Context: an optimization exercise on an open-source flow, tuned for a short achievable clock period and few clock cycles. The choices shown serve that exercise and are no tape-out recipe.
Where RTL was checked, it was by simulation tests only, not by an equivalence proof against the original.
Not every run is shown, and edits may drop behaviour that the tests do not exercise.
Only the layout flow was run in runs 3 to 6; the RTL was not checked for function there.
No activity file was given, so power comes from the tool's default toggle rates.

==> design/flow/run.sh <==
#!/bin/bash
# synth_recipe.tcl (not shown) runs the flow's synth.tcl, then flattens the netlist and writes it again
# the make line also repeats each setting of config.mk as NAME=value (left out here)
make -C /OpenROAD-flow-scripts/flow DESIGN_CONFIG=/design/flow/config.mk WORK_HOME=/design/flow/orfs CLKGATE_MAP_FILE= SYNTH_SCRIPT=/design/flow/synth_recipe.tcl finish
==> design/flow/config.mk <==
export PLATFORM = sky130hd
export DESIGN_NAME = mips
export DESIGN_NICKNAME = mips
export VERILOG_FILES = /design/flow/design.v
export SDC_FILE = /design/flow/constraint.sdc
export NUM_CORES = 4
export LEC_CHECK = 0
export ABC_CLOCK_PERIOD_IN_PS = 3000
export CAP_MARGIN = 20
export CORE_MARGIN = 2
export CORE_UTILIZATION = 40
export SETUP_SLACK_MARGIN = 5
export SLEW_MARGIN = 20
==> design/flow/constraint.sdc <==
create_clock -name core_clock -period 12.0 [get_ports {clk}]
set_input_delay 2.4000 -clock core_clock [delete_from_list [all_inputs] [get_ports {clk}]]
set_output_delay 2.4000 -clock core_clock [all_outputs]
set_load 0.01 [all_outputs]
==> design/flow/design.v <==
module mips #(parameter WIDTH = 32, REGBITS = 5)
             (input              clk,
              input              rst,
              output [WIDTH-1:0] pc,
              input  [WIDTH-1:0] instr,
              output [WIDTH-1:0] aluout,
              output [WIDTH-1:0] writedata,
              output             memwrite,
              input  [WIDTH-1:0] readdata);
    localparam OP_RTYPE = 6'b000000;
    localparam OP_LB    = 6'b100000;
    localparam OP_SB    = 6'b101000;
    localparam OP_LW    = 6'b100011;
    localparam OP_SW    = 6'b101011;
    localparam OP_BEQ   = 6'b000100;
    localparam OP_ADDI  = 6'b001000;
    localparam OP_J     = 6'b000010;
    localparam FUNCT_ADD = 6'b100000;
    localparam FUNCT_SUB = 6'b100010;
    localparam FUNCT_AND = 6'b100100;
    localparam FUNCT_OR  = 6'b100101;
    localparam FUNCT_SLT = 6'b101010;
    reg  [31:0] pc_f;
    reg  [31:0] ir_d, pc4_d;
    reg         v_d;
    reg  [31:0] a_e, b_e, s_e, tgt_e;
    reg         rw_e, ld_e, st_e, beq_e;
    reg         add_e, sub_e, and_e, or_e, slt_e;
    reg  [4:0]  dst_e;
    reg         fa_m, fa_w, fb_m, fb_w, fs_m, fs_w, fs_rd;
    reg  [31:0] res_m, wd_m;
    reg         mw_m, rw_m, ld_m;
    reg  [4:0]  dst_m;
    reg  [31:0] val_w;
    reg         rw_w;
    reg  [4:0]  dst_w;
    reg         rst_r;
    reg  [31:0] rf [1:31];
    wire [5:0]  op_d    = ir_d[31:26];
    wire [4:0]  rs_d    = ir_d[25:21];
    wire [4:0]  rt_d    = ir_d[20:16];
    wire [4:0]  rd_d    = ir_d[15:11];
    wire [5:0]  fn_d    = ir_d[5:0];
    wire [31:0] simm_d  = {{16{ir_d[15]}}, ir_d[15:0]};
    wire is_r_d    = (op_d == OP_RTYPE);
    wire is_addi_d = (op_d == OP_ADDI);
    wire is_ld_d   = (op_d == OP_LW) | (op_d == OP_LB);
    wire is_st_d   = (op_d == OP_SW) | (op_d == OP_SB);
    wire is_beq_d  = (op_d == OP_BEQ);
    wire rseqrt_d  = (rs_d == rt_d);
    wire use_rs_d  = is_r_d | is_addi_d | is_ld_d | is_st_d | (is_beq_d & !rseqrt_d);
    wire use_rt_d  = is_r_d | (is_beq_d & !rseqrt_d);    
    wire use_st_d  = is_st_d;                            
    wire alusrc_d  = is_addi_d | is_ld_d | is_st_d;
    wire [4:0] dst_d = is_r_d ? rd_d : rt_d;
    wire rw_d = v_d & (is_r_d | is_addi_d | is_ld_d) & (dst_d != 5'd0);
    wire f_add_d = is_r_d & (fn_d == FUNCT_ADD);
    wire f_sub_d = is_r_d & (fn_d == FUNCT_SUB);
    wire f_and_d = is_r_d & (fn_d == FUNCT_AND);
    wire f_or_d  = is_r_d & (fn_d == FUNCT_OR);
    wire f_slt_d = is_r_d & (fn_d == FUNCT_SLT);
    wire rs_nz = (rs_d != 5'd0);
    wire rt_nz = (rt_d != 5'd0);
    wire rs_he = rs_nz & rw_e & (dst_e == rs_d);
    wire rs_hm = rs_nz & rw_m & (dst_m == rs_d);
    wire rs_hw = rs_nz & rw_w & (dst_w == rs_d);
    wire rt_he = rt_nz & rw_e & (dst_e == rt_d);
    wire rt_hm = rt_nz & rw_m & (dst_m == rt_d);
    wire rt_hw = rt_nz & rw_w & (dst_w == rt_d);
    wire stall = v_d & ld_e & ((use_rs_d & rs_he) | (use_rt_d & rt_he));
    wire [31:0] rf_rs = rs_nz ? rf[rs_d] : 32'd0;
    wire [31:0] rf_rt = rt_nz ? rf[rt_d] : 32'd0;
    wire [31:0] rsv_d = (rs_hm & !ld_m) ? res_m : rs_hw ? val_w : rf_rs;
    wire [31:0] rtv_d = (rt_hm & !ld_m) ? res_m : rt_hw ? val_w : rf_rt;
    wire [31:0] tgt_d = pc4_d + {simm_d[29:0], 2'b00};
    wire redir_d = v_d & is_beq_d & rseqrt_d;
    wire [31:0] opa = fa_m ? res_m : fa_w ? val_w : a_e;
    wire [31:0] opb = fb_m ? res_m : fb_w ? val_w : b_e;
    wire [31:0] ops = fs_m ? res_m : fs_w ? val_w : s_e;
    wire        dosub = sub_e | slt_e;
    wire [32:0] sum   = {1'b0, opa} + {1'b0, opb ^ {32{dosub}}} + {32'd0, dosub};
    wire        ltu   = !sum[32];
    wire [31:0] res_e = ({32{add_e | sub_e}} & sum[31:0]) |
                        ({32{and_e}} & (opa & opb)) |
                        ({32{or_e}}  & (opa | opb)) |
                        {31'd0, slt_e & ltu};
    wire taken_e = beq_e & (opa == opb);
    wire [31:0] pc4_f  = pc_f + 32'd4;
    wire        j_f    = (instr[31:26] == OP_J);
    wire [31:0] jtgt_f = {pc4_f[31:28], instr[25:0], 2'b00};
    assign pc        = pc_f;
    assign aluout    = res_m;
    assign writedata = wd_m;
    assign memwrite  = mw_m;
    integer i;
    always @(posedge clk) begin
        rst_r <= rst;
        if (rst)
            pc_f <= 32'd0;
        else if (taken_e)
            pc_f <= tgt_e;
        else if (redir_d)
            pc_f <= tgt_d;
        else if (stall)
            pc_f <= pc_f;
        else if (j_f)
            pc_f <= jtgt_f;
        else
            pc_f <= pc4_f;
        if (rst | taken_e | redir_d)
            v_d <= 1'b0;
        else if (!stall)
            v_d <= !j_f;
        if (!stall) begin
            ir_d  <= instr;
            pc4_d <= pc4_f;
        end
        if (rst | taken_e | stall | !v_d) begin
            rw_e  <= 1'b0;
            ld_e  <= 1'b0;
            st_e  <= 1'b0;
            beq_e <= 1'b0;
        end else begin
            rw_e  <= rw_d;
            ld_e  <= is_ld_d;
            st_e  <= is_st_d;
            beq_e <= is_beq_d & !rseqrt_d;
        end
        add_e <= alusrc_d | f_add_d;
        sub_e <= f_sub_d;
        and_e <= f_and_d;
        or_e  <= f_or_d;
        slt_e <= f_slt_d;
        dst_e <= dst_d;
        a_e   <= rsv_d;
        b_e   <= alusrc_d ? simm_d : rtv_d;
        s_e   <= rtv_d;
        tgt_e <= tgt_d;
        fa_m  <= use_rs_d & rs_he;
        fa_w  <= use_rs_d & !rs_he & rs_hm & ld_m;
        fb_m  <= !alusrc_d & rt_he;
        fb_w  <= !alusrc_d & !rt_he & rt_hm & ld_m;
        fs_m  <= rt_he & !ld_e;
        fs_rd <= rt_he & ld_e;
        fs_w  <= !rt_he & rt_hm & ld_m;
        if (rst) begin
            mw_m <= 1'b0;
            rw_m <= 1'b0;
            ld_m <= 1'b0;
        end else begin
            mw_m <= st_e;
            rw_m <= rw_e;
            ld_m <= ld_e;
        end
        dst_m <= dst_e;
        res_m <= res_e;
        wd_m  <= fs_rd ? readdata : ops;
        if (rst)
            rw_w <= 1'b0;
        else
            rw_w <= rw_m;
        dst_w <= dst_m;
        val_w <= ld_m ? readdata : res_m;
        if (rst_r) begin
            for (i = 1; i < 32; i = i + 1)
                rf[i] <= 32'd0;
        end else if (rw_w) begin
            rf[dst_w] <= val_w;
        end
    end
endmodule
==> flow_metrics.tcl, run 1 <==
set metrics [dict create \
    status "no timing/DRC/antenna violations" \
    synth_cell_types 75 \
    viasPerCell 5.977 \
    setup_viol 0 \
    path_buf_inv 3 \
    postSynthAreaPerCell_um2 13.75 \
    fin_crit_ps 4933 \
    crit_chain "buf_4 -> nor2_1 -> a21oi_1 -> ha_1 -> nor4_1 -> buf_4 -> nand4_1 -> or4_1 -> buf_4 -> nand3_1 -> nand4_1 -> nor3_1" \
    antenna_found_initial 10 \
    grt_pass1_wl_mm 344.0 \
    reg2reg_from "fb_m" \
    first_pass_iters 6 \
    synth_warnings 1 \
    cts_setup_buffers 0 \
    endpoint_kind "flip-flop" \
    dpl_cell_area_um2 78310 \
    cp_top_family "simple AND/OR/NAND/NOR gates" \
    rsz0062_at_grt "no" \
    synthCells 5394 \
    p_leak_nw 30.39 \
    hp-start "pc4_d[0]" \
    maxCapViolCount 0 \
    grt_max_degree 130 \
    path_common_cell "buf_4" \
    drtAntennaViolNets 0 \
    gp_congestion 0.9017 \
    critical_path_class "reg -> reg" \
    htree_levels 4 \
    powerDensity_nw_per_um2 142.0 \
    grt_pass1_vias 48390 \
    yosys_most_used_dff "edfxtp_1" \
    root_buffer "clkbuf_16" \
    setup_tns_ps 0 \
    clk_path_buf_depth 3 \
    crit_arrival_ps 5630 \
    final_core_util 0.4509 \
    hold_viol_final 0 \
    tightest_slew_ps 1140 \
    grt_overflow 0 \
    final_common_cell "edfxtp_1" \
    maxSlewHeadroom 0.2400 \
    finalInstanceArea_um2 83350 \
    cts_sinks 1391 \
    critPathLaunchType "flip-flop" \
    synth_top_area_frac 0.4404 \
    rows 158 \
    clock_latency_ps 800 \
    wl_per_cell_um 30.01 \
    cp.required_ps 12690 \
    synthTopCellsByArea "edfxtp_1, mux4_2, and2_1" \
    crit_fanout 43 \
    cts_tree "built" \
    clkTransAtPathRegs_ps 60 \
    crit_start "fb_m" \
    die_area_um2 188900 \
    start_util 0.4013 \
    n_fill_cell 16350 \
    yosysTopAreaCell "edfxtp_1" \
    ios 163 \
    cp_slowest_cell "nand3_1" \
    slew_violations 0 \
    ys_ff_latch 1391 \
    synth_edf_count 1088 \
    mostFrequentLayoutCells "edfxtp_1, and2_1, mux4_2" \
    synthArstFlopShare 0 \
    skew_ps 29.35 \
    synth_nets 5587 \
    finalPower_mw 11.84 \
    finalCritPeriodShare 0.4111 \
    cp_slowest_stage_delay_ps 690 \
    max_freq_mhz 202.7 \
    hold_path_class "reg -> reg" \
    first_iter_violations 6052 \
    portBuffers 162 \
    finalNetCount 5525 \
    drive_gt1_frac 0.2312 \
    cts_resized 0 \
    synth_area_um2 74180 \
    cts-buffers-inserted 153 \
    yosysSeqAreaShare 0.5222 \
    syn_to_final_growth_pct 12.36 \
    postCtsHoldBufs 0 \
    drc 0 \
    hpwlAfterDp_mm 139.1 \
]
Testbench counts for the RTL of run 1, summed over its fixed seeds: cycles 64,684.
[run 1: per-stage QoR]
stage	worst slack (ps)	hold slack, ps	std cells
floorplan	7548	348.9	5394
global placement	7176	355.1	7657
detailed placement	7157	367.2	7657
CTS	7153	379.8	7938
global route	6786	398.1	7939
finish	7067	376.9	7944
[run 1: state kept, by name (all words and copies together), names as in the netlist, 5 cells and up, named ones only]
name	flops
rf	1024
a_e	32
b_e	32
ir_d	32
pc4_d	32
pc_f	32
res_m	32
s_e	32
tgt_e	32
val_w	32
wd_m	32
dst_e	5
dst_m	5
dst_w	5
[run 1: metal layers]
metal / up-vias / global-route usage / wire (µm)
li1: 20080 / - / -
met1: 24670 / 0.3454 / 95570
met2: 2298 / 0.4014 / 111700
met3: 429 / 0.03852 / 19990
met4: 6 / 0.1089 / 11100
met5: - / 0 / 34
[run 1: cells in the mapped netlist, types with 5 or more instances]
cell type / number
edfxtp_1: 1088
and2_1: 1000
mux4_2: 640
clkbuf_1: 393
nor2_1: 312
dfxtp_1: 303
nand2_1: 187
a21oi_1: 146
mux2_2: 129
ha_1: 125
xnor2_1: 111
mux2i_1: 110
inv_1: 106
o21ai_0: 89
buf_1: 79
a221oi_1: 65
a21o_1: 46
xor2_1: 45
or2_2: 38
o21a_1: 36
o221ai_1: 30
nand3_1: 28
clkbuf_2: 23
nand4_1: 23
and3_1: 22
nor3_1: 18
o211ai_1: 18
nor2b_1: 15
nor4_1: 15
a211oi_1: 13
o21bai_1: 13
buf_2: 10
nand2b_1: 10
mux2i_4: 8
a31oi_1: 7
a221o_1: 6
and4_1: 6
or3_1: 6
or4_1: 6
nand3b_1: 5
o31ai_1: 5
[run 1: logic make-up after synthesis]
kind of cell / count (synthesis) / share of synthesized area
and+or+nand+nor: 1700 / 0.1264
adders and majority gates: 128 / 0.02176
DFF: 1391 / 0.5222
buffers and inverters: 617 / 0.03228
AOI/OAI and AO/OA: 507 / 0.04571
muxes: 891 / 0.2320
xor gates and xnor gates: 160 / 0.01963
[run 1: worst register-to-register path: cells and delay by family, from the launching register on]
family	cells	cell delay [ps]
AO/OA/AOI/OAI	1	320
buffers and inverters	3	1110
flip-flops	1	520
adder cells (fa/ha/maj)	1	310
AND/OR/NAND/NOR	7	2600
[run 1: report_power, final]
part	switching [mW]	internal, mW
clock network	2.06	2.72
logic	0.808	0.675
registers	0.177	5.40
[run 1: path summary, 6_finish.rpt]
check,end,slack [ps],cells after the start
min,tgt_e[0],380,0
max,ld_e,7070,12
min reg2reg,tgt_e[0],380,0
max reg2reg,ld_e,7070,12
[run 1: area by class of cell]
type / count / area (µm²) / area share
multi-input combinational: 3386 / 33340 / 0.3999
tap: 2480 / 3103 / 0.03723
antenna: 6 / 15.01 / 0.0001801
clock buffer: 193 / 4143 / 0.04970
inverter: 106 / 397.9 / 0.004774
sequential: 1391 / 38800 / 0.4655
clock inverter: 88 / 870.8 / 0.01045
timing repair buffer: 294 / 2688 / 0.03224
==> run_1/wires.png <==
Bar = 100 µm.
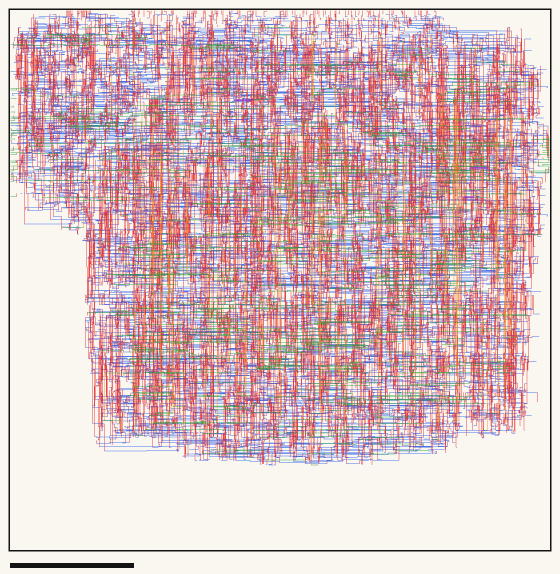
[purple] metal 5 | wire length: 34.0 µm
[green] metal 3 | wire length: 20000 µm
[orange] metal 4 | wire length: 11100 µm
[red] metal 2 | wire length: 112 mm
[blue] metal 1 | wire length: 95.6 mm
GRT Total Usage: 0.2527
vias after detailed routing: 47480

==> run_1/layer_met1.png <==
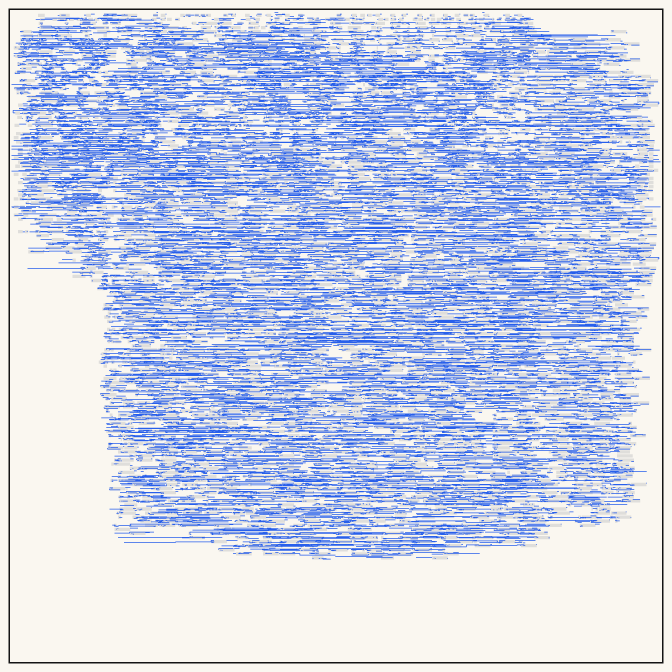
main direction: horizontal
share of all routed wire: 40%
met1 usage in global routing: 0.3454
routed wire length: 238.4 mm

==> run_1/power_grid.png <==
Pins as bars on the die edge.
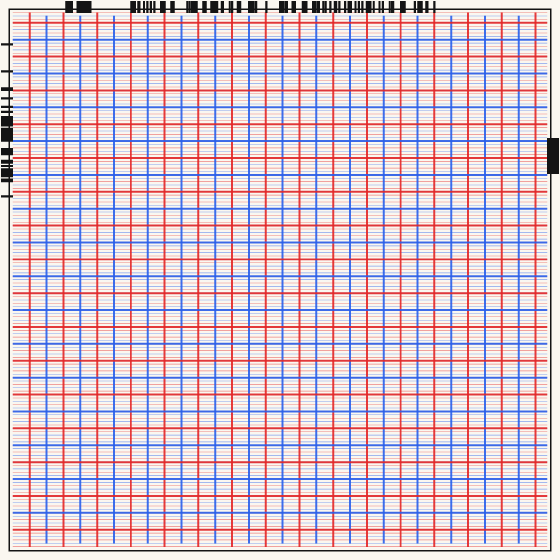
[red] VSS
[blue] VDD
met5 straps: 31
met1 rails: 159
met4 straps: 31
Core ar.: 184800 µm²
Max rail drop VDD: 151.1 µV
Die H: 434.6 µm
DIE WIDTH: 434.6 µm

==> run 1 -> run 2 <==
==> design/flow/flow/run.sh (new file) <==
#!/bin/bash
set -euo pipefail
MARGIN=${MARGIN:-8.7}
bash standard.sh SETUP_SLACK_MARGIN=$MARGIN TNS_END_PERCENT=100 finish > run_standard.log 2>&1
==> design/flow/standard.sh (new file) <==
#!/bin/bash
# synth_recipe.tcl (not shown) runs the flow's synth.tcl, then flattens the netlist and writes it again
# the make line also repeats each setting of config.mk as NAME=value (left out here)
make -C /OpenROAD-flow-scripts/flow DESIGN_CONFIG=/design/flow/config.mk WORK_HOME=/design/flow/orfs CLKGATE_MAP_FILE= SYNTH_SCRIPT=/design/flow/synth_recipe.tcl "${@:-finish}"
--- a/design/flow/config.mk
+++ b/design/flow/config.mk
@@ -10,4 +10,3 @@
 export CORE_MARGIN = 2
 export CORE_UTILIZATION = 40
-export SETUP_SLACK_MARGIN = 5
 export SLEW_MARGIN = 20
removed: design/flow/run.sh
==> run_2/wires.png <==
Bar = 100 µm.
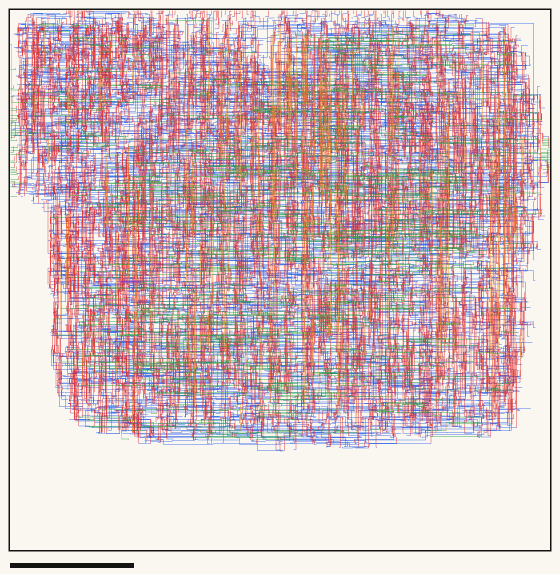
[orange] metal 4 | wire length: 14400 µm
[purple] metal 5 | wire length: 14.7 µm
[green] metal 3 | wire length: 28.3 mm
[blue] metal 1 | wire length: 105 mm
[red] metal 2 | wire length: 119 mm
vias after detailed routing: 50360
routed wire length: 266.4 mm
GRT Total Usage: 0.2804

==> run_2/layer_met1.png <==
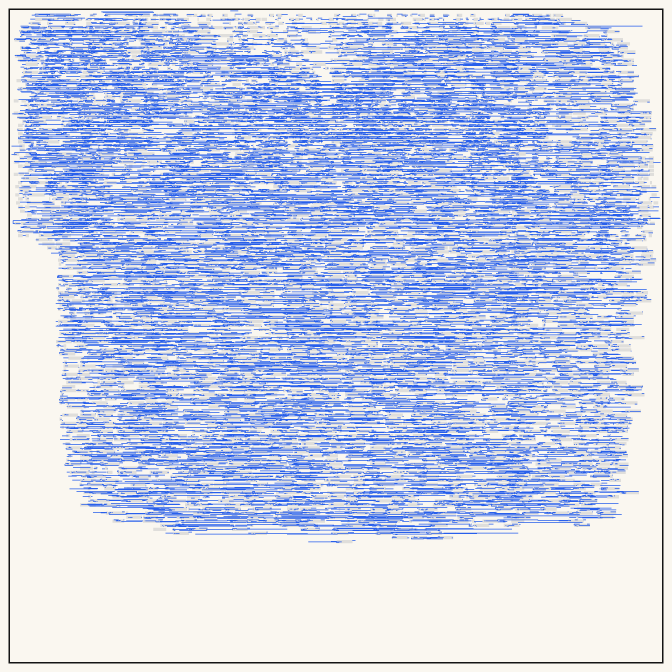
main direction: horizontal
nets with wire on the layer: 5537
share of all routed wire: 39%
longest straight run: 113 µm
met1 usage in global routing: 0.3950

==> run 2 against run 1 <==
Against the previous run: first-iteration DRC count is 21% higher; still clean on timing, DRC and antenna; combinational power is 18% higher; worst setup slack improved by 1000 ps; sequential power fell by 0.7%; largest cell class unchanged.
==> flow_metrics.tcl, run 2 <==
set metrics [dict create \
    drtAntennaViolNets 0 \
    tightest_slew_ps 1026 \
    grt_overflow 0 \
    die_h_um 434.6 \
    ys_ff_latch 1391 \
    slew_violations 0 \
    synth_top_area_frac 0.4404 \
    cts_tree "built" \
    largest_register "rf" \
    synth_nets 5587 \
    postSynthAreaPerCell_um2 13.75 \
    finalInstanceArea_um2 87710 \
    status "no timing/DRC/antenna violations" \
    synth_cell_types 75 \
    powerDensity_nw_per_um2 137.4 \
    switching_share 0.2593 \
    cp_slowest_cell "ha_1" \
    fin_crit_ps 3905 \
    clkTransAtPathRegs_ps 60 \
    cp.required_ps 12640 \
    setup_viol 0 \
    crit_fanout 6 \
    final_core_util 0.4745 \
    critPathLaunchType "flip-flop" \
    synth_warnings 1 \
    antenna_found_initial 20 \
    min_path_cells 0 \
    root_buffer "clkbuf_16" \
    start_util 0.4013 \
    crit_arrival_ps 4540 \
    p_sw_mw 3.125 \
    rows 158 \
    cts_sinks 1391 \
    synthCells 5394 \
    wl_per_cell_um 32.53 \
    first_iter_violations 7350 \
    r2r_cells 19 \
    grt_pass1_vias 49850 \
    synthTopCellsByArea "edfxtp_1, mux4_2, and2_1" \
    cp_top_family "compound AO/OA/AOI/OAI gates" \
    path_common_cell "a21o_1" \
    max_freq_mhz 256.1 \
    pwr-share-seq 0.460 \
    cp_slowest_stage_delay_ps 440 \
    clockPowerShare 0.395 \
    yosysSeqAreaShare 0.5222 \
    finalPower_mw 12.05 \
    yosys_most_used_dff "edfxtp_1" \
    crit_chain "buf_4 -> buf_12 -> buf_16 -> buf_12 -> mux2i_1 -> nor2_1 -> a21oi_1 -> xnor2_1 -> ha_1 -> a21o_1 -> a21o_1 -> a21o_1 -> a21o_1 -> a21oi_1 -> nor2_1 -> a311o_1 -> a21oi_2 -> xnor2_1 -> o221ai_1" \
    maxSlewHeadroom 0.3157 \
    viasPerCell 6.150 \
    yosysMostFrequentCell "edfxtp_1" \
    dp_slack_ps 7142 \
    hold_viol_final 0 \
    portBuffers 162 \
    cts-buffers-inserted 151 \
    rsz0062_at_grt "yes" \
    hpwlAfterDp_mm 142.5 \
    grt_max_degree 71 \
    hold_path_class "reg -> reg" \
    setup_tns_ps 0 \
    finalCritPeriodShare 0.3254 \
]
==> run_2/clocks.png <==
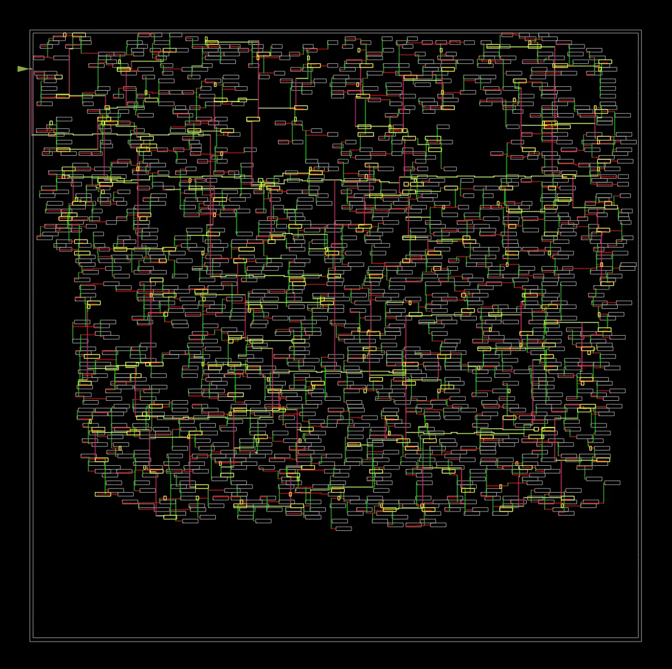
clock network power: 4.76 mW
Layout clock buffers: 210

==> run_2/power_grid.png <==
Pins as bars on the die edge.
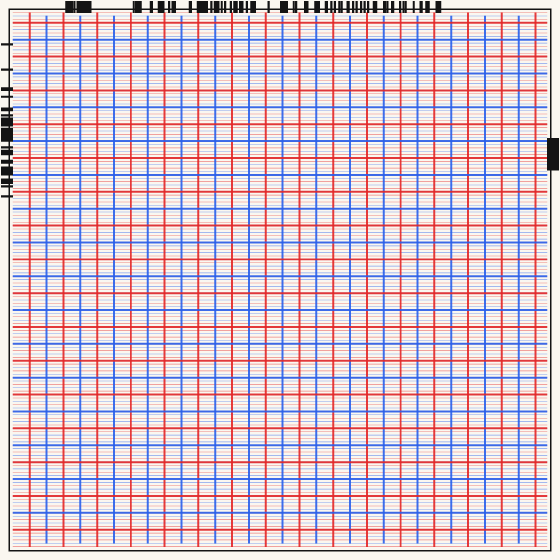
[blue] VDD
[red] VSS
rows: 158
met1 rails: 159
Max rail drop VDD: 124.2 µV

run 2: stage by stage:
| stage | cells | hold slack (ps) |
|---|---|---|
| finish | 8188 | 392.5 |
| global route | 8180 | 404.2 |
| CTS | 8137 | 393.1 |
| detailed placement | 7653 | 385.3 |
| global placement | 7653 | 356.4 |
| floorplan | 5394 | 348.9 |
run 2: path summary, 6_finish.rpt:
| check | start | to | slack, ps |
|---|---|---|---|
| min reg2reg | dst_e[1] | dst_m[1] | 390 |
| min | dst_e[1] | dst_m[1] | 390 |
| max | fb_w | res_m[29] | 8100 |
| max reg2reg | fb_w | res_m[29] | 8100 |
run 2: cell families (layout without fill, tap and decap cells):
family                   after synthesis  after routing  share of synthesized area
AO/OA/AOI/OAI                        507            507                    0.04571
XOR/XNOR                             160            160                    0.01963
adder cells (fa/ha/maj)              128            128                    0.02176
buffers and inverters                617            912                    0.03228
flip-flops                          1391           1391                     0.5222
multiplexers                         891            891                     0.2320
other                                  0              8                          0
AND/OR/NAND/NOR                     1700           1711                     0.1264
run 2: final cells by class:
cell class	instances	area [µm²]
antenna	8	20.02
clock buffer	210	4259
clock inverter	70	681.9
fill	15970	97130
inverter	106	407.9
multi-input combinational	3397	34320
sequential	1391	39050
tap	2480	3103
timing repair buffer	525	5853
timing repair inverter	1	7.507
run 2: metal layers:
layer  wire, µm  global-route usage  part of all wire
met1     104800              0.3950              0.39
met2     118900              0.4170              0.45
met3      28270             0.05354              0.11
met4      14430              0.1358             0.054
met5         14                   0          0.000053
run 2: repair_timing:
item	in CTS	in global routing
pin swaps	53	46
cloned	37	7
gates resized for setup	842	107
endpoints found under the setup margin	1007	529
hold buffers	0	0
setup buffers	167	36
run 2: power groups by stage:
stage          Clock, mW  Sequential, mW  Combinational, mW
6_report            4.76            5.54               1.75
5_1_grt             4.97            5.56               1.83
3_5_place_dp           0            5.67               1.51
3_3_place_gp           0            5.66               1.50
4_1_cts             4.80            5.54               1.67
2_1_floorplan          0            5.58               1.02
## Run 3: files that changed since run 2, shown whole
==> design/flow/design.v <==
module mips #(parameter WIDTH = 32, REGBITS = 5)
             (input              clk,
              input              rst,
              output [WIDTH-1:0] pc,
              input  [WIDTH-1:0] instr,
              output [WIDTH-1:0] aluout,
              output [WIDTH-1:0] writedata,
              output             memwrite,
              input  [WIDTH-1:0] readdata);
    localparam OP_RTYPE = 6'b000000;
    localparam OP_LB    = 6'b100000;
    localparam OP_SB    = 6'b101000;
    localparam OP_LW    = 6'b100011;
    localparam OP_SW    = 6'b101011;
    localparam OP_BEQ   = 6'b000100;
    localparam OP_ADDI  = 6'b001000;
    localparam OP_J     = 6'b000010;
    localparam FUNCT_ADD = 6'b100000;
    localparam FUNCT_SUB = 6'b100010;
    localparam FUNCT_AND = 6'b100100;
    localparam FUNCT_OR  = 6'b100101;
    localparam FUNCT_SLT = 6'b101010;
    reg  [31:0] pc_f;
    reg  [31:0] ir_d, pc4_d;
    reg         v_d, pt_d, bh_d;
    reg  [1:0]  bc_d;
    reg         bv   [0:15];
    reg  [5:0]  btag [0:15];
    reg  [9:0]  btgt [0:15];
    reg  [1:0]  bctr [0:15];
    reg  [31:0] pc4_e;
    reg         isbeq_e, se_e, pt_e, bh_e;
    reg  [1:0]  bc_e;
    reg         u_v, u_act, u_bh, u_ok;
    reg  [1:0]  u_bc;
    reg  [3:0]  u_i;
    reg  [5:0]  u_tag;
    reg  [9:0]  u_tgt;
    reg  [31:0] a_e, b_e, s_e, tgt_e;
    reg         rw_e, ld_e, st_e, beq_e;
    reg         add_e, sub_e, and_e, or_e, slt_e;
    reg  [4:0]  dst_e;
    reg  [3:0]  fa_m, fb_m;
    reg         fs_m, fs_rd;
    reg  [31:0] res_m, wd_m;
    reg         mw_m, rw_m, ld_m;
    reg  [4:0]  dst_m;
    reg  [31:0] val_w;
    reg         rw_w;
    reg  [4:0]  dst_w;
    reg         rst_r;
    reg  [31:0] rf [1:31];
    wire [5:0]  op_d    = ir_d[31:26];
    wire [4:0]  rs_d    = ir_d[25:21];
    wire [4:0]  rt_d    = ir_d[20:16];
    wire [4:0]  rd_d    = ir_d[15:11];
    wire [5:0]  fn_d    = ir_d[5:0];
    wire [31:0] simm_d  = {{16{ir_d[15]}}, ir_d[15:0]};
    wire is_r_d    = (op_d == OP_RTYPE);
    wire is_addi_d = (op_d == OP_ADDI);
    wire is_ld_d   = (op_d == OP_LW) | (op_d == OP_LB);
    wire is_st_d   = (op_d == OP_SW) | (op_d == OP_SB);
    wire is_beq_d  = (op_d == OP_BEQ);
    wire rseqrt_d  = (rs_d == rt_d);
    wire use_rs_d  = is_r_d | is_addi_d | is_ld_d | is_st_d | (is_beq_d & !rseqrt_d);
    wire use_rt_d  = is_r_d | (is_beq_d & !rseqrt_d);    
    wire use_st_d  = is_st_d;                            
    wire alusrc_d  = is_addi_d | is_ld_d | is_st_d;
    wire [4:0] dst_d = is_r_d ? rd_d : rt_d;
    wire rw_d = v_d & (is_r_d | is_addi_d | is_ld_d) & (dst_d != 5'd0);
    wire f_add_d = is_r_d & (fn_d == FUNCT_ADD);
    wire f_sub_d = is_r_d & (fn_d == FUNCT_SUB);
    wire f_and_d = is_r_d & (fn_d == FUNCT_AND);
    wire f_or_d  = is_r_d & (fn_d == FUNCT_OR);
    wire f_slt_d = is_r_d & (fn_d == FUNCT_SLT);
    wire rs_nz = (rs_d != 5'd0);
    wire rt_nz = (rt_d != 5'd0);
    wire rs_he = rs_nz & rw_e & (dst_e == rs_d);
    wire rs_hm = rs_nz & rw_m & (dst_m == rs_d);
    wire rs_hw = rs_nz & rw_w & (dst_w == rs_d);
    wire rt_he = rt_nz & rw_e & (dst_e == rt_d);
    wire rt_hm = rt_nz & rw_m & (dst_m == rt_d);
    wire rt_hw = rt_nz & rw_w & (dst_w == rt_d);
    wire stall = v_d & ld_e & ((use_rs_d & rs_he) | (use_rt_d & rt_he));
    wire [31:0] rf_rs = rs_nz ? rf[rs_d] : 32'd0;
    wire [31:0] rf_rt = rt_nz ? rf[rt_d] : 32'd0;
    wire [31:0] rsv_d = rs_hm ? res_m : rs_hw ? val_w : rf_rs;
    wire [31:0] rtv_d = rt_hm ? res_m : rt_hw ? val_w : rf_rt;
    wire        rd_a  = rs_hm & ld_m;
    wire        rd_b  = rt_hm & ld_m;
    wire [31:0] tgt_d = pc4_d + {simm_d[29:0], 2'b00};
    wire redir_d = v_d & is_beq_d & rseqrt_d & !pt_d;
    wire [31:0] opa, opb;
    genvar g;
    generate
        for (g = 0; g < 4; g = g + 1) begin : fwd
            assign opa[8*g+7:8*g] = fa_m[g] ? res_m[8*g+7:8*g] : a_e[8*g+7:8*g];
            assign opb[8*g+7:8*g] = fb_m[g] ? res_m[8*g+7:8*g] : b_e[8*g+7:8*g];
        end
    endgenerate
    wire [31:0] ops = fs_m ? res_m : s_e;
    wire        dosub = sub_e | slt_e;
    wire [32:0] sum   = {1'b0, opa} + {1'b0, opb ^ {32{dosub}}} + {32'd0, dosub};
    wire        ltu   = !sum[32];
    wire [31:0] res_e = ({32{add_e | sub_e}} & sum[31:0]) |
                        ({32{and_e}} & (opa & opb)) |
                        ({32{or_e}}  & (opa | opb)) |
                        {31'd0, slt_e & ltu};
    wire eq_e    = (opa == opb);
    wire taken_e = beq_e & (eq_e != pt_e);
    wire [31:0] fix_e = pt_e ? pc4_e : tgt_e;
    wire act_e   = se_e | eq_e;
    wire [3:0] bi_e = pc4_e[5:2] - 4'd1;
    wire [31:0] pcb_e = pc4_e - 32'd4;
    wire [31:0] pc4_f  = pc_f + 32'd4;
    wire        j_f    = (instr[31:26] == OP_J);
    wire [31:0] jtgt_f = {pc4_f[31:28], instr[25:0], 2'b00};
    wire [3:0]  bi_f   = pc_f[5:2];
    wire        bh_f   = bv[bi_f] & (btag[bi_f] == pc_f[11:6]) & (pc_f[31:12] == 20'd0);
    wire [1:0]  bc_f   = bctr[bi_f];
    wire        pt_f   = bh_f & bc_f[1];
    wire [31:0] pcn_early = taken_e ? fix_e : redir_d ? tgt_d : stall ? pc_f :
                            pt_f ? {20'd0, btgt[bi_f], 2'b00} : pc4_f;
    wire        j_ok   = j_f & !taken_e & !redir_d & !stall;
    assign pc        = pc_f;
    assign aluout    = res_m;
    assign writedata = wd_m;
    assign memwrite  = mw_m;
    integer i;
    always @(posedge clk) begin
        rst_r <= rst;
        if (rst)
            pc_f <= 32'd0;
        else if (j_ok)
            pc_f <= jtgt_f;
        else
            pc_f <= pcn_early;
        if (rst | taken_e | redir_d)
            v_d <= 1'b0;
        else if (!stall)
            v_d <= !j_f;
        if (!stall) begin
            ir_d  <= instr;
            pc4_d <= pc4_f;
            pt_d  <= pt_f;
            bh_d  <= bh_f;
            bc_d  <= bc_f;
        end
        if (rst | taken_e | stall | !v_d) begin
            rw_e  <= 1'b0;
            ld_e  <= 1'b0;
            st_e  <= 1'b0;
            beq_e <= 1'b0;
            isbeq_e <= 1'b0;
        end else begin
            isbeq_e <= is_beq_d;
            rw_e  <= rw_d;
            ld_e  <= is_ld_d;
            st_e  <= is_st_d;
            beq_e <= is_beq_d & !rseqrt_d;
        end
        add_e <= alusrc_d | f_add_d;
        sub_e <= f_sub_d;
        and_e <= f_and_d;
        or_e  <= f_or_d;
        slt_e <= f_slt_d;
        dst_e <= dst_d;
        a_e   <= rd_a ? readdata : rsv_d;
        b_e   <= alusrc_d ? simm_d : rd_b ? readdata : rtv_d;
        s_e   <= rd_b ? readdata : rtv_d;
        tgt_e <= tgt_d;
        pc4_e <= pc4_d;
        se_e  <= rseqrt_d;
        pt_e  <= pt_d;
        bh_e  <= bh_d;
        bc_e  <= bc_d;
        u_v   <= isbeq_e & !rst;
        u_act <= act_e;
        u_bh  <= bh_e;
        u_bc  <= bc_e;
        u_i   <= bi_e;
        u_tag <= pcb_e[11:6];
        u_tgt <= tgt_e[11:2];
        u_ok  <= (pcb_e[31:12] == 20'd0) & (tgt_e[31:12] == 20'd0);
        if (rst) begin
            for (i = 0; i < 16; i = i + 1)
                bv[i] <= 1'b0;
        end else if (u_v) begin
            if (u_act) begin
                if (u_bh) begin
                    if (u_bc != 2'd3)
                        bctr[u_i] <= u_bc + 2'd1;
                end else if (u_ok) begin
                    bv[u_i]   <= 1'b1;
                    btag[u_i] <= u_tag;
                    btgt[u_i] <= u_tgt;
                    bctr[u_i] <= 2'd2;
                end
            end else if (u_bh) begin
                if (u_bc != 2'd0)
                    bctr[u_i] <= u_bc - 2'd1;
            end
        end
        fa_m[0] <= rs_he;
        fa_m[1] <= rs_he & use_rs_d;
        fa_m[2] <= rs_he & v_d;
        fa_m[3] <= rs_he & (use_rs_d | !v_d);
        fb_m[0] <= rt_he & !alusrc_d;
        fb_m[1] <= rt_he & use_rt_d;
        fb_m[2] <= rt_he & !alusrc_d & v_d;
        fb_m[3] <= rt_he & !alusrc_d & (use_rt_d | !v_d);
        fs_m  <= rt_he & !ld_e;
        fs_rd <= rt_he & ld_e;
        if (rst) begin
            mw_m <= 1'b0;
            rw_m <= 1'b0;
            ld_m <= 1'b0;
        end else begin
            mw_m <= st_e;
            rw_m <= rw_e;
            ld_m <= ld_e;
        end
        dst_m <= dst_e;
        res_m <= res_e;
        wd_m  <= fs_rd ? readdata : ops;
        if (rst)
            rw_w <= 1'b0;
        else
            rw_w <= rw_m;
        dst_w <= dst_m;
        val_w <= ld_m ? readdata : res_m;
        if (rst_r) begin
            for (i = 1; i < 32; i = i + 1)
                rf[i] <= 32'd0;
        end else if (rw_w) begin
            rf[dst_w] <= val_w;
        end
    end
endmodule
==> design/flow/flow/run.sh <==
#!/bin/bash
set -euo pipefail
bash standard.sh SETUP_SLACK_MARGIN=8.4 finish > run_standard.log 2>&1
==> design/flow/config.mk <==
export PLATFORM = sky130hd
export DESIGN_NAME = mips
export DESIGN_NICKNAME = mips
export VERILOG_FILES = /design/flow/design.v
export SDC_FILE = /design/flow/constraint.sdc
export NUM_CORES = 4
export LEC_CHECK = 0
export ABC_CLOCK_PERIOD_IN_PS = 2000
export CAP_MARGIN = 20
export CORE_MARGIN = 2
export CORE_UTILIZATION = 40
export SLEW_MARGIN = 20
==> run_3/power_grid.png <==
Pins as bars on the die edge.
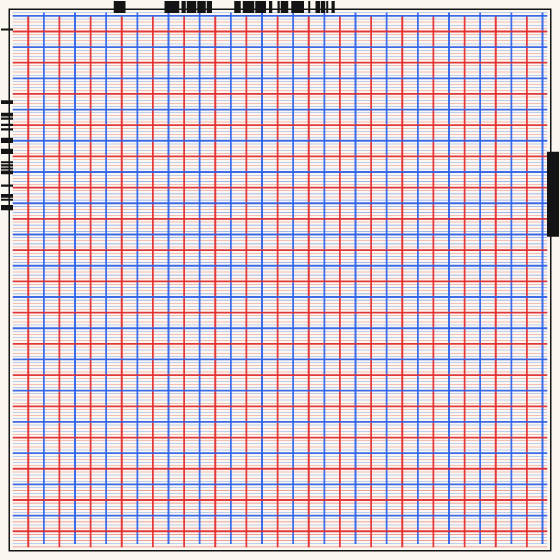
[red] VSS
[blue] VDD
met1 rails: 172
met4 straps: 34
signal pins: 163
rows: 171
met5 straps: 34
Max rail drop VDD: 163.3 µV
DIE WIDTH: 470.2 µm
Die H: 470.2 µm

==> run_3/layer_met1.png <==
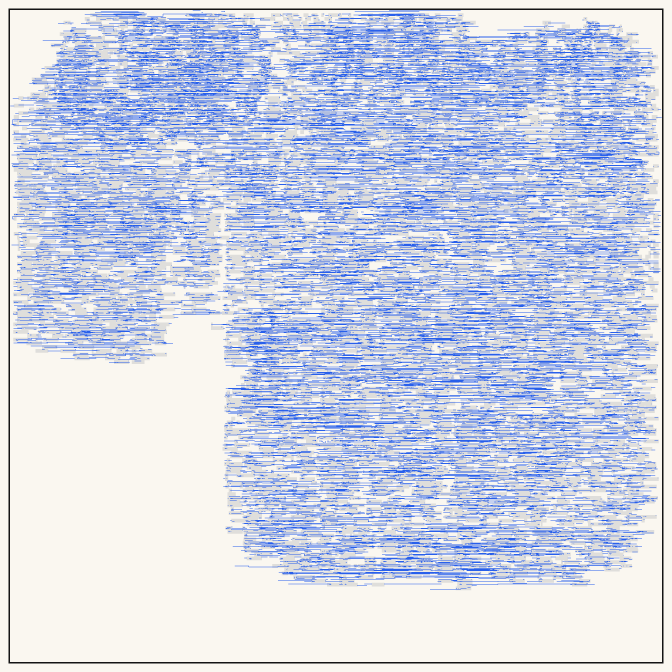
main direction: horizontal
longest straight run: 86.9 µm
share of all routed wire: 38%
met1 usage in global routing: 0.3426
vias after detailed routing: 55100
routed wire length: 294.5 mm

==> run 3 against run 2 <==
Against the previous run: sequential power is 28% higher; critical endpoint is now writedata[0]; sequential cell count rose by 377; largest cell class unchanged; clock-buffer cell count is 53 higher; highest routed layer unchanged; synthesized cell count up 8.2%.
==> flow_metrics.tcl, run 3 <==
set metrics [dict create \
    synth_warnings 1 \
    synth_top_area_frac 0.4767 \
    cp.required_ps 9600 \
    grt.busiest_layer "met2" \
    antenna_found_initial 17 \
    clk_path_buf_depth 3 \
    gp_congestion 0.8990 \
    status "no timing/DRC/antenna violations" \
    synthTopCellsByArea "edfxtp_1, mux4_2, dfxtp_1" \
    endpoint "writedata[0]" \
    p_sw_mw 3.833 \
    cts_tree "built" \
    die_area_um2 221100 \
    synthTopCellsByCount "edfxtp_1, and2_1, mux4_2" \
    synthCells 5839 \
    critical_path_class "reg -> out" \
    largest_register "rf" \
    final_core_util 0.4729 \
    setup_tns_ps 0 \
    path_buf_inv 1 \
    p_leak_nw 36.65 \
    synthArstFlopShare 0 \
    reg_top3 "rf: 1024 flops, btgt: 160 flops, btag: 96 flops" \
    mostFrequentLayoutCells "edfxtp_1, and2_1, mux4_2" \
    global_route.usage.met3 0.04611 \
    max_freq_mhz 263.4 \
    tightest_slew_ps 1171 \
    switching_share 0.2575 \
    rsz0062_at_grt "yes" \
    reg2reg_from "fb_m[3]" \
    finalPower_mw 14.89 \
    r2r-end "pc_f[7]" \
    first_iter_violations 6972 \
    drc 0 \
    coreArea_um2 216500 \
    crit_start "wd_m[0]" \
    viasPerCell 6.074 \
    postCtsHoldBufs 0 \
    drive_gt1_frac 0.3195 \
    yosys_most_used_dff "edfxtp_1" \
    r2r_cells 16 \
    grt_pass1_vias 55150 \
    setup_viol 0 \
    skew_ps 50.97 \
    cts-buffers-inserted 185 \
    yosysSeqAreaShare 0.5660 \
    crit_fanout 1 \
    drtAntennaViolNets 0 \
    clock_latency_ps 850 \
    pwr-share-seq 0.478 \
    powerDensity_nw_per_um2 145.4 \
    worst_slack_ps 8204 \
    met2_usage 0.4168 \
    largest_reg_flops 1024 \
    fin_crit_ps 3796 \
    grt_pass1_wl_mm 411.1 \
    crit_arrival_ps 1400 \
    critPathLaunchType "flip-flop" \
    final_common_cell "edfxtp_1" \
    maxCapViolCount 0 \
    dp_slack_ps 6248 \
]
==> run_3/io_fan.png <==
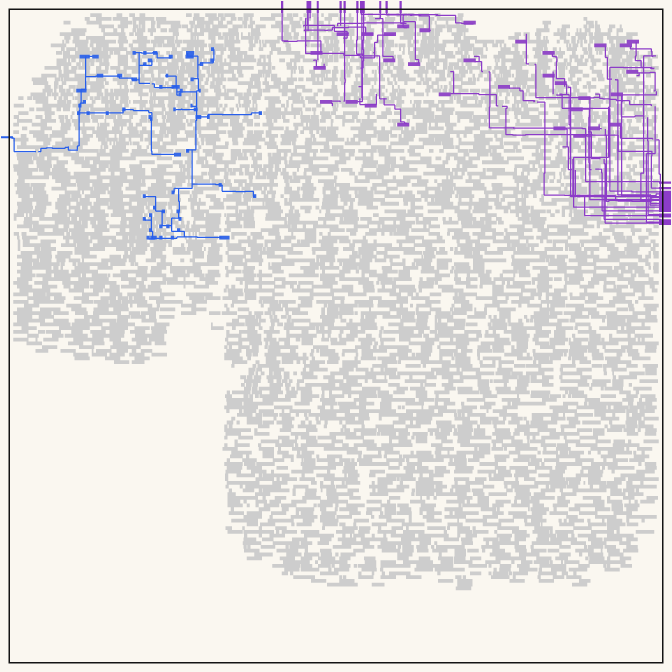
[purple] aluout | direction: output | end cells: 32 | buffers: 32 | wire: 3980 µm
[blue] rst | direction: input | end cells: 59 | buffers: 2 | wire: 879 µm
PortBufs: 162
total I/O pin count: 163

==> run_3/wires.png <==
Bar = 100 µm.
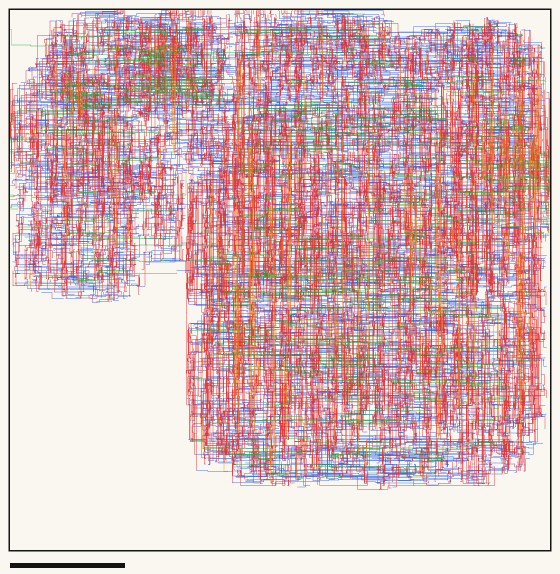
Wirelength per Cell: 32.46 µm
GRT Total Usage: 0.2601

-- run 3: worst min-delay path by stage --
stage	from	to	slack, ps	depth (start not counted)
floorplan	bc_e[0]	u_bc[0]	310	0
global placement	bc_e[1]	u_bc[1]	310	0
detailed placement	bc_e[1]	u_bc[1]	320	0
CTS	bc_e[1]	u_bc[1]	330	0
global route	bc_e[1]	u_bc[1]	330	0
finish	bc_e[1]	u_bc[1]	330	0
-- run 3: power groups by stage --
stage | registers, mW | logic [mW] | clock network (mW)
after floorplan | 7.10 | 1.09 | 0
after global placement | 7.24 | 1.62 | 0
after detailed placement | 7.26 | 1.63 | 0
after CTS | 7.10 | 1.79 | 5.93
after global routing | 7.14 | 1.98 | 6.15
final | 7.11 | 1.89 | 5.88
-- run 3: layer usage --
| layer | part of all wire | vias to the layer above | wire [µm] |
|---|---|---|---|
| met5 | 0.000092 | - | 27 |
| met4 | 0.056 | 4 | 16580 |
| met3 | 0.088 | 675 | 25860 |
| met2 | 0.47 | 3001 | 139700 |
| met1 | 0.38 | 28640 | 112300 |
| li1 | - | 22790 | - |
-- run 3: cell families (layout without fill, tap and decap cells) --
group / Yosys count / in the layout / share of synthesized area
DFF: 1768 / 1768 / 0.5660
and+or+nand+nor: 1583 / 1588 / 0.1049
muxes: 1006 / 1006 / 0.2229
buffers and inverters: 655 / 1023 / 0.02883
AOI/OAI and AO/OA: 520 / 520 / 0.04056
xor gates and xnor gates: 176 / 176 / 0.01789
adders and majority gates: 131 / 131 / 0.01900
other: 0 / 6 / 0
-- run 3: timing repair --
action	in CTS	in global routing
gates resized for setup	874	148
gates cloned	14	6
setup endpoints to repair	759	341
setup buffers	153	64
pin swaps	38	74
-- run 3: final cells by class --
type	instances	area, µm²
clock inverters	78	769.5
clock buffers	263	5391
well taps	2854	3571
inverters	162	619.3
repair buffers	519	5522
fillers	18430	114100
repair inverters	1	5.005
multi-input cells	3421	36910
flip-flops and latches	1768	49580
diodes	6	15.01
-- run 3: per-stage QoR --
step	instance area [µm²]	hold WS (ps)
2_1_floorplan	87180	309.6
3_3_place_gp	91740	313.5
3_5_place_dp	91760	315.7
4_1_cts	100900	329.7
5_1_grt	102400	331.4
6_report	102400	328.1
-- run 3: worst reg2reg max path: stages, from the launching register on --
cell     delay [ps]
dfxtp_4         370
buf_12          130
mux2i_4         260
ha_1            270
nor4_2          360
nand4_1         410
nor2_4          260
buf_12          140
xnor2_4         100
nor2b_4         170
buf_12          120
nor2_4           40
and2_4          210
nor3_4          350
nand2_4         140
buf_12          160
o22ai_1         180
==> run 3 -> run 4 <==
--- a/design/flow/design.v
+++ b/design/flow/design.v
@@ -43,4 +43,5 @@
     reg  [3:0]  fa_m, fb_m;
     reg         fs_m, fs_rd;
+    reg         fqa_e, fqb_e;
     reg  [31:0] res_m, wd_m;
     reg         mw_m, rw_m, ld_m;
@@ -89,4 +90,6 @@
     wire        rd_a  = rs_hm & ld_m;
     wire        rd_b  = rt_hm & ld_m;
+    wire [31:0] an_d  = rd_a ? readdata : rsv_d;
+    wire [31:0] bn_d  = rd_b ? readdata : rtv_d;
     wire [31:0] tgt_d = pc4_d + {simm_d[29:0], 2'b00};
     wire redir_d = v_d & is_beq_d & rseqrt_d & !pt_d;
@@ -107,5 +110,6 @@
                         ({32{or_e}}  & (opa | opb)) |
                         {31'd0, slt_e & ltu};
-    wire eq_e    = (opa == opb);
+    wire eq_e    = fqa_e ? (fqb_e | (res_m == b_e)) :
+                   fqb_e ? (a_e == res_m) : (a_e == b_e);
     wire taken_e = beq_e & (eq_e != pt_e);
     wire [31:0] fix_e = pt_e ? pc4_e : tgt_e;
@@ -120,7 +124,6 @@
     wire [1:0]  bc_f   = bctr[bi_f];
     wire        pt_f   = bh_f & bc_f[1];
-    wire [31:0] pcn_early = taken_e ? fix_e : redir_d ? tgt_d : stall ? pc_f :
-                            pt_f ? {20'd0, btgt[bi_f], 2'b00} : pc4_f;
-    wire        j_ok   = j_f & !taken_e & !redir_d & !stall;
+    wire [31:0] pcn_mid = redir_d ? tgt_d : pt_f ? {20'd0, btgt[bi_f], 2'b00} : pc4_f;
+    wire        j_ok   = j_f & !redir_d;
     assign pc        = pc_f;
     assign aluout    = res_m;
@@ -132,8 +135,12 @@
         if (rst)
             pc_f <= 32'd0;
+        else if (taken_e)
+            pc_f <= fix_e;
+        else if (stall)
+            pc_f <= pc_f;
         else if (j_ok)
             pc_f <= jtgt_f;
         else
-            pc_f <= pcn_early;
+            pc_f <= pcn_mid;
         if (rst | taken_e | redir_d)
             v_d <= 1'b0;
@@ -166,7 +173,9 @@
         slt_e <= f_slt_d;
         dst_e <= dst_d;
-        a_e   <= rd_a ? readdata : rsv_d;
-        b_e   <= alusrc_d ? simm_d : rd_b ? readdata : rtv_d;
-        s_e   <= rd_b ? readdata : rtv_d;
+        a_e   <= an_d;
+        b_e   <= alusrc_d ? simm_d : bn_d;
+        s_e   <= bn_d;
+        fqa_e <= rs_he & is_beq_d;
+        fqb_e <= rt_he & is_beq_d;
         tgt_e <= tgt_d;
         pc4_e <= pc4_d;
==> run_4/wires.png <==
Bar = 100 µm.
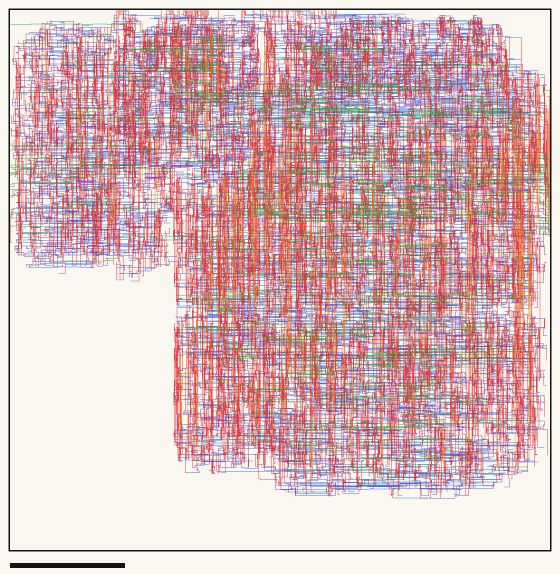
[red] metal 2 | wire length: 142 mm
[blue] metal 1 | wire length: 114 mm
[green] metal 3 | wire length: 26.5 mm
[purple] metal 5 | wire length: 54.3 µm
[orange] metal 4 | wire length: 15900 µm
vias after detailed routing: 56010
routed wire length: 298.2 mm
GRT Total Usage: 0.2628
Wirelength per Cell: 32.61 µm

==> run_4/clocks.png <==
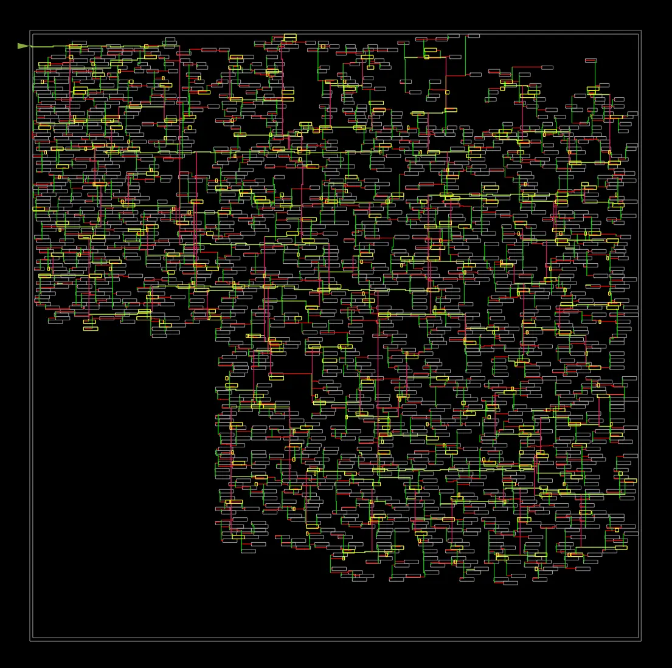
worst skew pair latency: 860 ps
seq_cells: 1770
CTS Sinks: 1770
clk_skew: 54.52 ps
Layout clock buffers: 245

==> run 4 against run 3 <==
Against the previous run: critical path depth rose by 12; first-iteration DRC count is 7.6% higher; largest cell class unchanged; final cell count up 0.77%; synthesized cell count up 1.8%; final area fell by 0.47%; fmax decreased by 3.4%.
==> flow_metrics.tcl, run 4 <==
set metrics [dict create \
    status "no timing/DRC/antenna violations" \
    powerDensity_nw_per_um2 145.6 \
    hold_path_class "reg -> reg" \
    synth_warnings 1 \
    setup_tns_ps 0 \
    tightest_slew_ps 1174 \
    yosysTopAreaCell "edfxtp_1" \
    drive_gt1_frac 0.3036 \
    hp-start "bc_e[0]" \
    antenna_found_initial 19 \
    rsz0062_at_grt "yes" \
    postCtsHoldBufs 0 \
    die_area_um2 221700 \
    hpwlAfterDp_mm 171.5 \
    critical_path_class "reg -> reg" \
    dpl_cell_area_um2 92010 \
    drc 0 \
    die_x_um 470.8 \
    slew_violations 0 \
    rrSetupSlack_ps 8070 \
    start_util 0.4018 \
    synthTopCellsByCount "edfxtp_1, and2_1, mux4_2" \
    synthTopCellsByArea "edfxtp_1, mux4_2, dfxtp_1" \
    critPathLaunchType "flip-flop" \
    grt_pass1_vias 55990 \
    postSynthAreaPerCell_um2 14.66 \
    viasPerCell 6.127 \
    min_path_cells 0 \
    largest_register "rf" \
    ios 163 \
    synth_area_um2 87170 \
    cp.required_ps 12720 \
    htree_levels 4 \
    cts_tree "built" \
    synth_top_area_frac 0.4754 \
    cts-buffers-inserted 188 \
    p_leak_nw 36.34 \
    yosys_most_used_dff "edfxtp_1" \
    final_common_cell "edfxtp_1" \
    first_iter_violations 7504 \
    crit_fanout 17 \
    mostFrequentLayoutCells "edfxtp_1, and2_1, mux4_2" \
    grt_overflow 0 \
    coreArea_um2 217000 \
    syn_to_final_growth_pct 16.90 \
    drtAntennaViolNets 0 \
    ys_ff_latch 1770 \
    portBuffers 162 \
    synthCells 5945 \
    hold_viol_final 0 \
    synth_edf_count 1380 \
    finalNetCount 6250 \
    yosysSeqAreaShare 0.5650 \
    whs_endpoint "u_bc[0]" \
    maxCapViolCount 0 \
    die_h_um 470.8 \
    yosysMostFrequentCell "edfxtp_1" \
    r2r-end "res_m[30]" \
    root_buffer "clkbuf_16" \
    rows 171 \
    synthArstFlopShare 0 \
    first_pass_iters 8 \
    reg_top3 "rf: 1024 flops, btgt: 160 flops, btag: 96 flops" \
    clkTransAtPathRegs_ps 60 \
    endpoint_kind "flip-flop" \
    largest_reg_flops 1024 \
    peakVddDrop_uv 169.8 \
    reg2reg_from "fa_m[1]" \
    grt_max_degree 65 \
    fin_crit_ps 3928 \
    r2r_cells 13 \
    finalInstanceArea_um2 101900 \
    finalCritPeriodShare 0.3273 \
    max_freq_mhz 254.6 \
    synth_nets 6077 \
    clk_path_buf_depth 3 \
    maxSlewHeadroom 0.2165 \
    setup_viol 0 \
    crit_arrival_ps 4650 \
    synth_cell_types 75 \
    grt_pass1_wl_mm 417.0 \
    gp_congestion 0.8819 \
]
==> run_4/io_fan.png <==
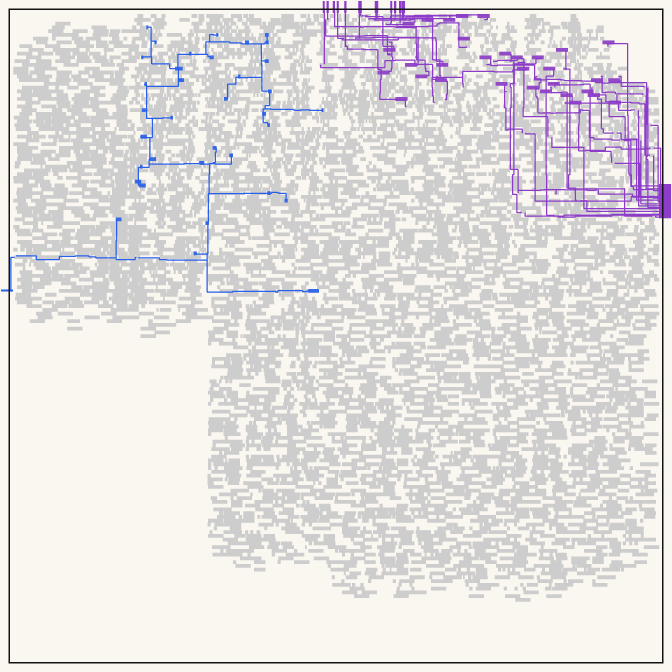

==> run_4/layer_met1.png <==
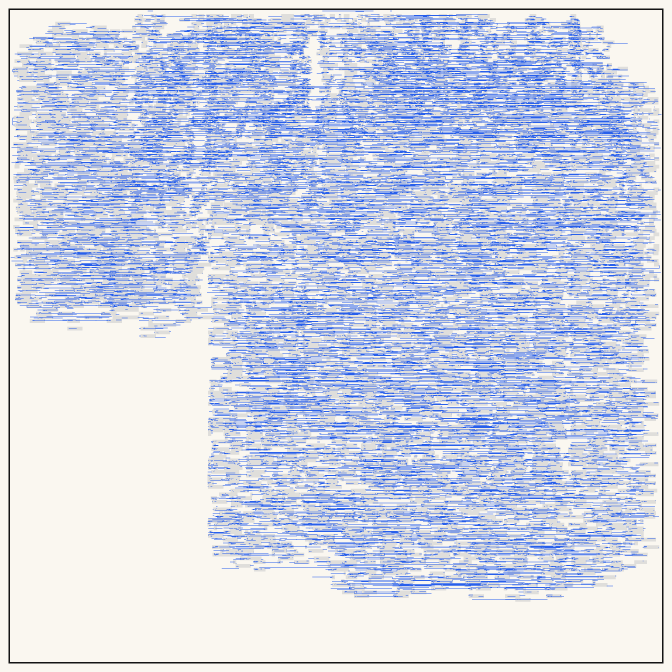
share of all routed wire: 38%
wire length on this layer: 114 mm
longest straight run: 88.5 µm
main direction: horizontal
nets with wire on the layer: 6024
met1 usage in global routing: 0.3490

-- run 4: cell families (layout without fill, tap and decap cells) --
group           Yosys count  count (layout)  synth area share
fa+ha+maj                67              67          0.009761
xor+xnor                236             236           0.02387
other cells               0               7                 0
buf+inv                 592             927           0.02610
simple gates           1701            1702            0.1095
flops                  1770            1770            0.5650
mux                    1008            1008            0.2228
compound gates          571             571           0.04302
-- run 4: metrics by stage --
stage,worst slack (ps),hold WS [ps],power (mW),cells,utilization
after floorplan,8173,309.6,8.218,5945,-
after global placement,6774,314.0,8.869,8574,0.4241
after detailed placement,6734,312.8,8.893,8574,0.4241
after CTS,8080,327.0,14.81,9074,0.4638
after global routing,7928,336.3,15.23,9139,0.4697
final,8072,327.5,14.84,9142,0.4697
-- run 4: worst max-delay path: stages, from the launching register on --
cell and delay [ps]:
dfxtp_2 570, mux2_2 420, ha_1 350, a21o_1 220, and3b_1 180, a21o_1 210, a311oi_2 400, a211oi_1 160
o21ai_0 210, a41oi_2 80, o41ai_2 400, o31a_1 280, xor2_1 170, o221ai_1 120
-- run 4: worst max-delay path by stage --
stage / from / endpoint / slack [ps]
after floorplan: rst / btag[15][0] / 8170
after global placement: fqb_e / ld_e / 6770
after detailed placement: fqb_e / rw_e / 6730
after CTS: res_m[0] / res_m[30] / 8080
after global routing: fa_m[1] / res_m[30] / 7930
final: fa_m[1] / res_m[30] / 8070
-- run 4: metal layers --
layer	wire length (µm)	global-route usage	vias up
met5	54	0	-
met3	26480	0.04390	636
met4	15880	0.1236	8
met2	141500	0.4219	3128
met1	114200	0.3490	29150
li1	-	-	23090
-- run 4: cell type report --
| class | count | area (µm²) |
|---|---|---|
| Fill cell | 18520 | 115100 |
| Antenna cell | 7 | 17.52 |
| Clock inverter | 108 | 1077 |
| Tap cell | 2854 | 3571 |
| Timing Repair Buffer | 489 | 5320 |
| Timing Repair inverter | 2 | 16.27 |
| Sequential cell | 1770 | 49620 |
| Inverter | 83 | 347.8 |
| Multi-Input combinational cell | 3584 | 36790 |
| Clock buffer | 245 | 5145 |
-- run 4: power breakdown --
part / switching (mW) / internal (mW) / leakage [nW]
Clock: 2.59 / 3.32 / 3.00
Sequential: 0.290 / 6.86 / 17.2
Combinational: 0.972 / 0.802 / 16.1
Total: 3.85 / 11.0 / 36.3
-- run 4: what timing repair did --
action                                  4_1_cts  5_1_grt
pin swaps                                    39       51
setup buffers                               137       52
resized for setup                           784      136
hold endpoints to repair                      0        0
endpoints found under the setup margin      821      427
cloned                                       10        8
==> run 4 -> run 5 <==
==> design/flow/flow/run.sh (replaced) <==
#!/bin/bash
set -euo pipefail
bash standard.sh SETUP_SLACK_MARGIN=8.4 \
  "CTS_ARGS=-sink_clustering_enable -repair_clock_nets -sink_clustering_size 25 -sink_clustering_max_diameter 100" \
  finish > run_standard.log 2>&1
--- a/design/flow/config.mk
+++ b/design/flow/config.mk
@@ -9,4 +9,4 @@
 export CAP_MARGIN = 20
 export CORE_MARGIN = 2
-export CORE_UTILIZATION = 40
+export CORE_UTILIZATION = 45
 export SLEW_MARGIN = 20
==> run_5/wires.png <==
Bar = 100 µm.
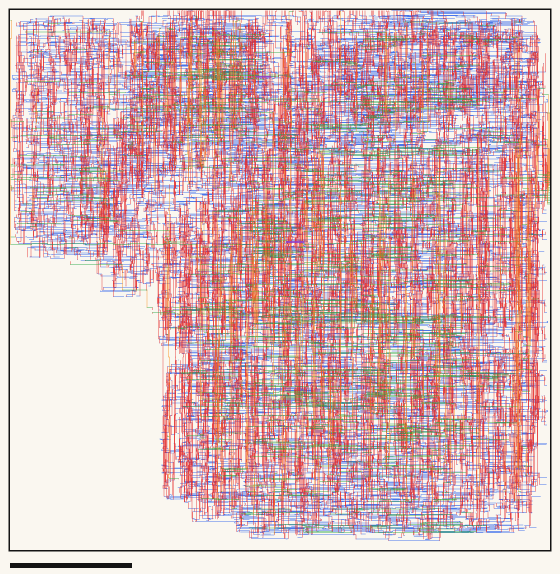
[purple] metal 5 | wire length: 24.8 µm
[red] metal 2 | wire length: 137 mm
[green] metal 3 | wire length: 24.1 mm
[orange] metal 4 | wire length: 16300 µm
[blue] metal 1 | wire length: 111 mm
routed wire length: 288.7 mm
Wirelength per Cell: 33.53 µm
vias after detailed routing: 54550

==> run_5/power_grid.png <==
Pins as bars on the die edge.
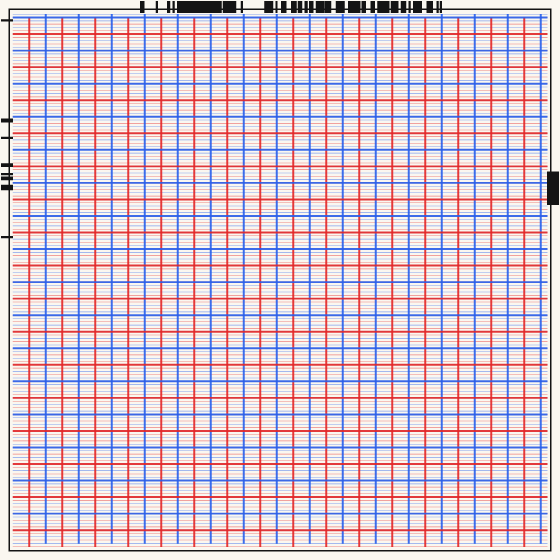
[red] VSS
[blue] VDD
met5 straps: 32
met4 straps: 32
rows: 161
signal pins: 163
met1 rails: 162
Core ar.: 192600 µm²
DIE WIDTH: 444.1 µm

==> run 5 against run 4 <==
Against the previous run: via count down 2.6%; combinational power about the same; clock power down 42%.
==> flow_metrics.tcl, run 5 <==
set metrics [dict create \
    synth_warnings 1 \
    yosysMostFrequentCell "edfxtp_1" \
    postCtsHoldBufs 0 \
    crit_start "fb_m[0]" \
    synth_edf_count 1380 \
    grt_pass1_vias 54040 \
    hp-start "bc_e[0]" \
    rows 161 \
    ff_latch_area_um2 49600 \
    viasPerCell 6.336 \
    synthTopCellsByArea "edfxtp_1, mux4_2, dfxtp_1" \
    endpoint_kind "flip-flop" \
    hpwlAfterDp_mm 165.2 \
    start_util 0.4526 \
    grt_util_all_layers 0.2878 \
    setup_tns_ps 0 \
    synthCells 5945 \
    drtAntennaViolNets 0 \
    grt_max_degree 65 \
    status "no timing/DRC/antenna violations" \
    critical_path_class "reg -> reg" \
    cp.required_ps 12630 \
    finalNetCount 6154 \
    synth_top_area_frac 0.4754 \
    switching_share 0.2678 \
    ios 163 \
    largest_reg_flops 1024 \
    gp_congestion 0.9113 \
    htree_levels 3 \
    p_sw_mw 3.292 \
    clock_latency_ps 780 \
    grt_pass1_wl_mm 403.8 \
    synthArstFlopShare 0 \
    cts_sinks 1770 \
    cts-buffers-inserted 83 \
    root_buffer "clkbuf_16" \
    maxSlewHeadroom 0.2261 \
    crit_fanout 7 \
    final_core_util 0.5075 \
    yosysSeqAreaShare 0.5650 \
    finalCritPeriodShare 0.3223 \
    synth_cell_types 75 \
    clk_path_buf_depth 3 \
    tightest_slew_ps 1159 \
    crit_arrival_ps 4490 \
    multi_input_area_um2 36760 \
    die_area_um2 197200 \
    cts_tree "built" \
    syn_to_final_growth_pct 12.13 \
    p_leak_nw 34.58 \
    portBuffers 162 \
    slew_violations 0 \
    rsz0062_at_grt "yes" \
    max_freq_mhz 258.5 \
    combPwrFrac 0.145 \
    critPathLaunchType "flip-flop" \
    grt_overflow 0 \
    antenna_found_initial 13 \
    synthTopCellsByCount "edfxtp_1, and2_1, mux4_2" \
    postSynthAreaPerCell_um2 14.66 \
    hold_path_class "reg -> reg" \
    synth_area_um2 87170 \
    yosys_most_used_dff "edfxtp_1" \
    fin_crit_ps 3868 \
    synth_nets 6077 \
    drc 0 \
    drive_gt1_frac 0.2839 \
    powerDensity_nw_per_um2 125.7 \
    internal_power_mw 8.998 \
    skew_ps 44.15 \
    ys_ff_latch 1770 \
    reg2reg_from "fb_m[0]" \
    hold_viol_final 0 \
    first_iter_violations 6899 \
    clockPowerShare 0.277 \
    first_pass_iters 6 \
    mostFrequentLayoutCells "edfxtp_1, and2_1, mux4_2" \
    peakVddDrop_uv 135.7 \
    pwr-share-seq 0.579 \
    setup_viol 0 \
    n_fill_cell 15920 \
    yosysTopAreaCell "edfxtp_1" \
    final_common_cell "edfxtp_1" \
    clkTransAtPathRegs_ps 110 \
    maxCapViolCount 0 \
    largest_register "rf" \
    reg_top3 "rf: 1024 flops, btgt: 160 flops, btag: 96 flops" \
]
==> run_5/io_fan.png <==
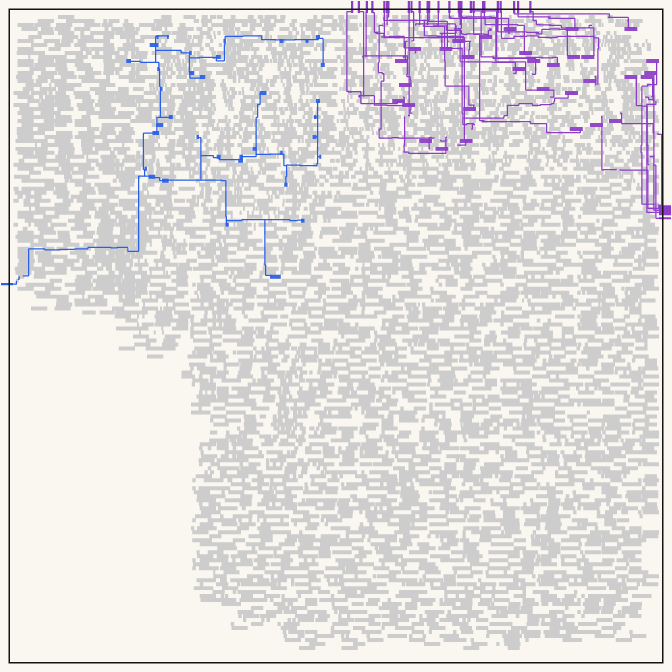
[purple] aluout | direction: output | end cells: 32 | buffers: 33 | wire: 3220 µm
[blue] rst | direction: input | end cells: 36 | buffers: 2 | wire: 923 µm

==> run_5/layer_met1.png <==
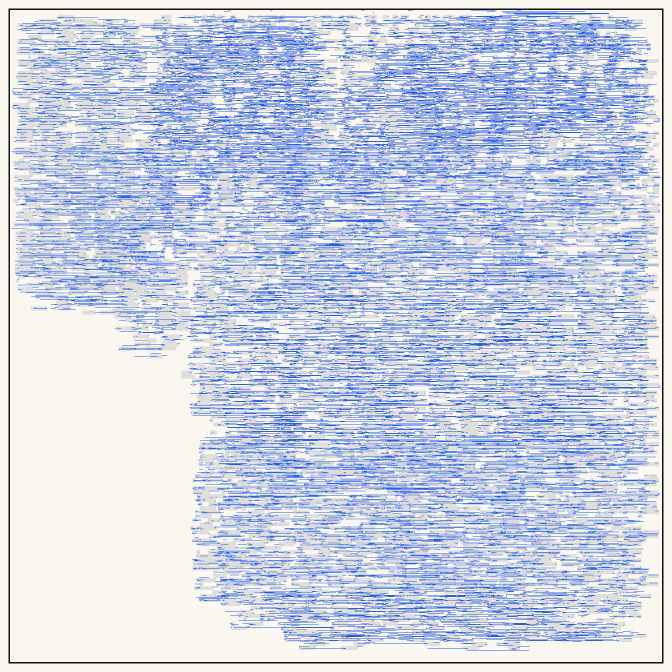
wire length on this layer: 111 mm
share of all routed wire: 39%
met1 usage in global routing: 0.3894

[run 5: cell counts after synthesis]
No cell type changed its count.
[run 5: logic make-up after synthesis]
logic type | synth area share
buffers and inverters | 0.02610
adders and majority gates | 0.009761
muxes | 0.2228
xor gates and xnor gates | 0.02387
and+or+nand+nor | 0.1095
DFF | 0.5650
AOI/OAI and AO/OA | 0.04302
[run 5: layer usage]
layer,part of all wire,up-vias,global-route usage
li1,-,22730,-
met1,0.39,28440,0.3894
met2,0.47,2797,0.4634
met3,0.083,582,0.03959
met4,0.057,4,0.1332
met5,0.000083,-,0
[run 5: metrics by stage]
stage	instance area, µm²	power, mW	hold slack [ps]	std cells	worst slack, ps
after floorplan	87540	8.218	309.6	5945	8173
after global placement	91660	8.876	315.9	8253	6966
after detailed placement	91670	8.891	315.0	8253	6983
after CTS	96730	12.27	338.4	8557	8124
after global routing	97720	12.64	344.0	8605	7939
final	97740	12.29	337.1	8610	8132
[run 5: critical path, stage by stage, from the launching register on]
cell       delay [ps]
dfxtp_4           400
buf_4             160
o21ba_2           200
o22ai_2           160
inv_1              70
fa_2              370
nor2b_4           150
o31ai_4            90
a21oi_2           160
or4b_4            500
a32oi_4           270
o2111ai_4         200
a41oi_2           290
o41ai_2           100
o31a_1            320
xor2_1            150
o221ai_1          110
[run 5: power by group through the flow]
stage | combinational [mW] | sequential (mW) | clock [mW]
2_1_floorplan | 1.10 | 7.12 | 0
3_3_place_gp | 1.62 | 7.26 | 0
3_5_place_dp | 1.62 | 7.27 | 0
4_1_cts | 1.72 | 7.10 | 3.45
5_1_grt | 1.86 | 7.14 | 3.64
6_report | 1.78 | 7.11 | 3.40
[run 5: final cells by class]
type	instances	share of cell area
inverter	83	0.003610
sequential	1770	0.5075
clock inverter	15	0.002138
timing repair inverter	3	0.0003072
multi-input combinational	3586	0.3762
timing repair buffer	495	0.05457
antenna	7	0.0001792
clock buffer	125	0.02318
tap	2526	0.03234
[run 5: final timing paths]
| path | endpoint | slack [ps] | depth (start not counted) |
|---|---|---|---|
| min | u_bc[0] | 340 | 0 |
| max reg2reg | res_m[30] | 8130 | 16 |
| max | res_m[30] | 8130 | 16 |
| min reg2reg | u_bc[0] | 340 | 0 |
[run 5: timing repair]
action,CTS,global route
pin swaps,42,41
setup endpoints to repair,716,391
gates cloned,15,9
resized for setup,771,115
setup buffers,149,37
==> run 5 -> run 6 <==
--- a/design/flow/design.v
+++ b/design/flow/design.v
@@ -41,7 +41,5 @@
     reg         add_e, sub_e, and_e, or_e, slt_e;
     reg  [4:0]  dst_e;
-    reg  [3:0]  fa_m, fb_m;
-    reg         fs_m, fs_rd;
-    reg         fqa_e, fqb_e;
+    reg         fs_rd;
     reg  [31:0] res_m, wd_m;
     reg         mw_m, rw_m, ld_m;
@@ -94,13 +92,6 @@
     wire [31:0] tgt_d = pc4_d + {simm_d[29:0], 2'b00};
     wire redir_d = v_d & is_beq_d & rseqrt_d & !pt_d;
-    wire [31:0] opa, opb;
-    genvar g;
-    generate
-        for (g = 0; g < 4; g = g + 1) begin : fwd
-            assign opa[8*g+7:8*g] = fa_m[g] ? res_m[8*g+7:8*g] : a_e[8*g+7:8*g];
-            assign opb[8*g+7:8*g] = fb_m[g] ? res_m[8*g+7:8*g] : b_e[8*g+7:8*g];
-        end
-    endgenerate
-    wire [31:0] ops = fs_m ? res_m : s_e;
+    wire [31:0] opa = a_e;
+    wire [31:0] opb = b_e;
     wire        dosub = sub_e | slt_e;
     wire [32:0] sum   = {1'b0, opa} + {1'b0, opb ^ {32{dosub}}} + {32'd0, dosub};
@@ -110,6 +101,5 @@
                         ({32{or_e}}  & (opa | opb)) |
                         {31'd0, slt_e & ltu};
-    wire eq_e    = fqa_e ? (fqb_e | (res_m == b_e)) :
-                   fqb_e ? (a_e == res_m) : (a_e == b_e);
+    wire eq_e    = (a_e == b_e);
     wire taken_e = beq_e & (eq_e != pt_e);
     wire [31:0] fix_e = pt_e ? pc4_e : tgt_e;
@@ -173,9 +163,7 @@
         slt_e <= f_slt_d;
         dst_e <= dst_d;
-        a_e   <= an_d;
-        b_e   <= alusrc_d ? simm_d : bn_d;
-        s_e   <= bn_d;
-        fqa_e <= rs_he & is_beq_d;
-        fqb_e <= rt_he & is_beq_d;
+        a_e   <= rs_he ? res_e : an_d;
+        b_e   <= alusrc_d ? simm_d : rt_he ? res_e : bn_d;
+        s_e   <= rt_he ? res_e : bn_d;
         tgt_e <= tgt_d;
         pc4_e <= pc4_d;
@@ -211,13 +199,4 @@
             end
         end
-        fa_m[0] <= rs_he;
-        fa_m[1] <= rs_he & use_rs_d;
-        fa_m[2] <= rs_he & v_d;
-        fa_m[3] <= rs_he & (use_rs_d | !v_d);
-        fb_m[0] <= rt_he & !alusrc_d;
-        fb_m[1] <= rt_he & use_rt_d;
-        fb_m[2] <= rt_he & !alusrc_d & v_d;
-        fb_m[3] <= rt_he & !alusrc_d & (use_rt_d | !v_d);
-        fs_m  <= rt_he & !ld_e;
         fs_rd <= rt_he & ld_e;
         if (rst) begin
@@ -232,5 +211,5 @@
         dst_m <= dst_e;
         res_m <= res_e;
-        wd_m  <= fs_rd ? readdata : ops;
+        wd_m  <= fs_rd ? readdata : s_e;
         if (rst)
             rw_w <= 1'b0;
==> design/flow/flow/run.sh (replaced) <==
#!/bin/bash
set -euo pipefail
bash standard.sh SETUP_SLACK_MARGIN=8.5 \
  "CTS_ARGS=-sink_clustering_enable -repair_clock_nets -sink_clustering_size 25 -sink_clustering_max_diameter 100" \
  finish > run_standard.log 2>&1
--- a/design/flow/config.mk
+++ b/design/flow/config.mk
@@ -6,5 +6,5 @@
 export NUM_CORES = 4
 export LEC_CHECK = 0
-export ABC_CLOCK_PERIOD_IN_PS = 2000
+export ABC_CLOCK_PERIOD_IN_PS = 1000
 export CAP_MARGIN = 20
 export CORE_MARGIN = 2
==> run_6/layer_met1.png <==
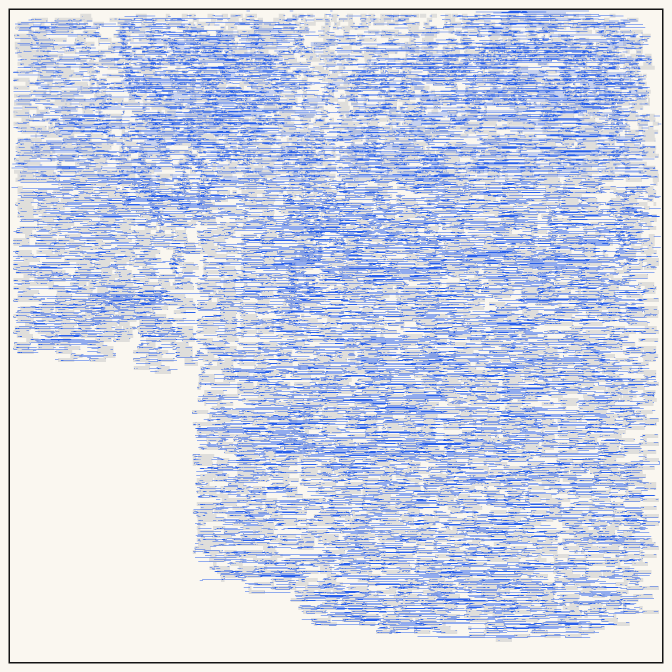
vias after detailed routing: 54440
met1 usage in global routing: 0.3828
routed wire length: 285.9 mm

==> run_6/power_grid.png <==
Pins as bars on the die edge.
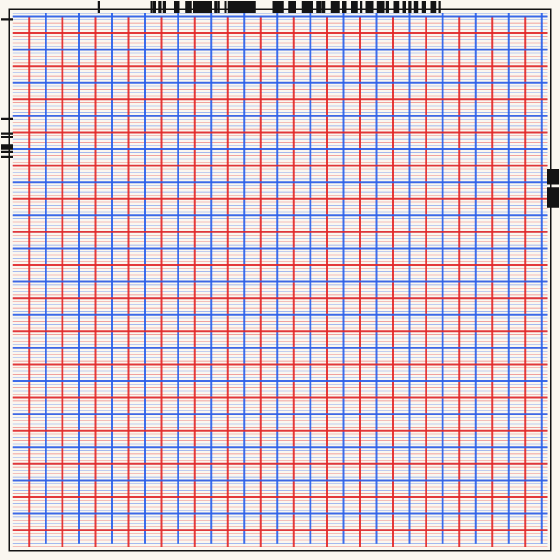
[red] VSS
[blue] VDD
signal pins: 163
met5 straps: 32
DIE WIDTH: 443.2 µm
Core ar.: 192200 µm²
Max rail drop VDD: 162.0 µV
Die H: 443.2 µm

==> run 6 against run 5 <==
Against the previous run: still clean on timing, DRC and antenna; critical path depth shrank 15; fmax grew 3.4%; die area shrank 0.39%; total power shrank 0.62%; area after synthesis shrank 0.39%; clock-buffer cell count shrank 6; core utilization is essentially flat; worst hold slack gained 6.6 ps; synthesized cell count grew 0.15%; sequential power is essentially flat; wire length shrank 0.99%; clock power is essentially flat; critical endpoint is now pc[3]; largest cell class unchanged.
==> flow_metrics.tcl, run 6 <==
set metrics [dict create \
    cp_slowest_cell "dfxtp_4" \
    cp_top_family "flip-flops" \
    cts_sinks 1759 \
    rsz0062_at_grt "yes" \
    cp.required_ps 9600 \
    clockPowerShare 0.276 \
    cp_slowest_stage_delay_ps 430 \
    ys_ff_latch 1759 \
    first_iter_violations 6662 \
    synth_warnings 1 \
    postSynthAreaPerCell_um2 14.58 \
    crit_arrival_ps 1340 \
    yosysMostFrequentCell "edfxtp_1" \
    yosysTopAreaCell "edfxtp_1" \
    final_common_cell "edfxtp_1" \
    grt_pass1_vias 54090 \
    synthArstFlopShare 0 \
    hold_path_class "reg -> reg" \
    r2r_cells 15 \
    grt_max_degree 65 \
    path_buf_inv 1 \
    mostFrequentLayoutCells "edfxtp_1, and2_1, mux4_2" \
    final_core_util 0.5076 \
    status "no timing/DRC/antenna violations" \
    dp_cells 8283 \
    hold_viol_final 0 \
    antenna_found_initial 9 \
    powerDensity_nw_per_um2 125.2 \
    synthTopCellsByCount "edfxtp_1, and2_1, mux4_2" \
    critical_path_class "reg -> out" \
    drtAntennaViolNets 0 \
    viasPerCell 6.308 \
    drc 0 \
    root_buffer "clkbuf_16" \
    finalNetCount 6252 \
    path_depth 1 \
    synth_top_area_frac 0.4773 \
    synth_nets 6158 \
    yosys_most_used_dff "edfxtp_1" \
    min_path_cells 0 \
    yosysSeqAreaShare 0.5647 \
    setup_tns_ps 0 \
    cts_tree "built" \
    cts-buffers-inserted 82 \
    setup_viol 0 \
    clkTransAtPathRegs_ps 110 \
    synth_area_um2 86820 \
    start_util 0.4518 \
    postCtsHoldBufs 0 \
    largest_reg_flops 1024 \
    syn_to_final_growth_pct 12.35 \
    fin_crit_ps 3740 \
    clk_path_buf_depth 3 \
    internal_power_mw 8.960 \
    die_area_um2 196500 \
    hpwlAfterDp_mm 166.0 \
    switching_share 0.2664 \
    maxCapViolCount 0 \
    rows 161 \
    endpoint_kind "output pin" \
    largest_register "rf" \
    rrSetupSlack_ps 8360 \
    ios 163 \
    skew_ps 64.89 \
    synth_edf_count 1380 \
    finalCritPeriodShare 0.3117 \
    slew_violations 0 \
    synthCells 5954 \
    gp_congestion 0.8860 \
    p_sw_mw 3.254 \
    fin_cells 8631 \
    synthTopCellsByArea "edfxtp_1, mux4_2, dfxtp_1" \
    maxSlewHeadroom 0.2248 \
    p_leak_nw 35.26 \
    critPathLaunchType "flip-flop" \
    pwr-share-seq 0.580 \
    tightest_slew_ps 1161 \
    combPwrFrac 0.144 \
    drive_gt1_frac 0.2819 \
    crit_chain "buf_6" \
    first_pass_iters 5 \
    clock_latency_ps 790 \
    portBuffers 162 \
    htree_levels 3 \
    grt_overflow 0 \
    grt_pass1_wl_mm 401.7 \
    crit_fanout 2 \
    max_freq_mhz 267.4 \
]
==> run_6/io_fan.png <==
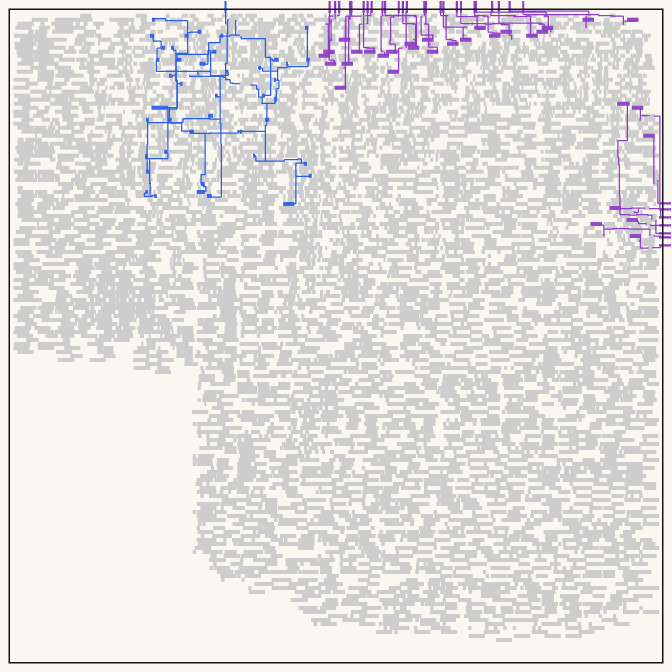
[purple] aluout | direction: output | end cells: 32 | buffers: 32 | wire: 1490 µm
[blue] rst | direction: input | end cells: 42 | buffers: 7 | wire: 1180 µm

==> run_6/wires.png <==
Bar = 100 µm.
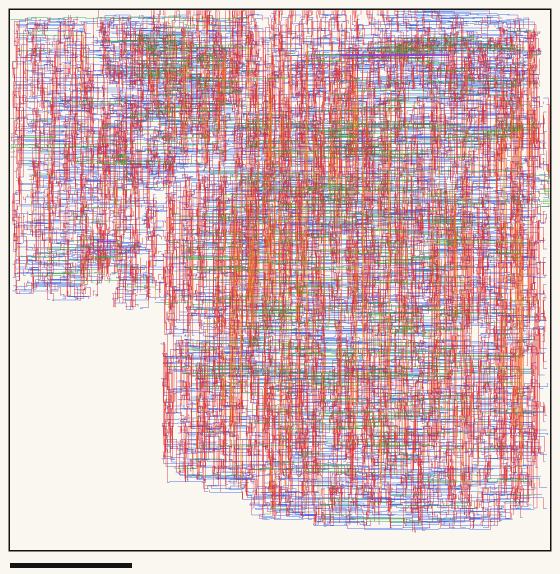
GRT Total Usage: 0.2859
Wirelength per Cell: 33.12 µm

[run 6: worst paths after layout]
check	start	end
worst max-delay path	pc_f[3]	pc[3]
worst min-delay path	bh_e	u_bh
worst max register to register	slt_e	a_e[31]
worst min register to register	bh_e	u_bh
[run 6: kinds of logic after synthesis]
logic type / count (synthesis) / synth area share
flip-flops: 1759 / 0.5647
AND/OR/NAND/NOR: 1734 / 0.1117
adder cells (fa/ha/maj): 138 / 0.02006
buffers and inverters: 621 / 0.02866
multiplexers: 951 / 0.2148
AO/OA/AOI/OAI: 598 / 0.04465
XOR/XNOR: 153 / 0.01543
[run 6: what timing repair did]
item | 4_1_cts | 5_1_grt
buffers inserted | 108 | 78
pin swaps | 42 | 51
endpoints found under the setup margin | 686 | 495
hold endpoints to repair | 0 | 0
gates cloned | 12 | 8
gates resized for setup | 753 | 131
[run 6: final cells by class]
cell class,instances,area (µm²)
Fill cell,15970,94630
Sequential cell,1759,49290
Multi-Input combinational cell,3576,36580
Timing Repair Buffer,508,5573
Tap cell,2526,3161
Clock buffer,119,2201
Inverter,121,485.5
Clock inverter,18,250.2
Antenna cell,4,10.01
[run 6: routing by layer]
layer | routed length (µm) | GRT usage
met1 | 109800 | 0.3828
met2 | 136500 | 0.4613
met3 | 23110 | 0.04084
met4 | 16310 | 0.1378
met5 | 102 | 0
[run 6: power groups by stage]
stage	clock (mW)	sequential [mW]	combinational, mW
after floorplan	0	7.08	1.05
after global placement	0	7.23	1.53
after detailed placement	0	7.24	1.54
after CTS	3.42	7.09	1.64
after global routing	3.61	7.12	1.84
final	3.37	7.09	1.75
[run 6: metrics by stage]
stage / setup WS, ps / total power, mW / instance area, µm² / hold slack, ps
after CTS: 8229 / 12.14 / 96100 / 347.9
after detailed placement: 6862 / 8.779 / 91230 / 321.5
after global routing: 8230 / 12.57 / 97540 / 356.2
final: 8260 / 12.21 / 97550 / 343.7
after global placement: 6842 / 8.763 / 91220 / 312.7
after floorplan: 8185 / 8.125 / 87070 / 309.6
==> run 6 -> run 7 <==
--- a/design/flow/design.v
+++ b/design/flow/design.v
@@ -43,4 +43,5 @@
     reg         fs_rd;
     reg  [31:0] res_m, wd_m;
+    reg  [31:0] ao_m;           
     reg         mw_m, rw_m, ld_m;
     reg  [4:0]  dst_m;
@@ -117,5 +118,5 @@
     wire        j_ok   = j_f & !redir_d;
     assign pc        = pc_f;
-    assign aluout    = res_m;
+    assign aluout    = ao_m;
     assign writedata = wd_m;
     assign memwrite  = mw_m;
@@ -183,5 +184,8 @@
             for (i = 0; i < 16; i = i + 1)
                 bv[i] <= 1'b0;
-        end else if (u_v) begin
+        end else if (u_v & u_act & !u_bh & u_ok) begin
+            bv[u_i] <= 1'b1;
+        end
+        if (u_v) begin
             if (u_act) begin
                 if (u_bh) begin
@@ -189,5 +193,4 @@
                         bctr[u_i] <= u_bc + 2'd1;
                 end else if (u_ok) begin
-                    bv[u_i]   <= 1'b1;
                     btag[u_i] <= u_tag;
                     btgt[u_i] <= u_tgt;
@@ -211,4 +214,5 @@
         dst_m <= dst_e;
         res_m <= res_e;
+        ao_m  <= (rw_e | ld_e | st_e) ? res_e : 32'd0;
         wd_m  <= fs_rd ? readdata : s_e;
         if (rst)
--- a/design/flow/config.mk
+++ b/design/flow/config.mk
@@ -9,4 +9,4 @@
 export CAP_MARGIN = 20
 export CORE_MARGIN = 2
-export CORE_UTILIZATION = 45
+export CORE_UTILIZATION = 55
 export SLEW_MARGIN = 20
==> run_7/wires.png <==
Bar = 100 µm.
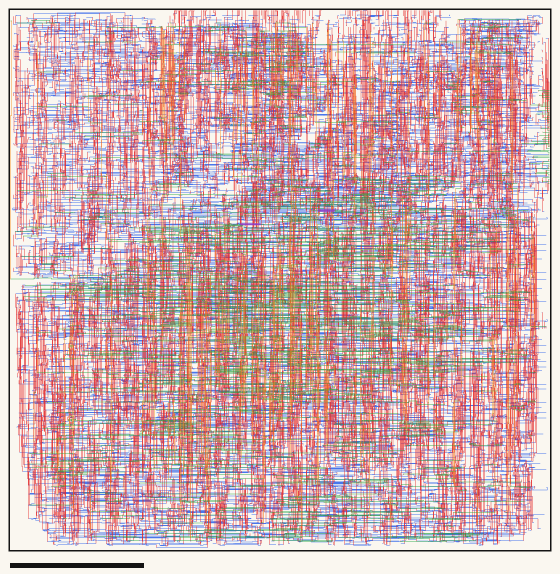
[green] metal 3 | wire length: 32.8 mm
[purple] metal 5 | wire length: 24.8 µm
[red] metal 2 | wire length: 137 mm
[orange] metal 4 | wire length: 16400 µm
[blue] metal 1 | wire length: 112 mm
vias after detailed routing: 55830
routed wire length: 298.6 mm
Wirelength per Cell: 36.21 µm

==> run_7/io_fan.png <==
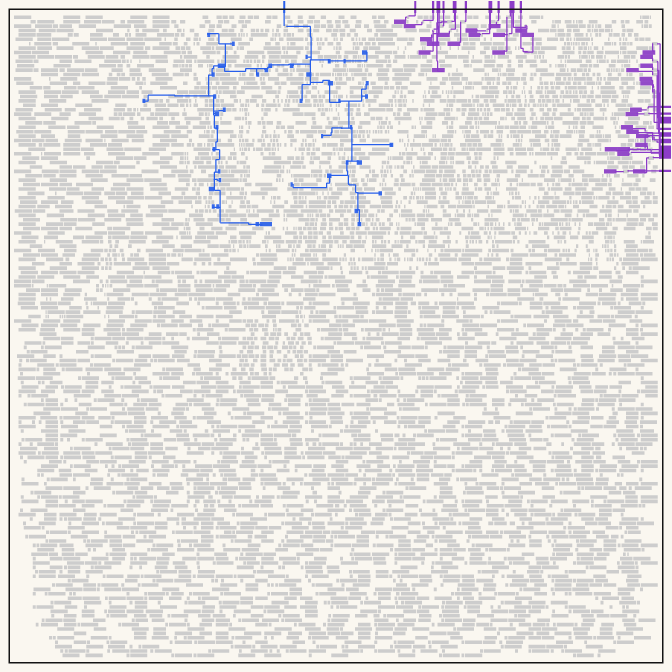
[purple] aluout | direction: output | end cells: 32 | buffers: 32 | wire: 815 µm
[blue] rst | direction: input | end cells: 41 | buffers: 1 | wire: 701 µm

==> run 7 against run 6 <==
Against the previous run: worst hold slack lost 18 ps; fmax grew 1.8%; register-to-register slack improved by 40 ps; combinational power rose by 8%; clock-buffer cell count is 7 lower; critical path type unchanged.
==> flow_metrics.tcl, run 7 <==
set metrics [dict create \
    status "no timing/DRC/antenna violations" \
    crit_fanout 2 \
    r2r_cells 9 \
    cp_slowest_cell "dfxtp_4" \
    die_area_um2 162400 \
    syn_to_final_growth_pct 11.64 \
    first_pass_iters 6 \
    yosys_most_used_dff "edfxtp_1" \
    clockPowerShare 0.271 \
    grt_pass1_vias 54320 \
    switching_share 0.2700 \
    multi_input_area_um2 37210 \
    synth_top_area_frac 0.4733 \
    drive_gt1_frac 0.2795 \
    synth_edf_count 1380 \
    final_common_cell "edfxtp_1" \
    finalNetCount 6329 \
    synthTopCellsByArea "edfxtp_1, mux4_2, dfxtp_1" \
    finalCritPeriodShare 0.3061 \
    internal_power_mw 9.087 \
    ff_latch_area_um2 49910 \
    min_path_cells 0 \
    start_util 0.5535 \
    crit_arrival_ps 1270 \
    final_core_util 0.6179 \
    ys_ff_latch 1791 \
    grt_util_all_layers 0.3654 \
    setup_tns_ps 0 \
    whs_endpoint "u_bc[1]" \
    pwr-share-seq 0.578 \
    skew_ps 36.74 \
    synthArstFlopShare 0 \
    setup_viol 0 \
    endpoint_kind "output pin" \
    p_sw_mw 3.361 \
    p_leak_nw 35.45 \
    maxSlewHeadroom 0.1925 \
    max_freq_mhz 272.3 \
    yosysMostFrequentCell "edfxtp_1" \
    portBuffers 162 \
    hpwlAfterDp_mm 166.6 \
    hold_viol_final 0 \
    rows 146 \
    viasPerCell 6.771 \
    die_h_um 403.0 \
    ios 163 \
    powerDensity_nw_per_um2 127.3 \
    peakVddDrop_uv 141.3 \
    grt_pass1_wl_mm 414.7 \
    drtAntennaViolNets 0 \
    cp.required_ps 9600 \
    coreArea_um2 158200 \
    synth_cell_types 79 \
    gp_congestion 0.8791 \
    grt_overflow 0 \
    mostFrequentLayoutCells "edfxtp_1, and2_1, mux4_2" \
    clkTransAtPathRegs_ps 110 \
    yosysTopAreaCell "edfxtp_1" \
    postCtsHoldBufs 0 \
    antenna_found_initial 24 \
    hold_path_class "reg -> reg" \
    htree_levels 3 \
    critPathLaunchType "flip-flop" \
    cp_slowest_stage_delay_ps 380 \
    fin_crit_ps 3673 \
    root_buffer "clkbuf_16" \
    largest_reg_flops 1024 \
    hp-start "bc_e[1]" \
    synth_nets 6239 \
    path_depth 1 \
    combPwrFrac 0.151 \
    synth_area_um2 87560 \
    critical_path_class "reg -> out" \
    first_iter_violations 8033 \
    rrSetupSlack_ps 8400 \
    r2r-end "b_e[12]" \
    slew_violations 0 \
    largest_register "rf" \
    rsz0062_at_grt "yes" \
    synth_warnings 1 \
    cp_top_family "flip-flops" \
    grt_max_degree 72 \
    finalPower_mw 12.45 \
    clk_path_buf_depth 3 \
    yosysSeqAreaShare 0.5672 \
    crit_chain "buf_6" \
    reg_top3 "rf: 1024 flops, btgt: 160 flops, btag: 96 flops" \
]
Testbench counts for the RTL of run 7, summed over its fixed seeds: cycles 63,671.
==> run_7/clocks.png <==
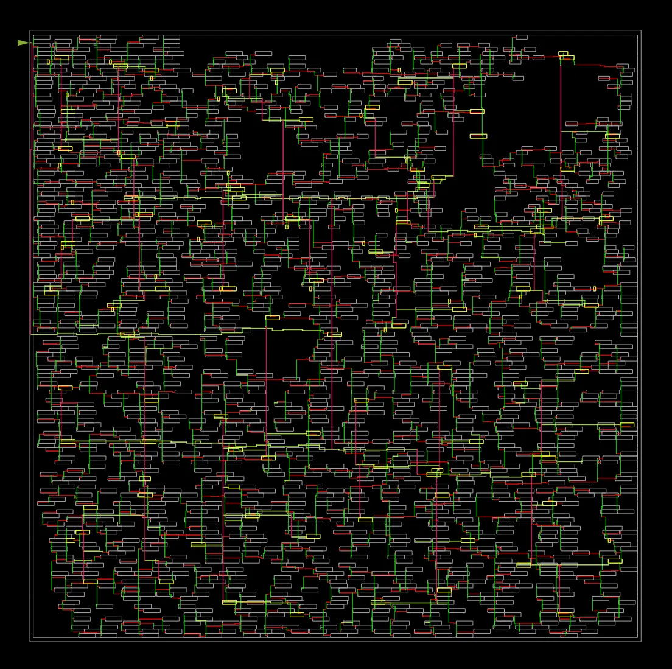
seq_cells: 1791
CTS Sinks: 1791
worst skew pair latency: 790 ps
CTS buffer count: 82
Layout clock buffers: 112

==> run_7/layer_met1.png <==
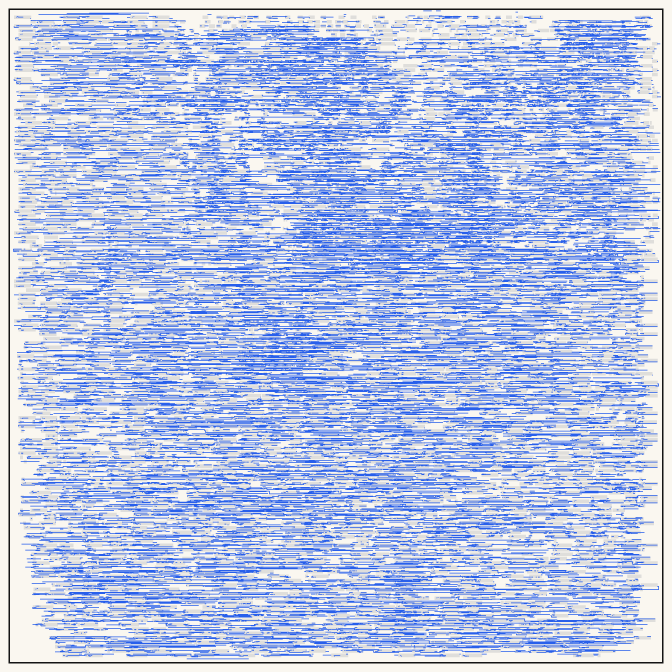
met1 usage in global routing: 0.4994

run 7: changes by cell type in the layout (fill, tap and decap cells not counted), sizes merged, moves of 18 or more:
cell | before | now
dfxtp | 379 | 411
inv | 127 | 147
a211oi | 40 | 22
a21o | 46 | 28
buf | 428 | 408
nor2 | 200 | 230
nand2 | 241 | 265
o21ai | 143 | 118
a21oi | 172 | 200
run 7: how the worst max path moves through the flow:
stage / start / to / slack (ps)
3_5_place_dp: flip-flop / b_e[28] / 6660
4_1_cts: pc_f[19] / pc[19] / 8290
6_report: pc_f[23] / pc[23] / 8330
5_1_grt: pc_f[23] / pc[23] / 8290
3_3_place_gp: flip-flop / b_e[28] / 6630
2_1_floorplan: instr[29] / pc_f[21] / 8420
run 7: cell families after synthesis:
kind of cell               synth area share
DFF                                  0.5672
adders and majority gates           0.01989
buffers and inverters               0.02901
AOI/OAI and AO/OA                   0.04114
and+or+nand+nor                      0.1140
xor gates and xnor gates            0.01580
muxes                                0.2129
run 7: metrics by stage:
step / area [µm²] / instances / hold slack [ps] / worst slack [ps]
floorplan: 87620 / 6035 / 309.6 / 8422
global placement: 91250 / 7901 / 310.5 / 6631
detailed placement: 91270 / 7902 / 312.1 / 6661
CTS: 96130 / 8166 / 328.9 / 8293
global route: 97730 / 8238 / 338.5 / 8289
finish: 97750 / 8245 / 325.5 / 8327
run 7: routing by layer:
| layer | vias to the layer above | global-route usage | share of wire |
|---|---|---|---|
| met3 | 640 | 0.07871 | 0.11 |
| met1 | 28960 | 0.4994 | 0.37 |
| met5 | - | 0 | 0.000080 |
| li1 | 22900 | - | - |
| met4 | 4 | 0.1628 | 0.055 |
| met2 | 3324 | 0.5680 | 0.46 |
run 7: area by class of cell:
cell class | instances | share of cell area
Antenna cell | 9 | 0.0002304
Clock buffer | 112 | 0.02214
Clock inverter | 11 | 0.002419
Inverter | 143 | 0.005607
Multi-Input combinational cell | 3621 | 0.3806
Sequential cell | 1791 | 0.5106
Tap cell | 2072 | 0.02652
Timing Repair Buffer | 485 | 0.05182
Timing Repair inverter | 1 | 0.00005120
run 7: repair_timing:
item	in CTS	in global routing
buffers inserted	115	64
gates cloned	26	6
resized for setup	759	178
pin swaps	46	75
hold endpoints to repair	0	0
endpoints found under the setup margin	646	397
run 7: power by group through the flow:
stage	Combinational (mW)	Sequential, mW	Clock [mW]
2_1_floorplan	1.06	7.18	0
3_3_place_gp	1.57	7.32	0
3_5_place_dp	1.58	7.33	0
4_1_cts	1.73	7.17	3.40
5_1_grt	1.97	7.22	3.59
6_report	1.89	7.19	3.37
==> run 7 -> run 8 <==
--- a/design/flow/config.mk
+++ b/design/flow/config.mk
@@ -9,4 +9,4 @@
 export CAP_MARGIN = 20
 export CORE_MARGIN = 2
-export CORE_UTILIZATION = 55
+export CORE_UTILIZATION = 45
 export SLEW_MARGIN = 20
==> run_8/power_grid.png <==
Pins as bars on the die edge.
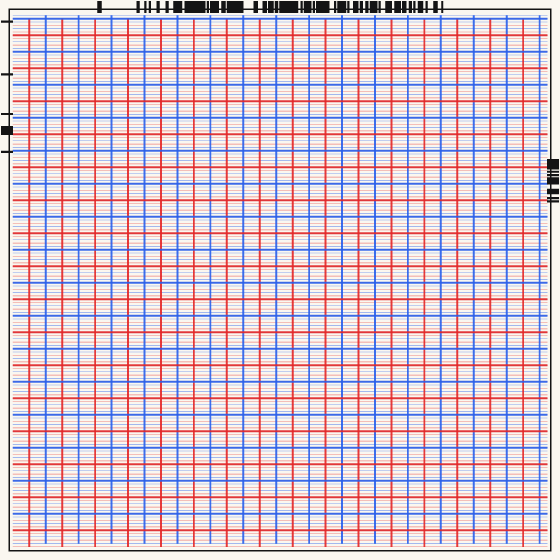
[blue] VDD
[red] VSS
rows: 161
met4 straps: 32
met5 straps: 32
met1 rails: 162
Max rail drop VDD: 128.1 µV
DIE WIDTH: 445.1 µm
Die H: 445.1 µm
Core ar.: 193000 µm²

==> run_8/clocks.png <==
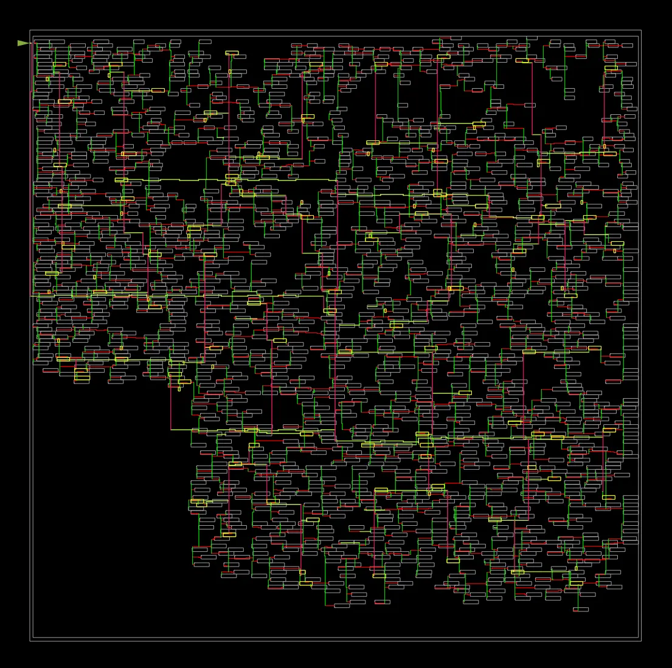
clock network power: 3.39 mW
CTS buffer count: 83
Layout clock buffers: 120
clk_skew: 94.74 ps
worst skew pair latency: 780 ps

==> run 8 against run 7 <==
Against the previous run: still clean on timing, DRC and antenna; area after synthesis is the same; wire length decreased by 3.3%; sequential power barely moved; combinational power fell by 6%; sequential cell count unchanged; fmax is 1.3% lower; worst hold slack better by 11 ps; worst setup slack worse by 48 ps; critical path depth stayed put; highest routed layer unchanged.
==> flow_metrics.tcl, run 8 <==
set metrics [dict create \
    status "no timing/DRC/antenna violations" \
    htree_levels 3 \
    synth_warnings 1 \
    synthArstFlopShare 0 \
    path_buf_inv 1 \
    setup_tns_ps 0 \
    endpoint_kind "output pin" \
    powerDensity_nw_per_um2 126.5 \
    synth_top_area_frac 0.4733 \
    fin_hold_ws_ps 336.5 \
    path_depth 1 \
    largest_reg_flops 1024 \
    fin_cells 8680 \
    drc 0 \
    gp_congestion 0.9045 \
    cp_slowest_stage_delay_ps 410 \
    grt_max_degree 65 \
    hold_viol_final 0 \
    synth_edf_count 1380 \
    cts_tree "built" \
    grt_pass1_wl_mm 401.6 \
    endpoint "pc[14]" \
    dpl_cell_area_um2 91930 \
    cp.required_ps 9600 \
    fin_crit_ps 3721 \
    die_area_um2 198100 \
    postSynthAreaPerCell_um2 14.51 \
    max_freq_mhz 268.7 \
    cts_sinks 1791 \
    drive_gt1_frac 0.2702 \
    grt_overflow 0 \
    viasPerCell 6.308 \
    ys_ff_latch 1791 \
    yosysSeqAreaShare 0.5672 \
    synthTopCellsByArea "edfxtp_1, mux4_2, dfxtp_1" \
    p_leak_nw 35.24 \
    r2r-end "b_e[0]" \
    dp_cells 8374 \
    root_buffer "clkbuf_16" \
    synth_cell_types 79 \
    reg2reg_from "sub_e" \
    dp_slack_ps 6702 \
    cp_slowest_cell "dfxtp_4" \
    rrSetupSlack_ps 8390 \
    yosysMostFrequentCell "edfxtp_1" \
    maxSlewHeadroom 0.2237 \
    first_pass_iters 6 \
    hold_path_class "reg -> reg" \
    finalPower_mw 12.35 \
    synthTopCellsByCount "edfxtp_1, and2_1, mux4_2" \
    finalInstanceArea_um2 97650 \
    start_util 0.4537 \
    reg_top3 "rf: 1024 flops, btgt: 160 flops, btag: 96 flops" \
    drtAntennaViolNets 0 \
    setup_viol 0 \
    finalNetCount 6305 \
    finalCritPeriodShare 0.3101 \
    portBuffers 162 \
    yosys_most_used_dff "edfxtp_1" \
    n_fill_cell 16140 \
    ff_latch_area_um2 49910 \
    critical_path_class "reg -> out" \
    synthCells 6035 \
    rsz0062_at_grt "yes" \
    hpwlAfterDp_mm 165.5 \
    cp_top_family "flip-flops" \
    final_core_util 0.5060 \
    final_common_cell "edfxtp_1" \
    syn_to_final_growth_pct 11.52 \
    yosysTopAreaCell "edfxtp_1" \
    crit_arrival_ps 1320 \
    first_iter_violations 6371 \
    multi_input_area_um2 36670 \
    synth_nets 6239 \
    clkTransAtPathRegs_ps 110 \
    crit_fanout 4 \
    mostFrequentLayoutCells "edfxtp_1, and2_1, mux4_2" \
    antenna_found_initial 9 \
    ios 163 \
    crit_start "pc_f[14]" \
    clk_path_buf_depth 3 \
    worst_slack_ps 8279 \
    largest_register "rf" \
    maxCapViolCount 0 \
    slew_violations 0 \
    rows 161 \
    tightest_slew_ps 1163 \
    critPathLaunchType "flip-flop" \
    synth_area_um2 87560 \
    grt_pass1_vias 54680 \
    crit_chain "buf_6" \
    r2r_cells 15 \
]
==> run_8/wires.png <==
Bar = 100 µm.
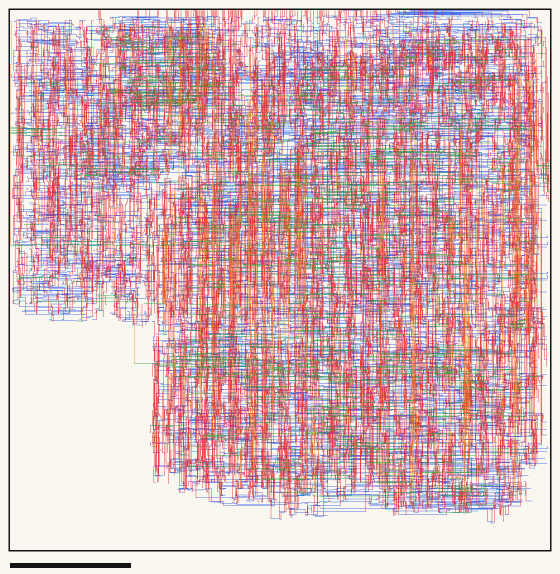
GRT Total Usage: 0.2848
Wirelength per Cell: 33.27 µm
routed wire length: 288.8 mm
vias after detailed routing: 54760

==> run_8/layer_met1.png <==
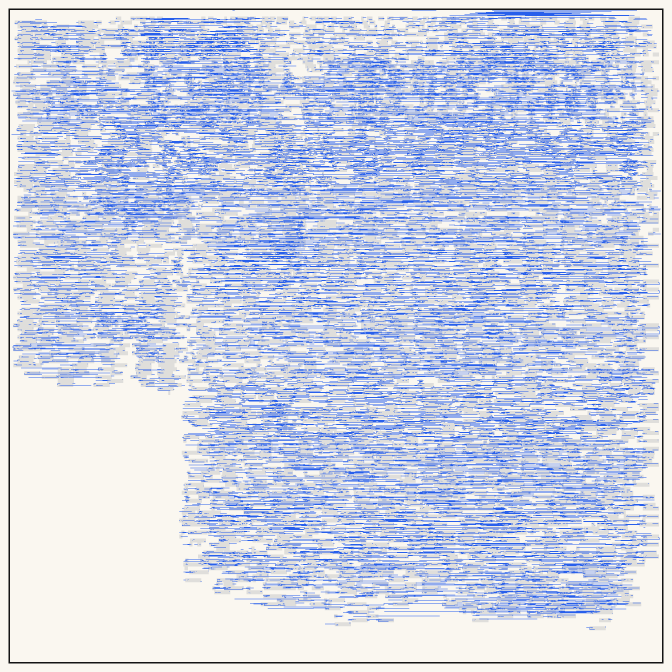
longest straight run: 98.4 µm
wire length on this layer: 111 mm
met1 usage in global routing: 0.3728

[run 8: where the power goes]
group,switching [mW],internal [mW]
combinational,0.983,0.796
sequential,0.255,6.92
clock,2.06,1.33
[run 8: routing by layer]
layer,part of all wire,track usage,vias to the layer above,wire [µm]
li1,-,-,22810,-
met3,0.074,0.03643,540,21240
met4,0.052,0.1298,2,15160
met5,0.000024,0,-,7
met2,0.49,0.4752,2630,141000
met1,0.39,0.3728,28770,111400
[run 8: area by class of cell]
class / count / share of cell area
clock buffers: 120 / 0.02269
repair buffers: 471 / 0.04974
inverters: 143 / 0.005804
flip-flops and latches: 1791 / 0.5111
diodes: 6 / 0.0001538
clock inverters: 12 / 0.002294
multi-input cells: 3608 / 0.3755
repair inverters: 3 / 0.0003331
well taps: 2526 / 0.03237
[run 8: what timing repair did]
| action | in CTS | in global routing |
|---|---|---|
| buffers inserted | 90 | 58 |
| hold buffers | 0 | 0 |
| endpoints found under the hold margin | 0 | 0 |
| resized for setup | 710 | 169 |
| pin swaps | 28 | 60 |
| gates cloned | 9 | 11 |
| setup endpoints to repair | 373 | 193 |
[run 8: cells by family (layout without fill, tap and decap cells)]
| family | after synthesis | count (layout) | share of synthesized area |
|---|---|---|---|
| buf+inv | 637 | 749 | 0.02901 |
| mux | 944 | 944 | 0.2129 |
| fa+ha+maj | 138 | 138 | 0.01989 |
| xor+xnor | 158 | 158 | 0.01580 |
| compound gates | 569 | 569 | 0.04114 |
| simple gates | 1798 | 1799 | 0.1140 |
| flops | 1791 | 1791 | 0.5672 |
| other cells | 0 | 6 | 0 |
[run 8: how the worst min path moves through the flow]
| stage | start | endpoint | slack, ps | cells past startpoint |
|---|---|---|---|---|
| after floorplan | bc_e[0] | u_bc[0] | 310 | 0 |
| after global placement | bc_e[1] | u_bc[1] | 310 | 0 |
| after detailed placement | bc_e[1] | u_bc[1] | 310 | 0 |
| after CTS | bc_e[1] | u_bc[1] | 340 | 0 |
| after global routing | bc_e[1] | u_bc[1] | 340 | 0 |
| final | bc_e[1] | u_bc[1] | 340 | 0 |
==> run 8 -> run 9 <==
--- a/design/flow/design.v
+++ b/design/flow/design.v
@@ -21,5 +21,7 @@
     localparam FUNCT_OR  = 6'b100101;
     localparam FUNCT_SLT = 6'b101010;
-    reg  [31:0] pc_f;
+    reg  [31:0] pc_f;           
+    reg  [31:0] pcn_f;          
+    wire [31:0] pcv_f = ~pcn_f;
     reg  [31:0] ir_d, pc4_d;
     reg         v_d, pt_d, bh_d;
@@ -108,9 +110,9 @@
     wire [3:0] bi_e = pc4_e[5:2] - 4'd1;
     wire [31:0] pcb_e = pc4_e - 32'd4;
-    wire [31:0] pc4_f  = pc_f + 32'd4;
+    wire [31:0] pc4_f  = pcv_f + 32'd4;
     wire        j_f    = (instr[31:26] == OP_J);
     wire [31:0] jtgt_f = {pc4_f[31:28], instr[25:0], 2'b00};
-    wire [3:0]  bi_f   = pc_f[5:2];
-    wire        bh_f   = bv[bi_f] & (btag[bi_f] == pc_f[11:6]) & (pc_f[31:12] == 20'd0);
+    wire [3:0]  bi_f   = pcv_f[5:2];
+    wire        bh_f   = bv[bi_f] & (btag[bi_f] == pcv_f[11:6]) & (pcv_f[31:12] == 20'd0);
     wire [1:0]  bc_f   = bctr[bi_f];
     wire        pt_f   = bh_f & bc_f[1];
@@ -129,9 +131,19 @@
             pc_f <= fix_e;
         else if (stall)
-            pc_f <= pc_f;
+            pc_f <= pcv_f;
         else if (j_ok)
             pc_f <= jtgt_f;
         else
             pc_f <= pcn_mid;
+        if (rst)
+            pcn_f <= ~32'd0;
+        else if (taken_e)
+            pcn_f <= ~fix_e;
+        else if (stall)
+            pcn_f <= pcn_f;
+        else if (j_ok)
+            pcn_f <= ~jtgt_f;
+        else
+            pcn_f <= ~pcn_mid;
         if (rst | taken_e | redir_d)
             v_d <= 1'b0;
--- a/design/flow/config.mk
+++ b/design/flow/config.mk
@@ -9,4 +9,5 @@
 export CAP_MARGIN = 20
 export CORE_MARGIN = 2
-export CORE_UTILIZATION = 45
+export CORE_UTILIZATION = 55
+export PLACE_DENSITY = 0.75
 export SLEW_MARGIN = 20
==> run_9/layer_met1.png <==
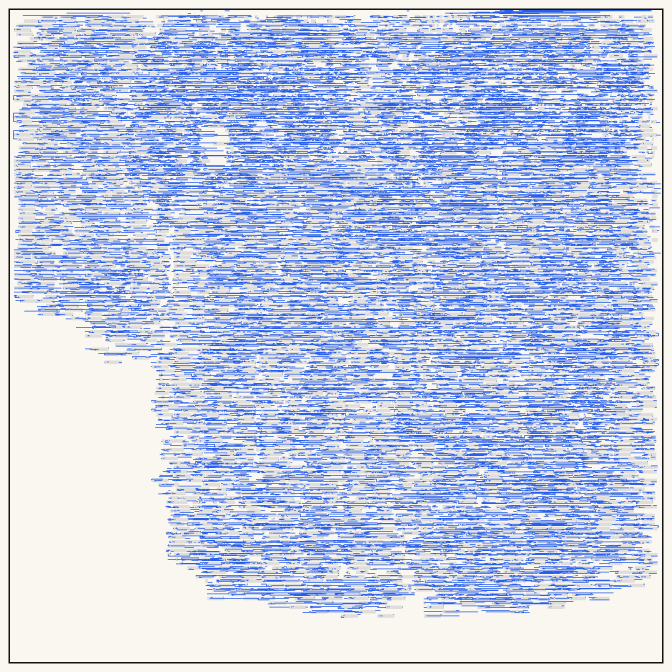
wire length on this layer: 96.7 mm
main direction: horizontal
longest straight run: 104 µm
nets with wire on the layer: 6060
share of all routed wire: 34%
met1 usage in global routing: 0.4436
vias after detailed routing: 57180
routed wire length: 285.8 mm

==> run_9/clocks.png <==
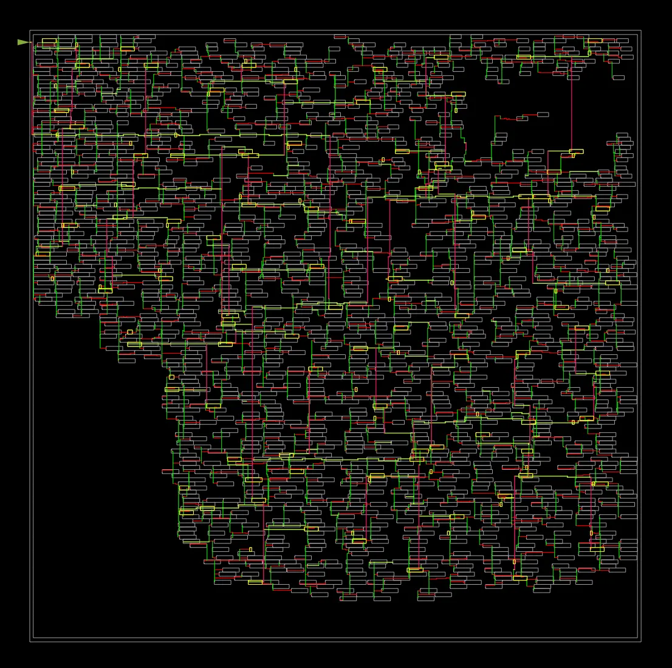
CTS Sinks: 1819
clk_skew: 67.75 ps

==> run 9 against run 8 <==
Against the previous run: non-clock buffer count is 45 lower; largest power group unchanged; area after synthesis rose by 1.2%; critical path type unchanged; combinational power about the same; clock-buffer cell count increased by 12; final cell count decreased by 4.2%; synthesized cell count increased by 0.71%; worst setup slack improved by 16 ps.
==> flow_metrics.tcl, run 9 <==
set metrics [dict create \
    crit_fanout 1 \
    fin_cells 8314 \
    pwr-share-seq 0.585 \
    cp_slowest_stage_delay_ps 380 \
    grt.busiest_layer "met2" \
    postSynthAreaPerCell_um2 14.58 \
    synth_edf_count 1380 \
    antenna_found_initial 12 \
    p_leak_nw 35.35 \
    dpl_cell_area_um2 92610 \
    setup_tns_ps 0 \
    cts-buffers-inserted 83 \
    clock_latency_ps 810 \
    synth_top_area_frac 0.4677 \
    synthArstFlopShare 0 \
    dp_cells 8057 \
    worst_slack_ps 8295 \
    synth_area_um2 88610 \
    hold_path_class "reg -> reg" \
    largest_reg_flops 1024 \
    reg_top3 "rf: 1024 flops, btgt: 160 flops, btag: 96 flops" \
    grt_pass1_vias 56520 \
    grt_overflow 0 \
    tightest_slew_ps 1180 \
    dp_slack_ps 6914 \
    hpwlAfterDp_mm 168.0 \
    switching_share 0.2678 \
    start_util 0.5531 \
    slew_violations 0 \
    maxSlewHeadroom 0.2125 \
    viasPerCell 6.877 \
    final_common_cell "edfxtp_1" \
    max_freq_mhz 269.9 \
    setup_viol 0 \
    first_pass_iters 8 \
    rsz0062_at_grt "yes" \
    htree_levels 3 \
    internal_power_mw 9.149 \
    maxCapViolCount 0 \
    hold_viol_final 0 \
    portBuffers 162 \
    endpoint_kind "output pin" \
    crit_arrival_ps 1310 \
    postCtsHoldBufs 0 \
    cts_tree "built" \
    gp_congestion 0.9447 \
    ys_ff_latch 1819 \
    synthTopCellsByCount "edfxtp_1, and2_1, mux4_2" \
    synthTopCellsByArea "edfxtp_1, mux4_2, dfxtp_1" \
    drtAntennaViolNets 0 \
    path_buf_inv 1 \
    finalPower_mw 12.50 \
    yosysSeqAreaShare 0.5668 \
    grt_pass1_wl_mm 402.0 \
    rows 147 \
    yosysMostFrequentCell "edfxtp_1" \
    ios 163 \
    drc 0 \
    first_iter_violations 9223 \
    cp.required_ps 9600 \
    yosys_most_used_dff "edfxtp_1" \
    powerDensity_nw_per_um2 127.9 \
    fin_crit_ps 3705 \
    finalInstanceArea_um2 97740 \
    cp_top_family "flip-flops" \
    synthCells 6078 \
    finalNetCount 6296 \
    combPwrFrac 0.142 \
    wl_per_cell_um 34.38 \
    largest_register "rf" \
    synth_cell_types 83 \
    critical_path_class "reg -> out" \
    status "no timing/DRC/antenna violations" \
    met2_usage 0.5252 \
    clockPowerShare 0.272 \
    grt_util_all_layers 0.3456 \
    syn_to_final_growth_pct 10.30 \
    synth_warnings 1 \
    synth_nets 6282 \
    crit_chain "buf_6" \
    finalCritPeriodShare 0.3088 \
    mostFrequentLayoutCells "edfxtp_1, and2_1, mux4_2" \
    critPathLaunchType "flip-flop" \
    drive_gt1_frac 0.2691 \
    die_area_um2 164300 \
    root_buffer "clkbuf_16" \
    yosysTopAreaCell "edfxtp_1" \
    clk_path_buf_depth 3 \
    global_route.usage.met3 0.09102 \
    cp_slowest_cell "dfxtp_4" \
    grt_max_degree 69 \
    clkTransAtPathRegs_ps 100 \
    p_sw_mw 3.347 \
]
Testbench counts for the RTL of run 9, summed over its fixed seeds: cycles 63,671.
==> run_9/power_grid.png <==
Pins as bars on the die edge.
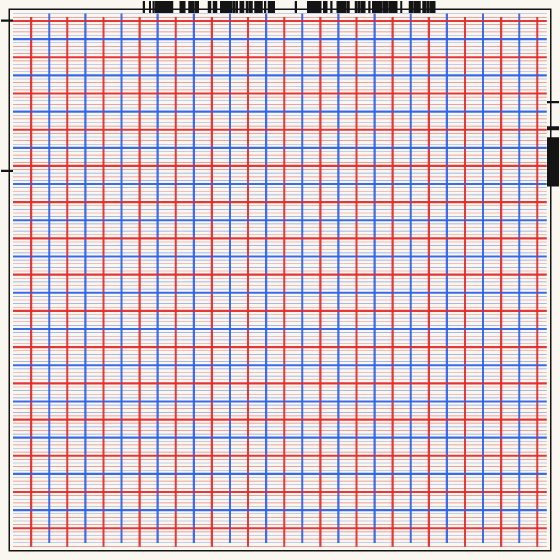
[blue] VDD
[red] VSS
rows: 147
met4 straps: 29
signal pins: 163
met5 straps: 29
DIE WIDTH: 405.4 µm
Core ar.: 160200 µm²
Die H: 405.4 µm
Max rail drop VDD: 174.9 µV

==> run_9/io_fan.png <==
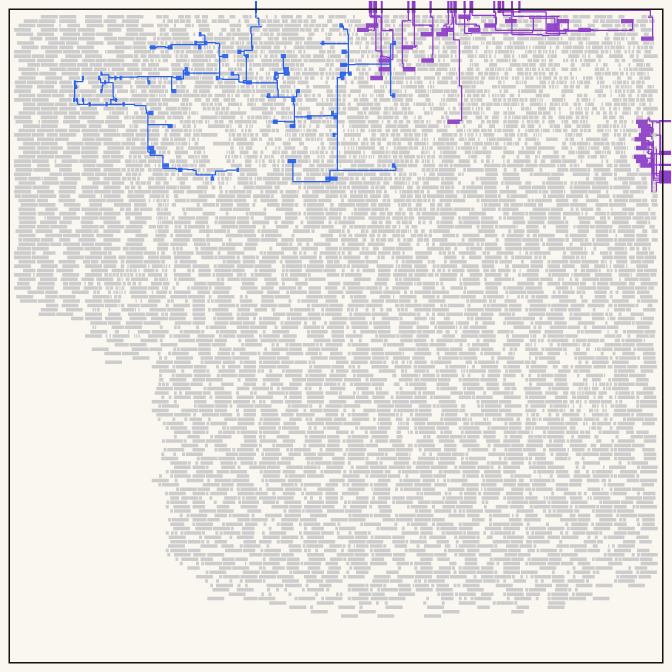
[purple] aluout | direction: output | end cells: 32 | buffers: 32 | wire: 1200 µm
[blue] rst | direction: input | end cells: 68 | buffers: 2 | wire: 948 µm

[run 9: cell type report]
cell class | instances | area (µm²)
tap | 2160 | 2703
sequential | 1819 | 50430
clock inverter | 12 | 242.7
inverter | 153 | 581.8
timing repair buffer | 426 | 4449
multi-input combinational | 3608 | 37060
fill | 11590 | 62460
timing repair inverter | 1 | 5.005
antenna | 3 | 7.507
clock buffer | 132 | 2261
[run 9: kinds of logic after synthesis]
group | after synthesis | share of synthesized area
XOR/XNOR | 159 | 0.01572
AND/OR/NAND/NOR | 1791 | 0.1130
buffers and inverters | 652 | 0.02945
flip-flops | 1819 | 0.5668
multiplexers | 924 | 0.2089
adder cells (fa/ha/maj) | 138 | 0.01966
AO/OA/AOI/OAI | 595 | 0.04644
[run 9: per-layer routing]
layer	vias up	wire length, µm
met1	28940	96740
li1	22980	-
met2	4270	129900
met4	10	21520
met3	976	37640
met5	-	62
[run 9: path summary, 6_finish.rpt]
| kind | startpoint | to | slack, ps | cells past startpoint |
|---|---|---|---|---|
| hold reg to reg | bc_e[0] | u_bc[0] | 330 | 0 |
| setup / recovery | pc_f[5] | pc[5] | 8290 | 1 |
| hold / removal | bc_e[0] | u_bc[0] | 330 | 0 |
| setup reg to reg | a_e[24] | pc_f[24] | 8450 | 13 |
[run 9: per-stage QoR]
stage          hold slack [ps]  utilization
6_report                 334.6       0.6101
5_1_grt                  340.2       0.6101
3_3_place_gp             311.4       0.5780
3_5_place_dp             313.8       0.5781
4_1_cts                  336.1       0.6034
2_1_floorplan            309.6            -
[run 9: worst reg2reg max path: stages (launching register included)]
cell and delay (ps):
dfxtp_2 460, inv_1 70, ha_1 350, nor4_4 340
nand4_1 300, nor2_4 260, xor2_2 240, and2_4 230
buf_12 200, nor2_1 110, buf_4 210, nand3_2 210
nor2_1 90, a2111oi_0 360
[run 9: power groups by stage]
stage / Sequential, mW / Combinational (mW) / Clock [mW]
3_3_place_gp: 7.43 / 1.55 / 0
3_5_place_dp: 7.45 / 1.57 / 0
2_1_floorplan: 7.28 / 1.08 / 0
5_1_grt: 7.34 / 1.85 / 3.59
6_report: 7.32 / 1.78 / 3.40
4_1_cts: 7.30 / 1.66 / 3.40
[run 9: repair_timing]
action | in CTS | in global routing
buffers inserted | 58 | 35
pin swaps | 16 | 35
setup endpoints to repair | 1055 | 369
gates resized for setup | 672 | 161
gates cloned | 13 | 4

==> layout pictures side by side <==
Clock routing.
image #1
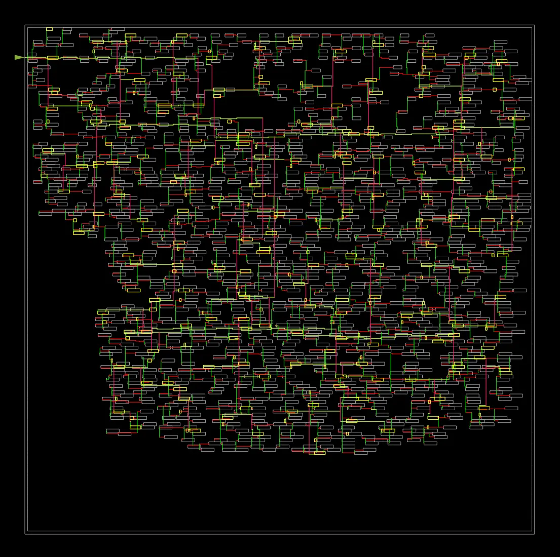
image #2
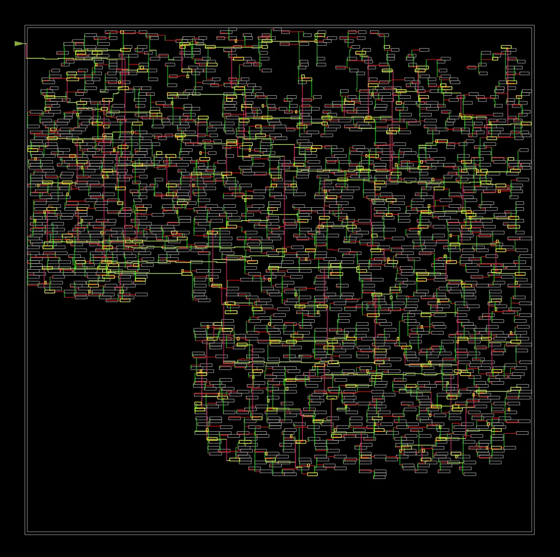
- run 1 = image #1
- run 3 = image #2


==> layout pictures side by side <==
Nets reached from selected ports.
picture 1
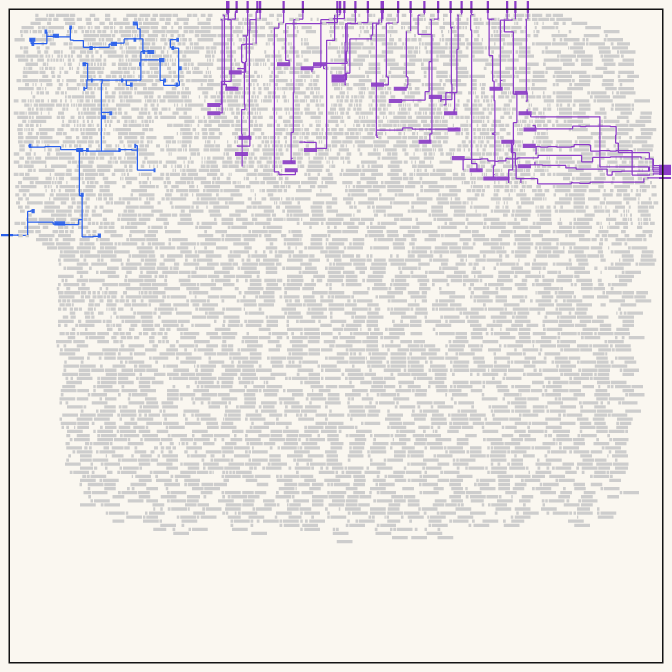
picture 2
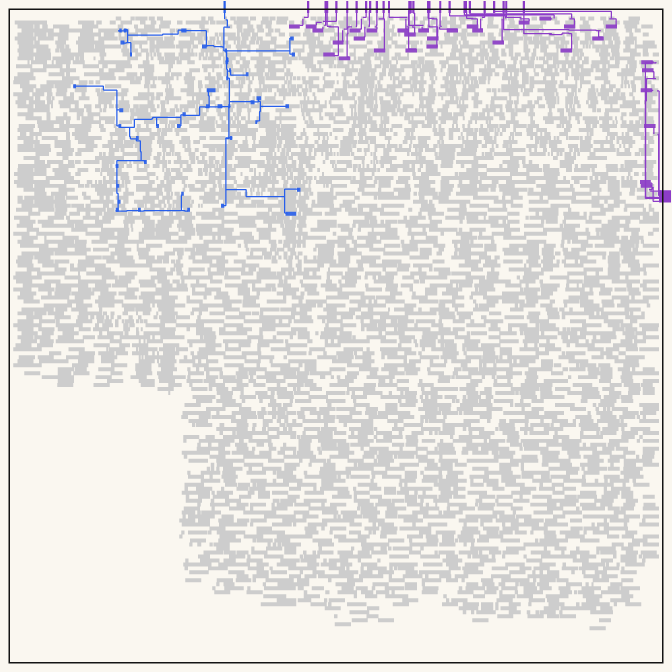
run 2 -> picture 1
run 8 -> picture 2

Key to picture 2:
[purple] aluout | direction: output | end cells: 32 | buffers: 32 | wire: 1300 µm
[blue] rst | direction: input | end cells: 41 | buffers: 2 | wire: 802 µm

[what the ideal ports hide]
How much do the figures lean on ideal ports? The routed layouts below were timed once more, with nothing changed but the port constraints.
Step 1 (the two cells are an assumption about what drives the block):
set clk [get_ports {clk}]
set_driving_cell -lib_cell sky130_fd_sc_hd__clkbuf_16 $clk
set_driving_cell -lib_cell sky130_fd_sc_hd__buf_2 [delete_from_list [all_inputs] $clk]
Step 2 adds t to the input delays and takes it off the output delays; t is the mean of the earliest and latest rising clock arrival at the registers after step 1. Input paths then give back, and output paths get back, about the clock's delay inside the block.
a / b / c = ideal / step 1 / step 2; a / b = the first two.
run | t (ns) | slack for setup (ns) | worst register clock-pin slew, ns | worst slew at a driven data input, ns
run 1 | 0.873 | 7.067 / 7.067 / 7.067 | 0.07 / 0.07 | 0.04
run 2 | 0.885 | 8.095 / 8.095 / 7.637 | 0.07 / 0.07 | 0.04
run 3 | 0.926 | 8.204 / 8.111 / 7.507 | 0.07 / 0.07 | 0.11
run 4 | 0.931 | 8.072 / 8.030 / 7.654 | 0.07 / 0.07 | 0.16
run 5 | 0.843 | 8.132 / 8.131 / 7.650 | 0.11 / 0.11 | 0.10
run 6 | 0.857 | 8.260 / 8.164 / 7.731 | 0.11 / 0.11 | 0.08
run 7 | 0.841 | 8.327 / 8.248 / 7.661 | 0.12 / 0.12 | 0.05
run 8 | 0.824 | 8.279 / 8.195 / 7.791 | 0.11 / 0.11 | 0.12
run 9 | 0.867 | 8.295 / 8.205 / 7.677 | 0.11 / 0.11 | 0.10
After both steps setup and hold are still met in every run listed. For run 3, which loses most, drivers alone change the setup slack by -0.093 ns; drivers and shift together by -0.697 ns.
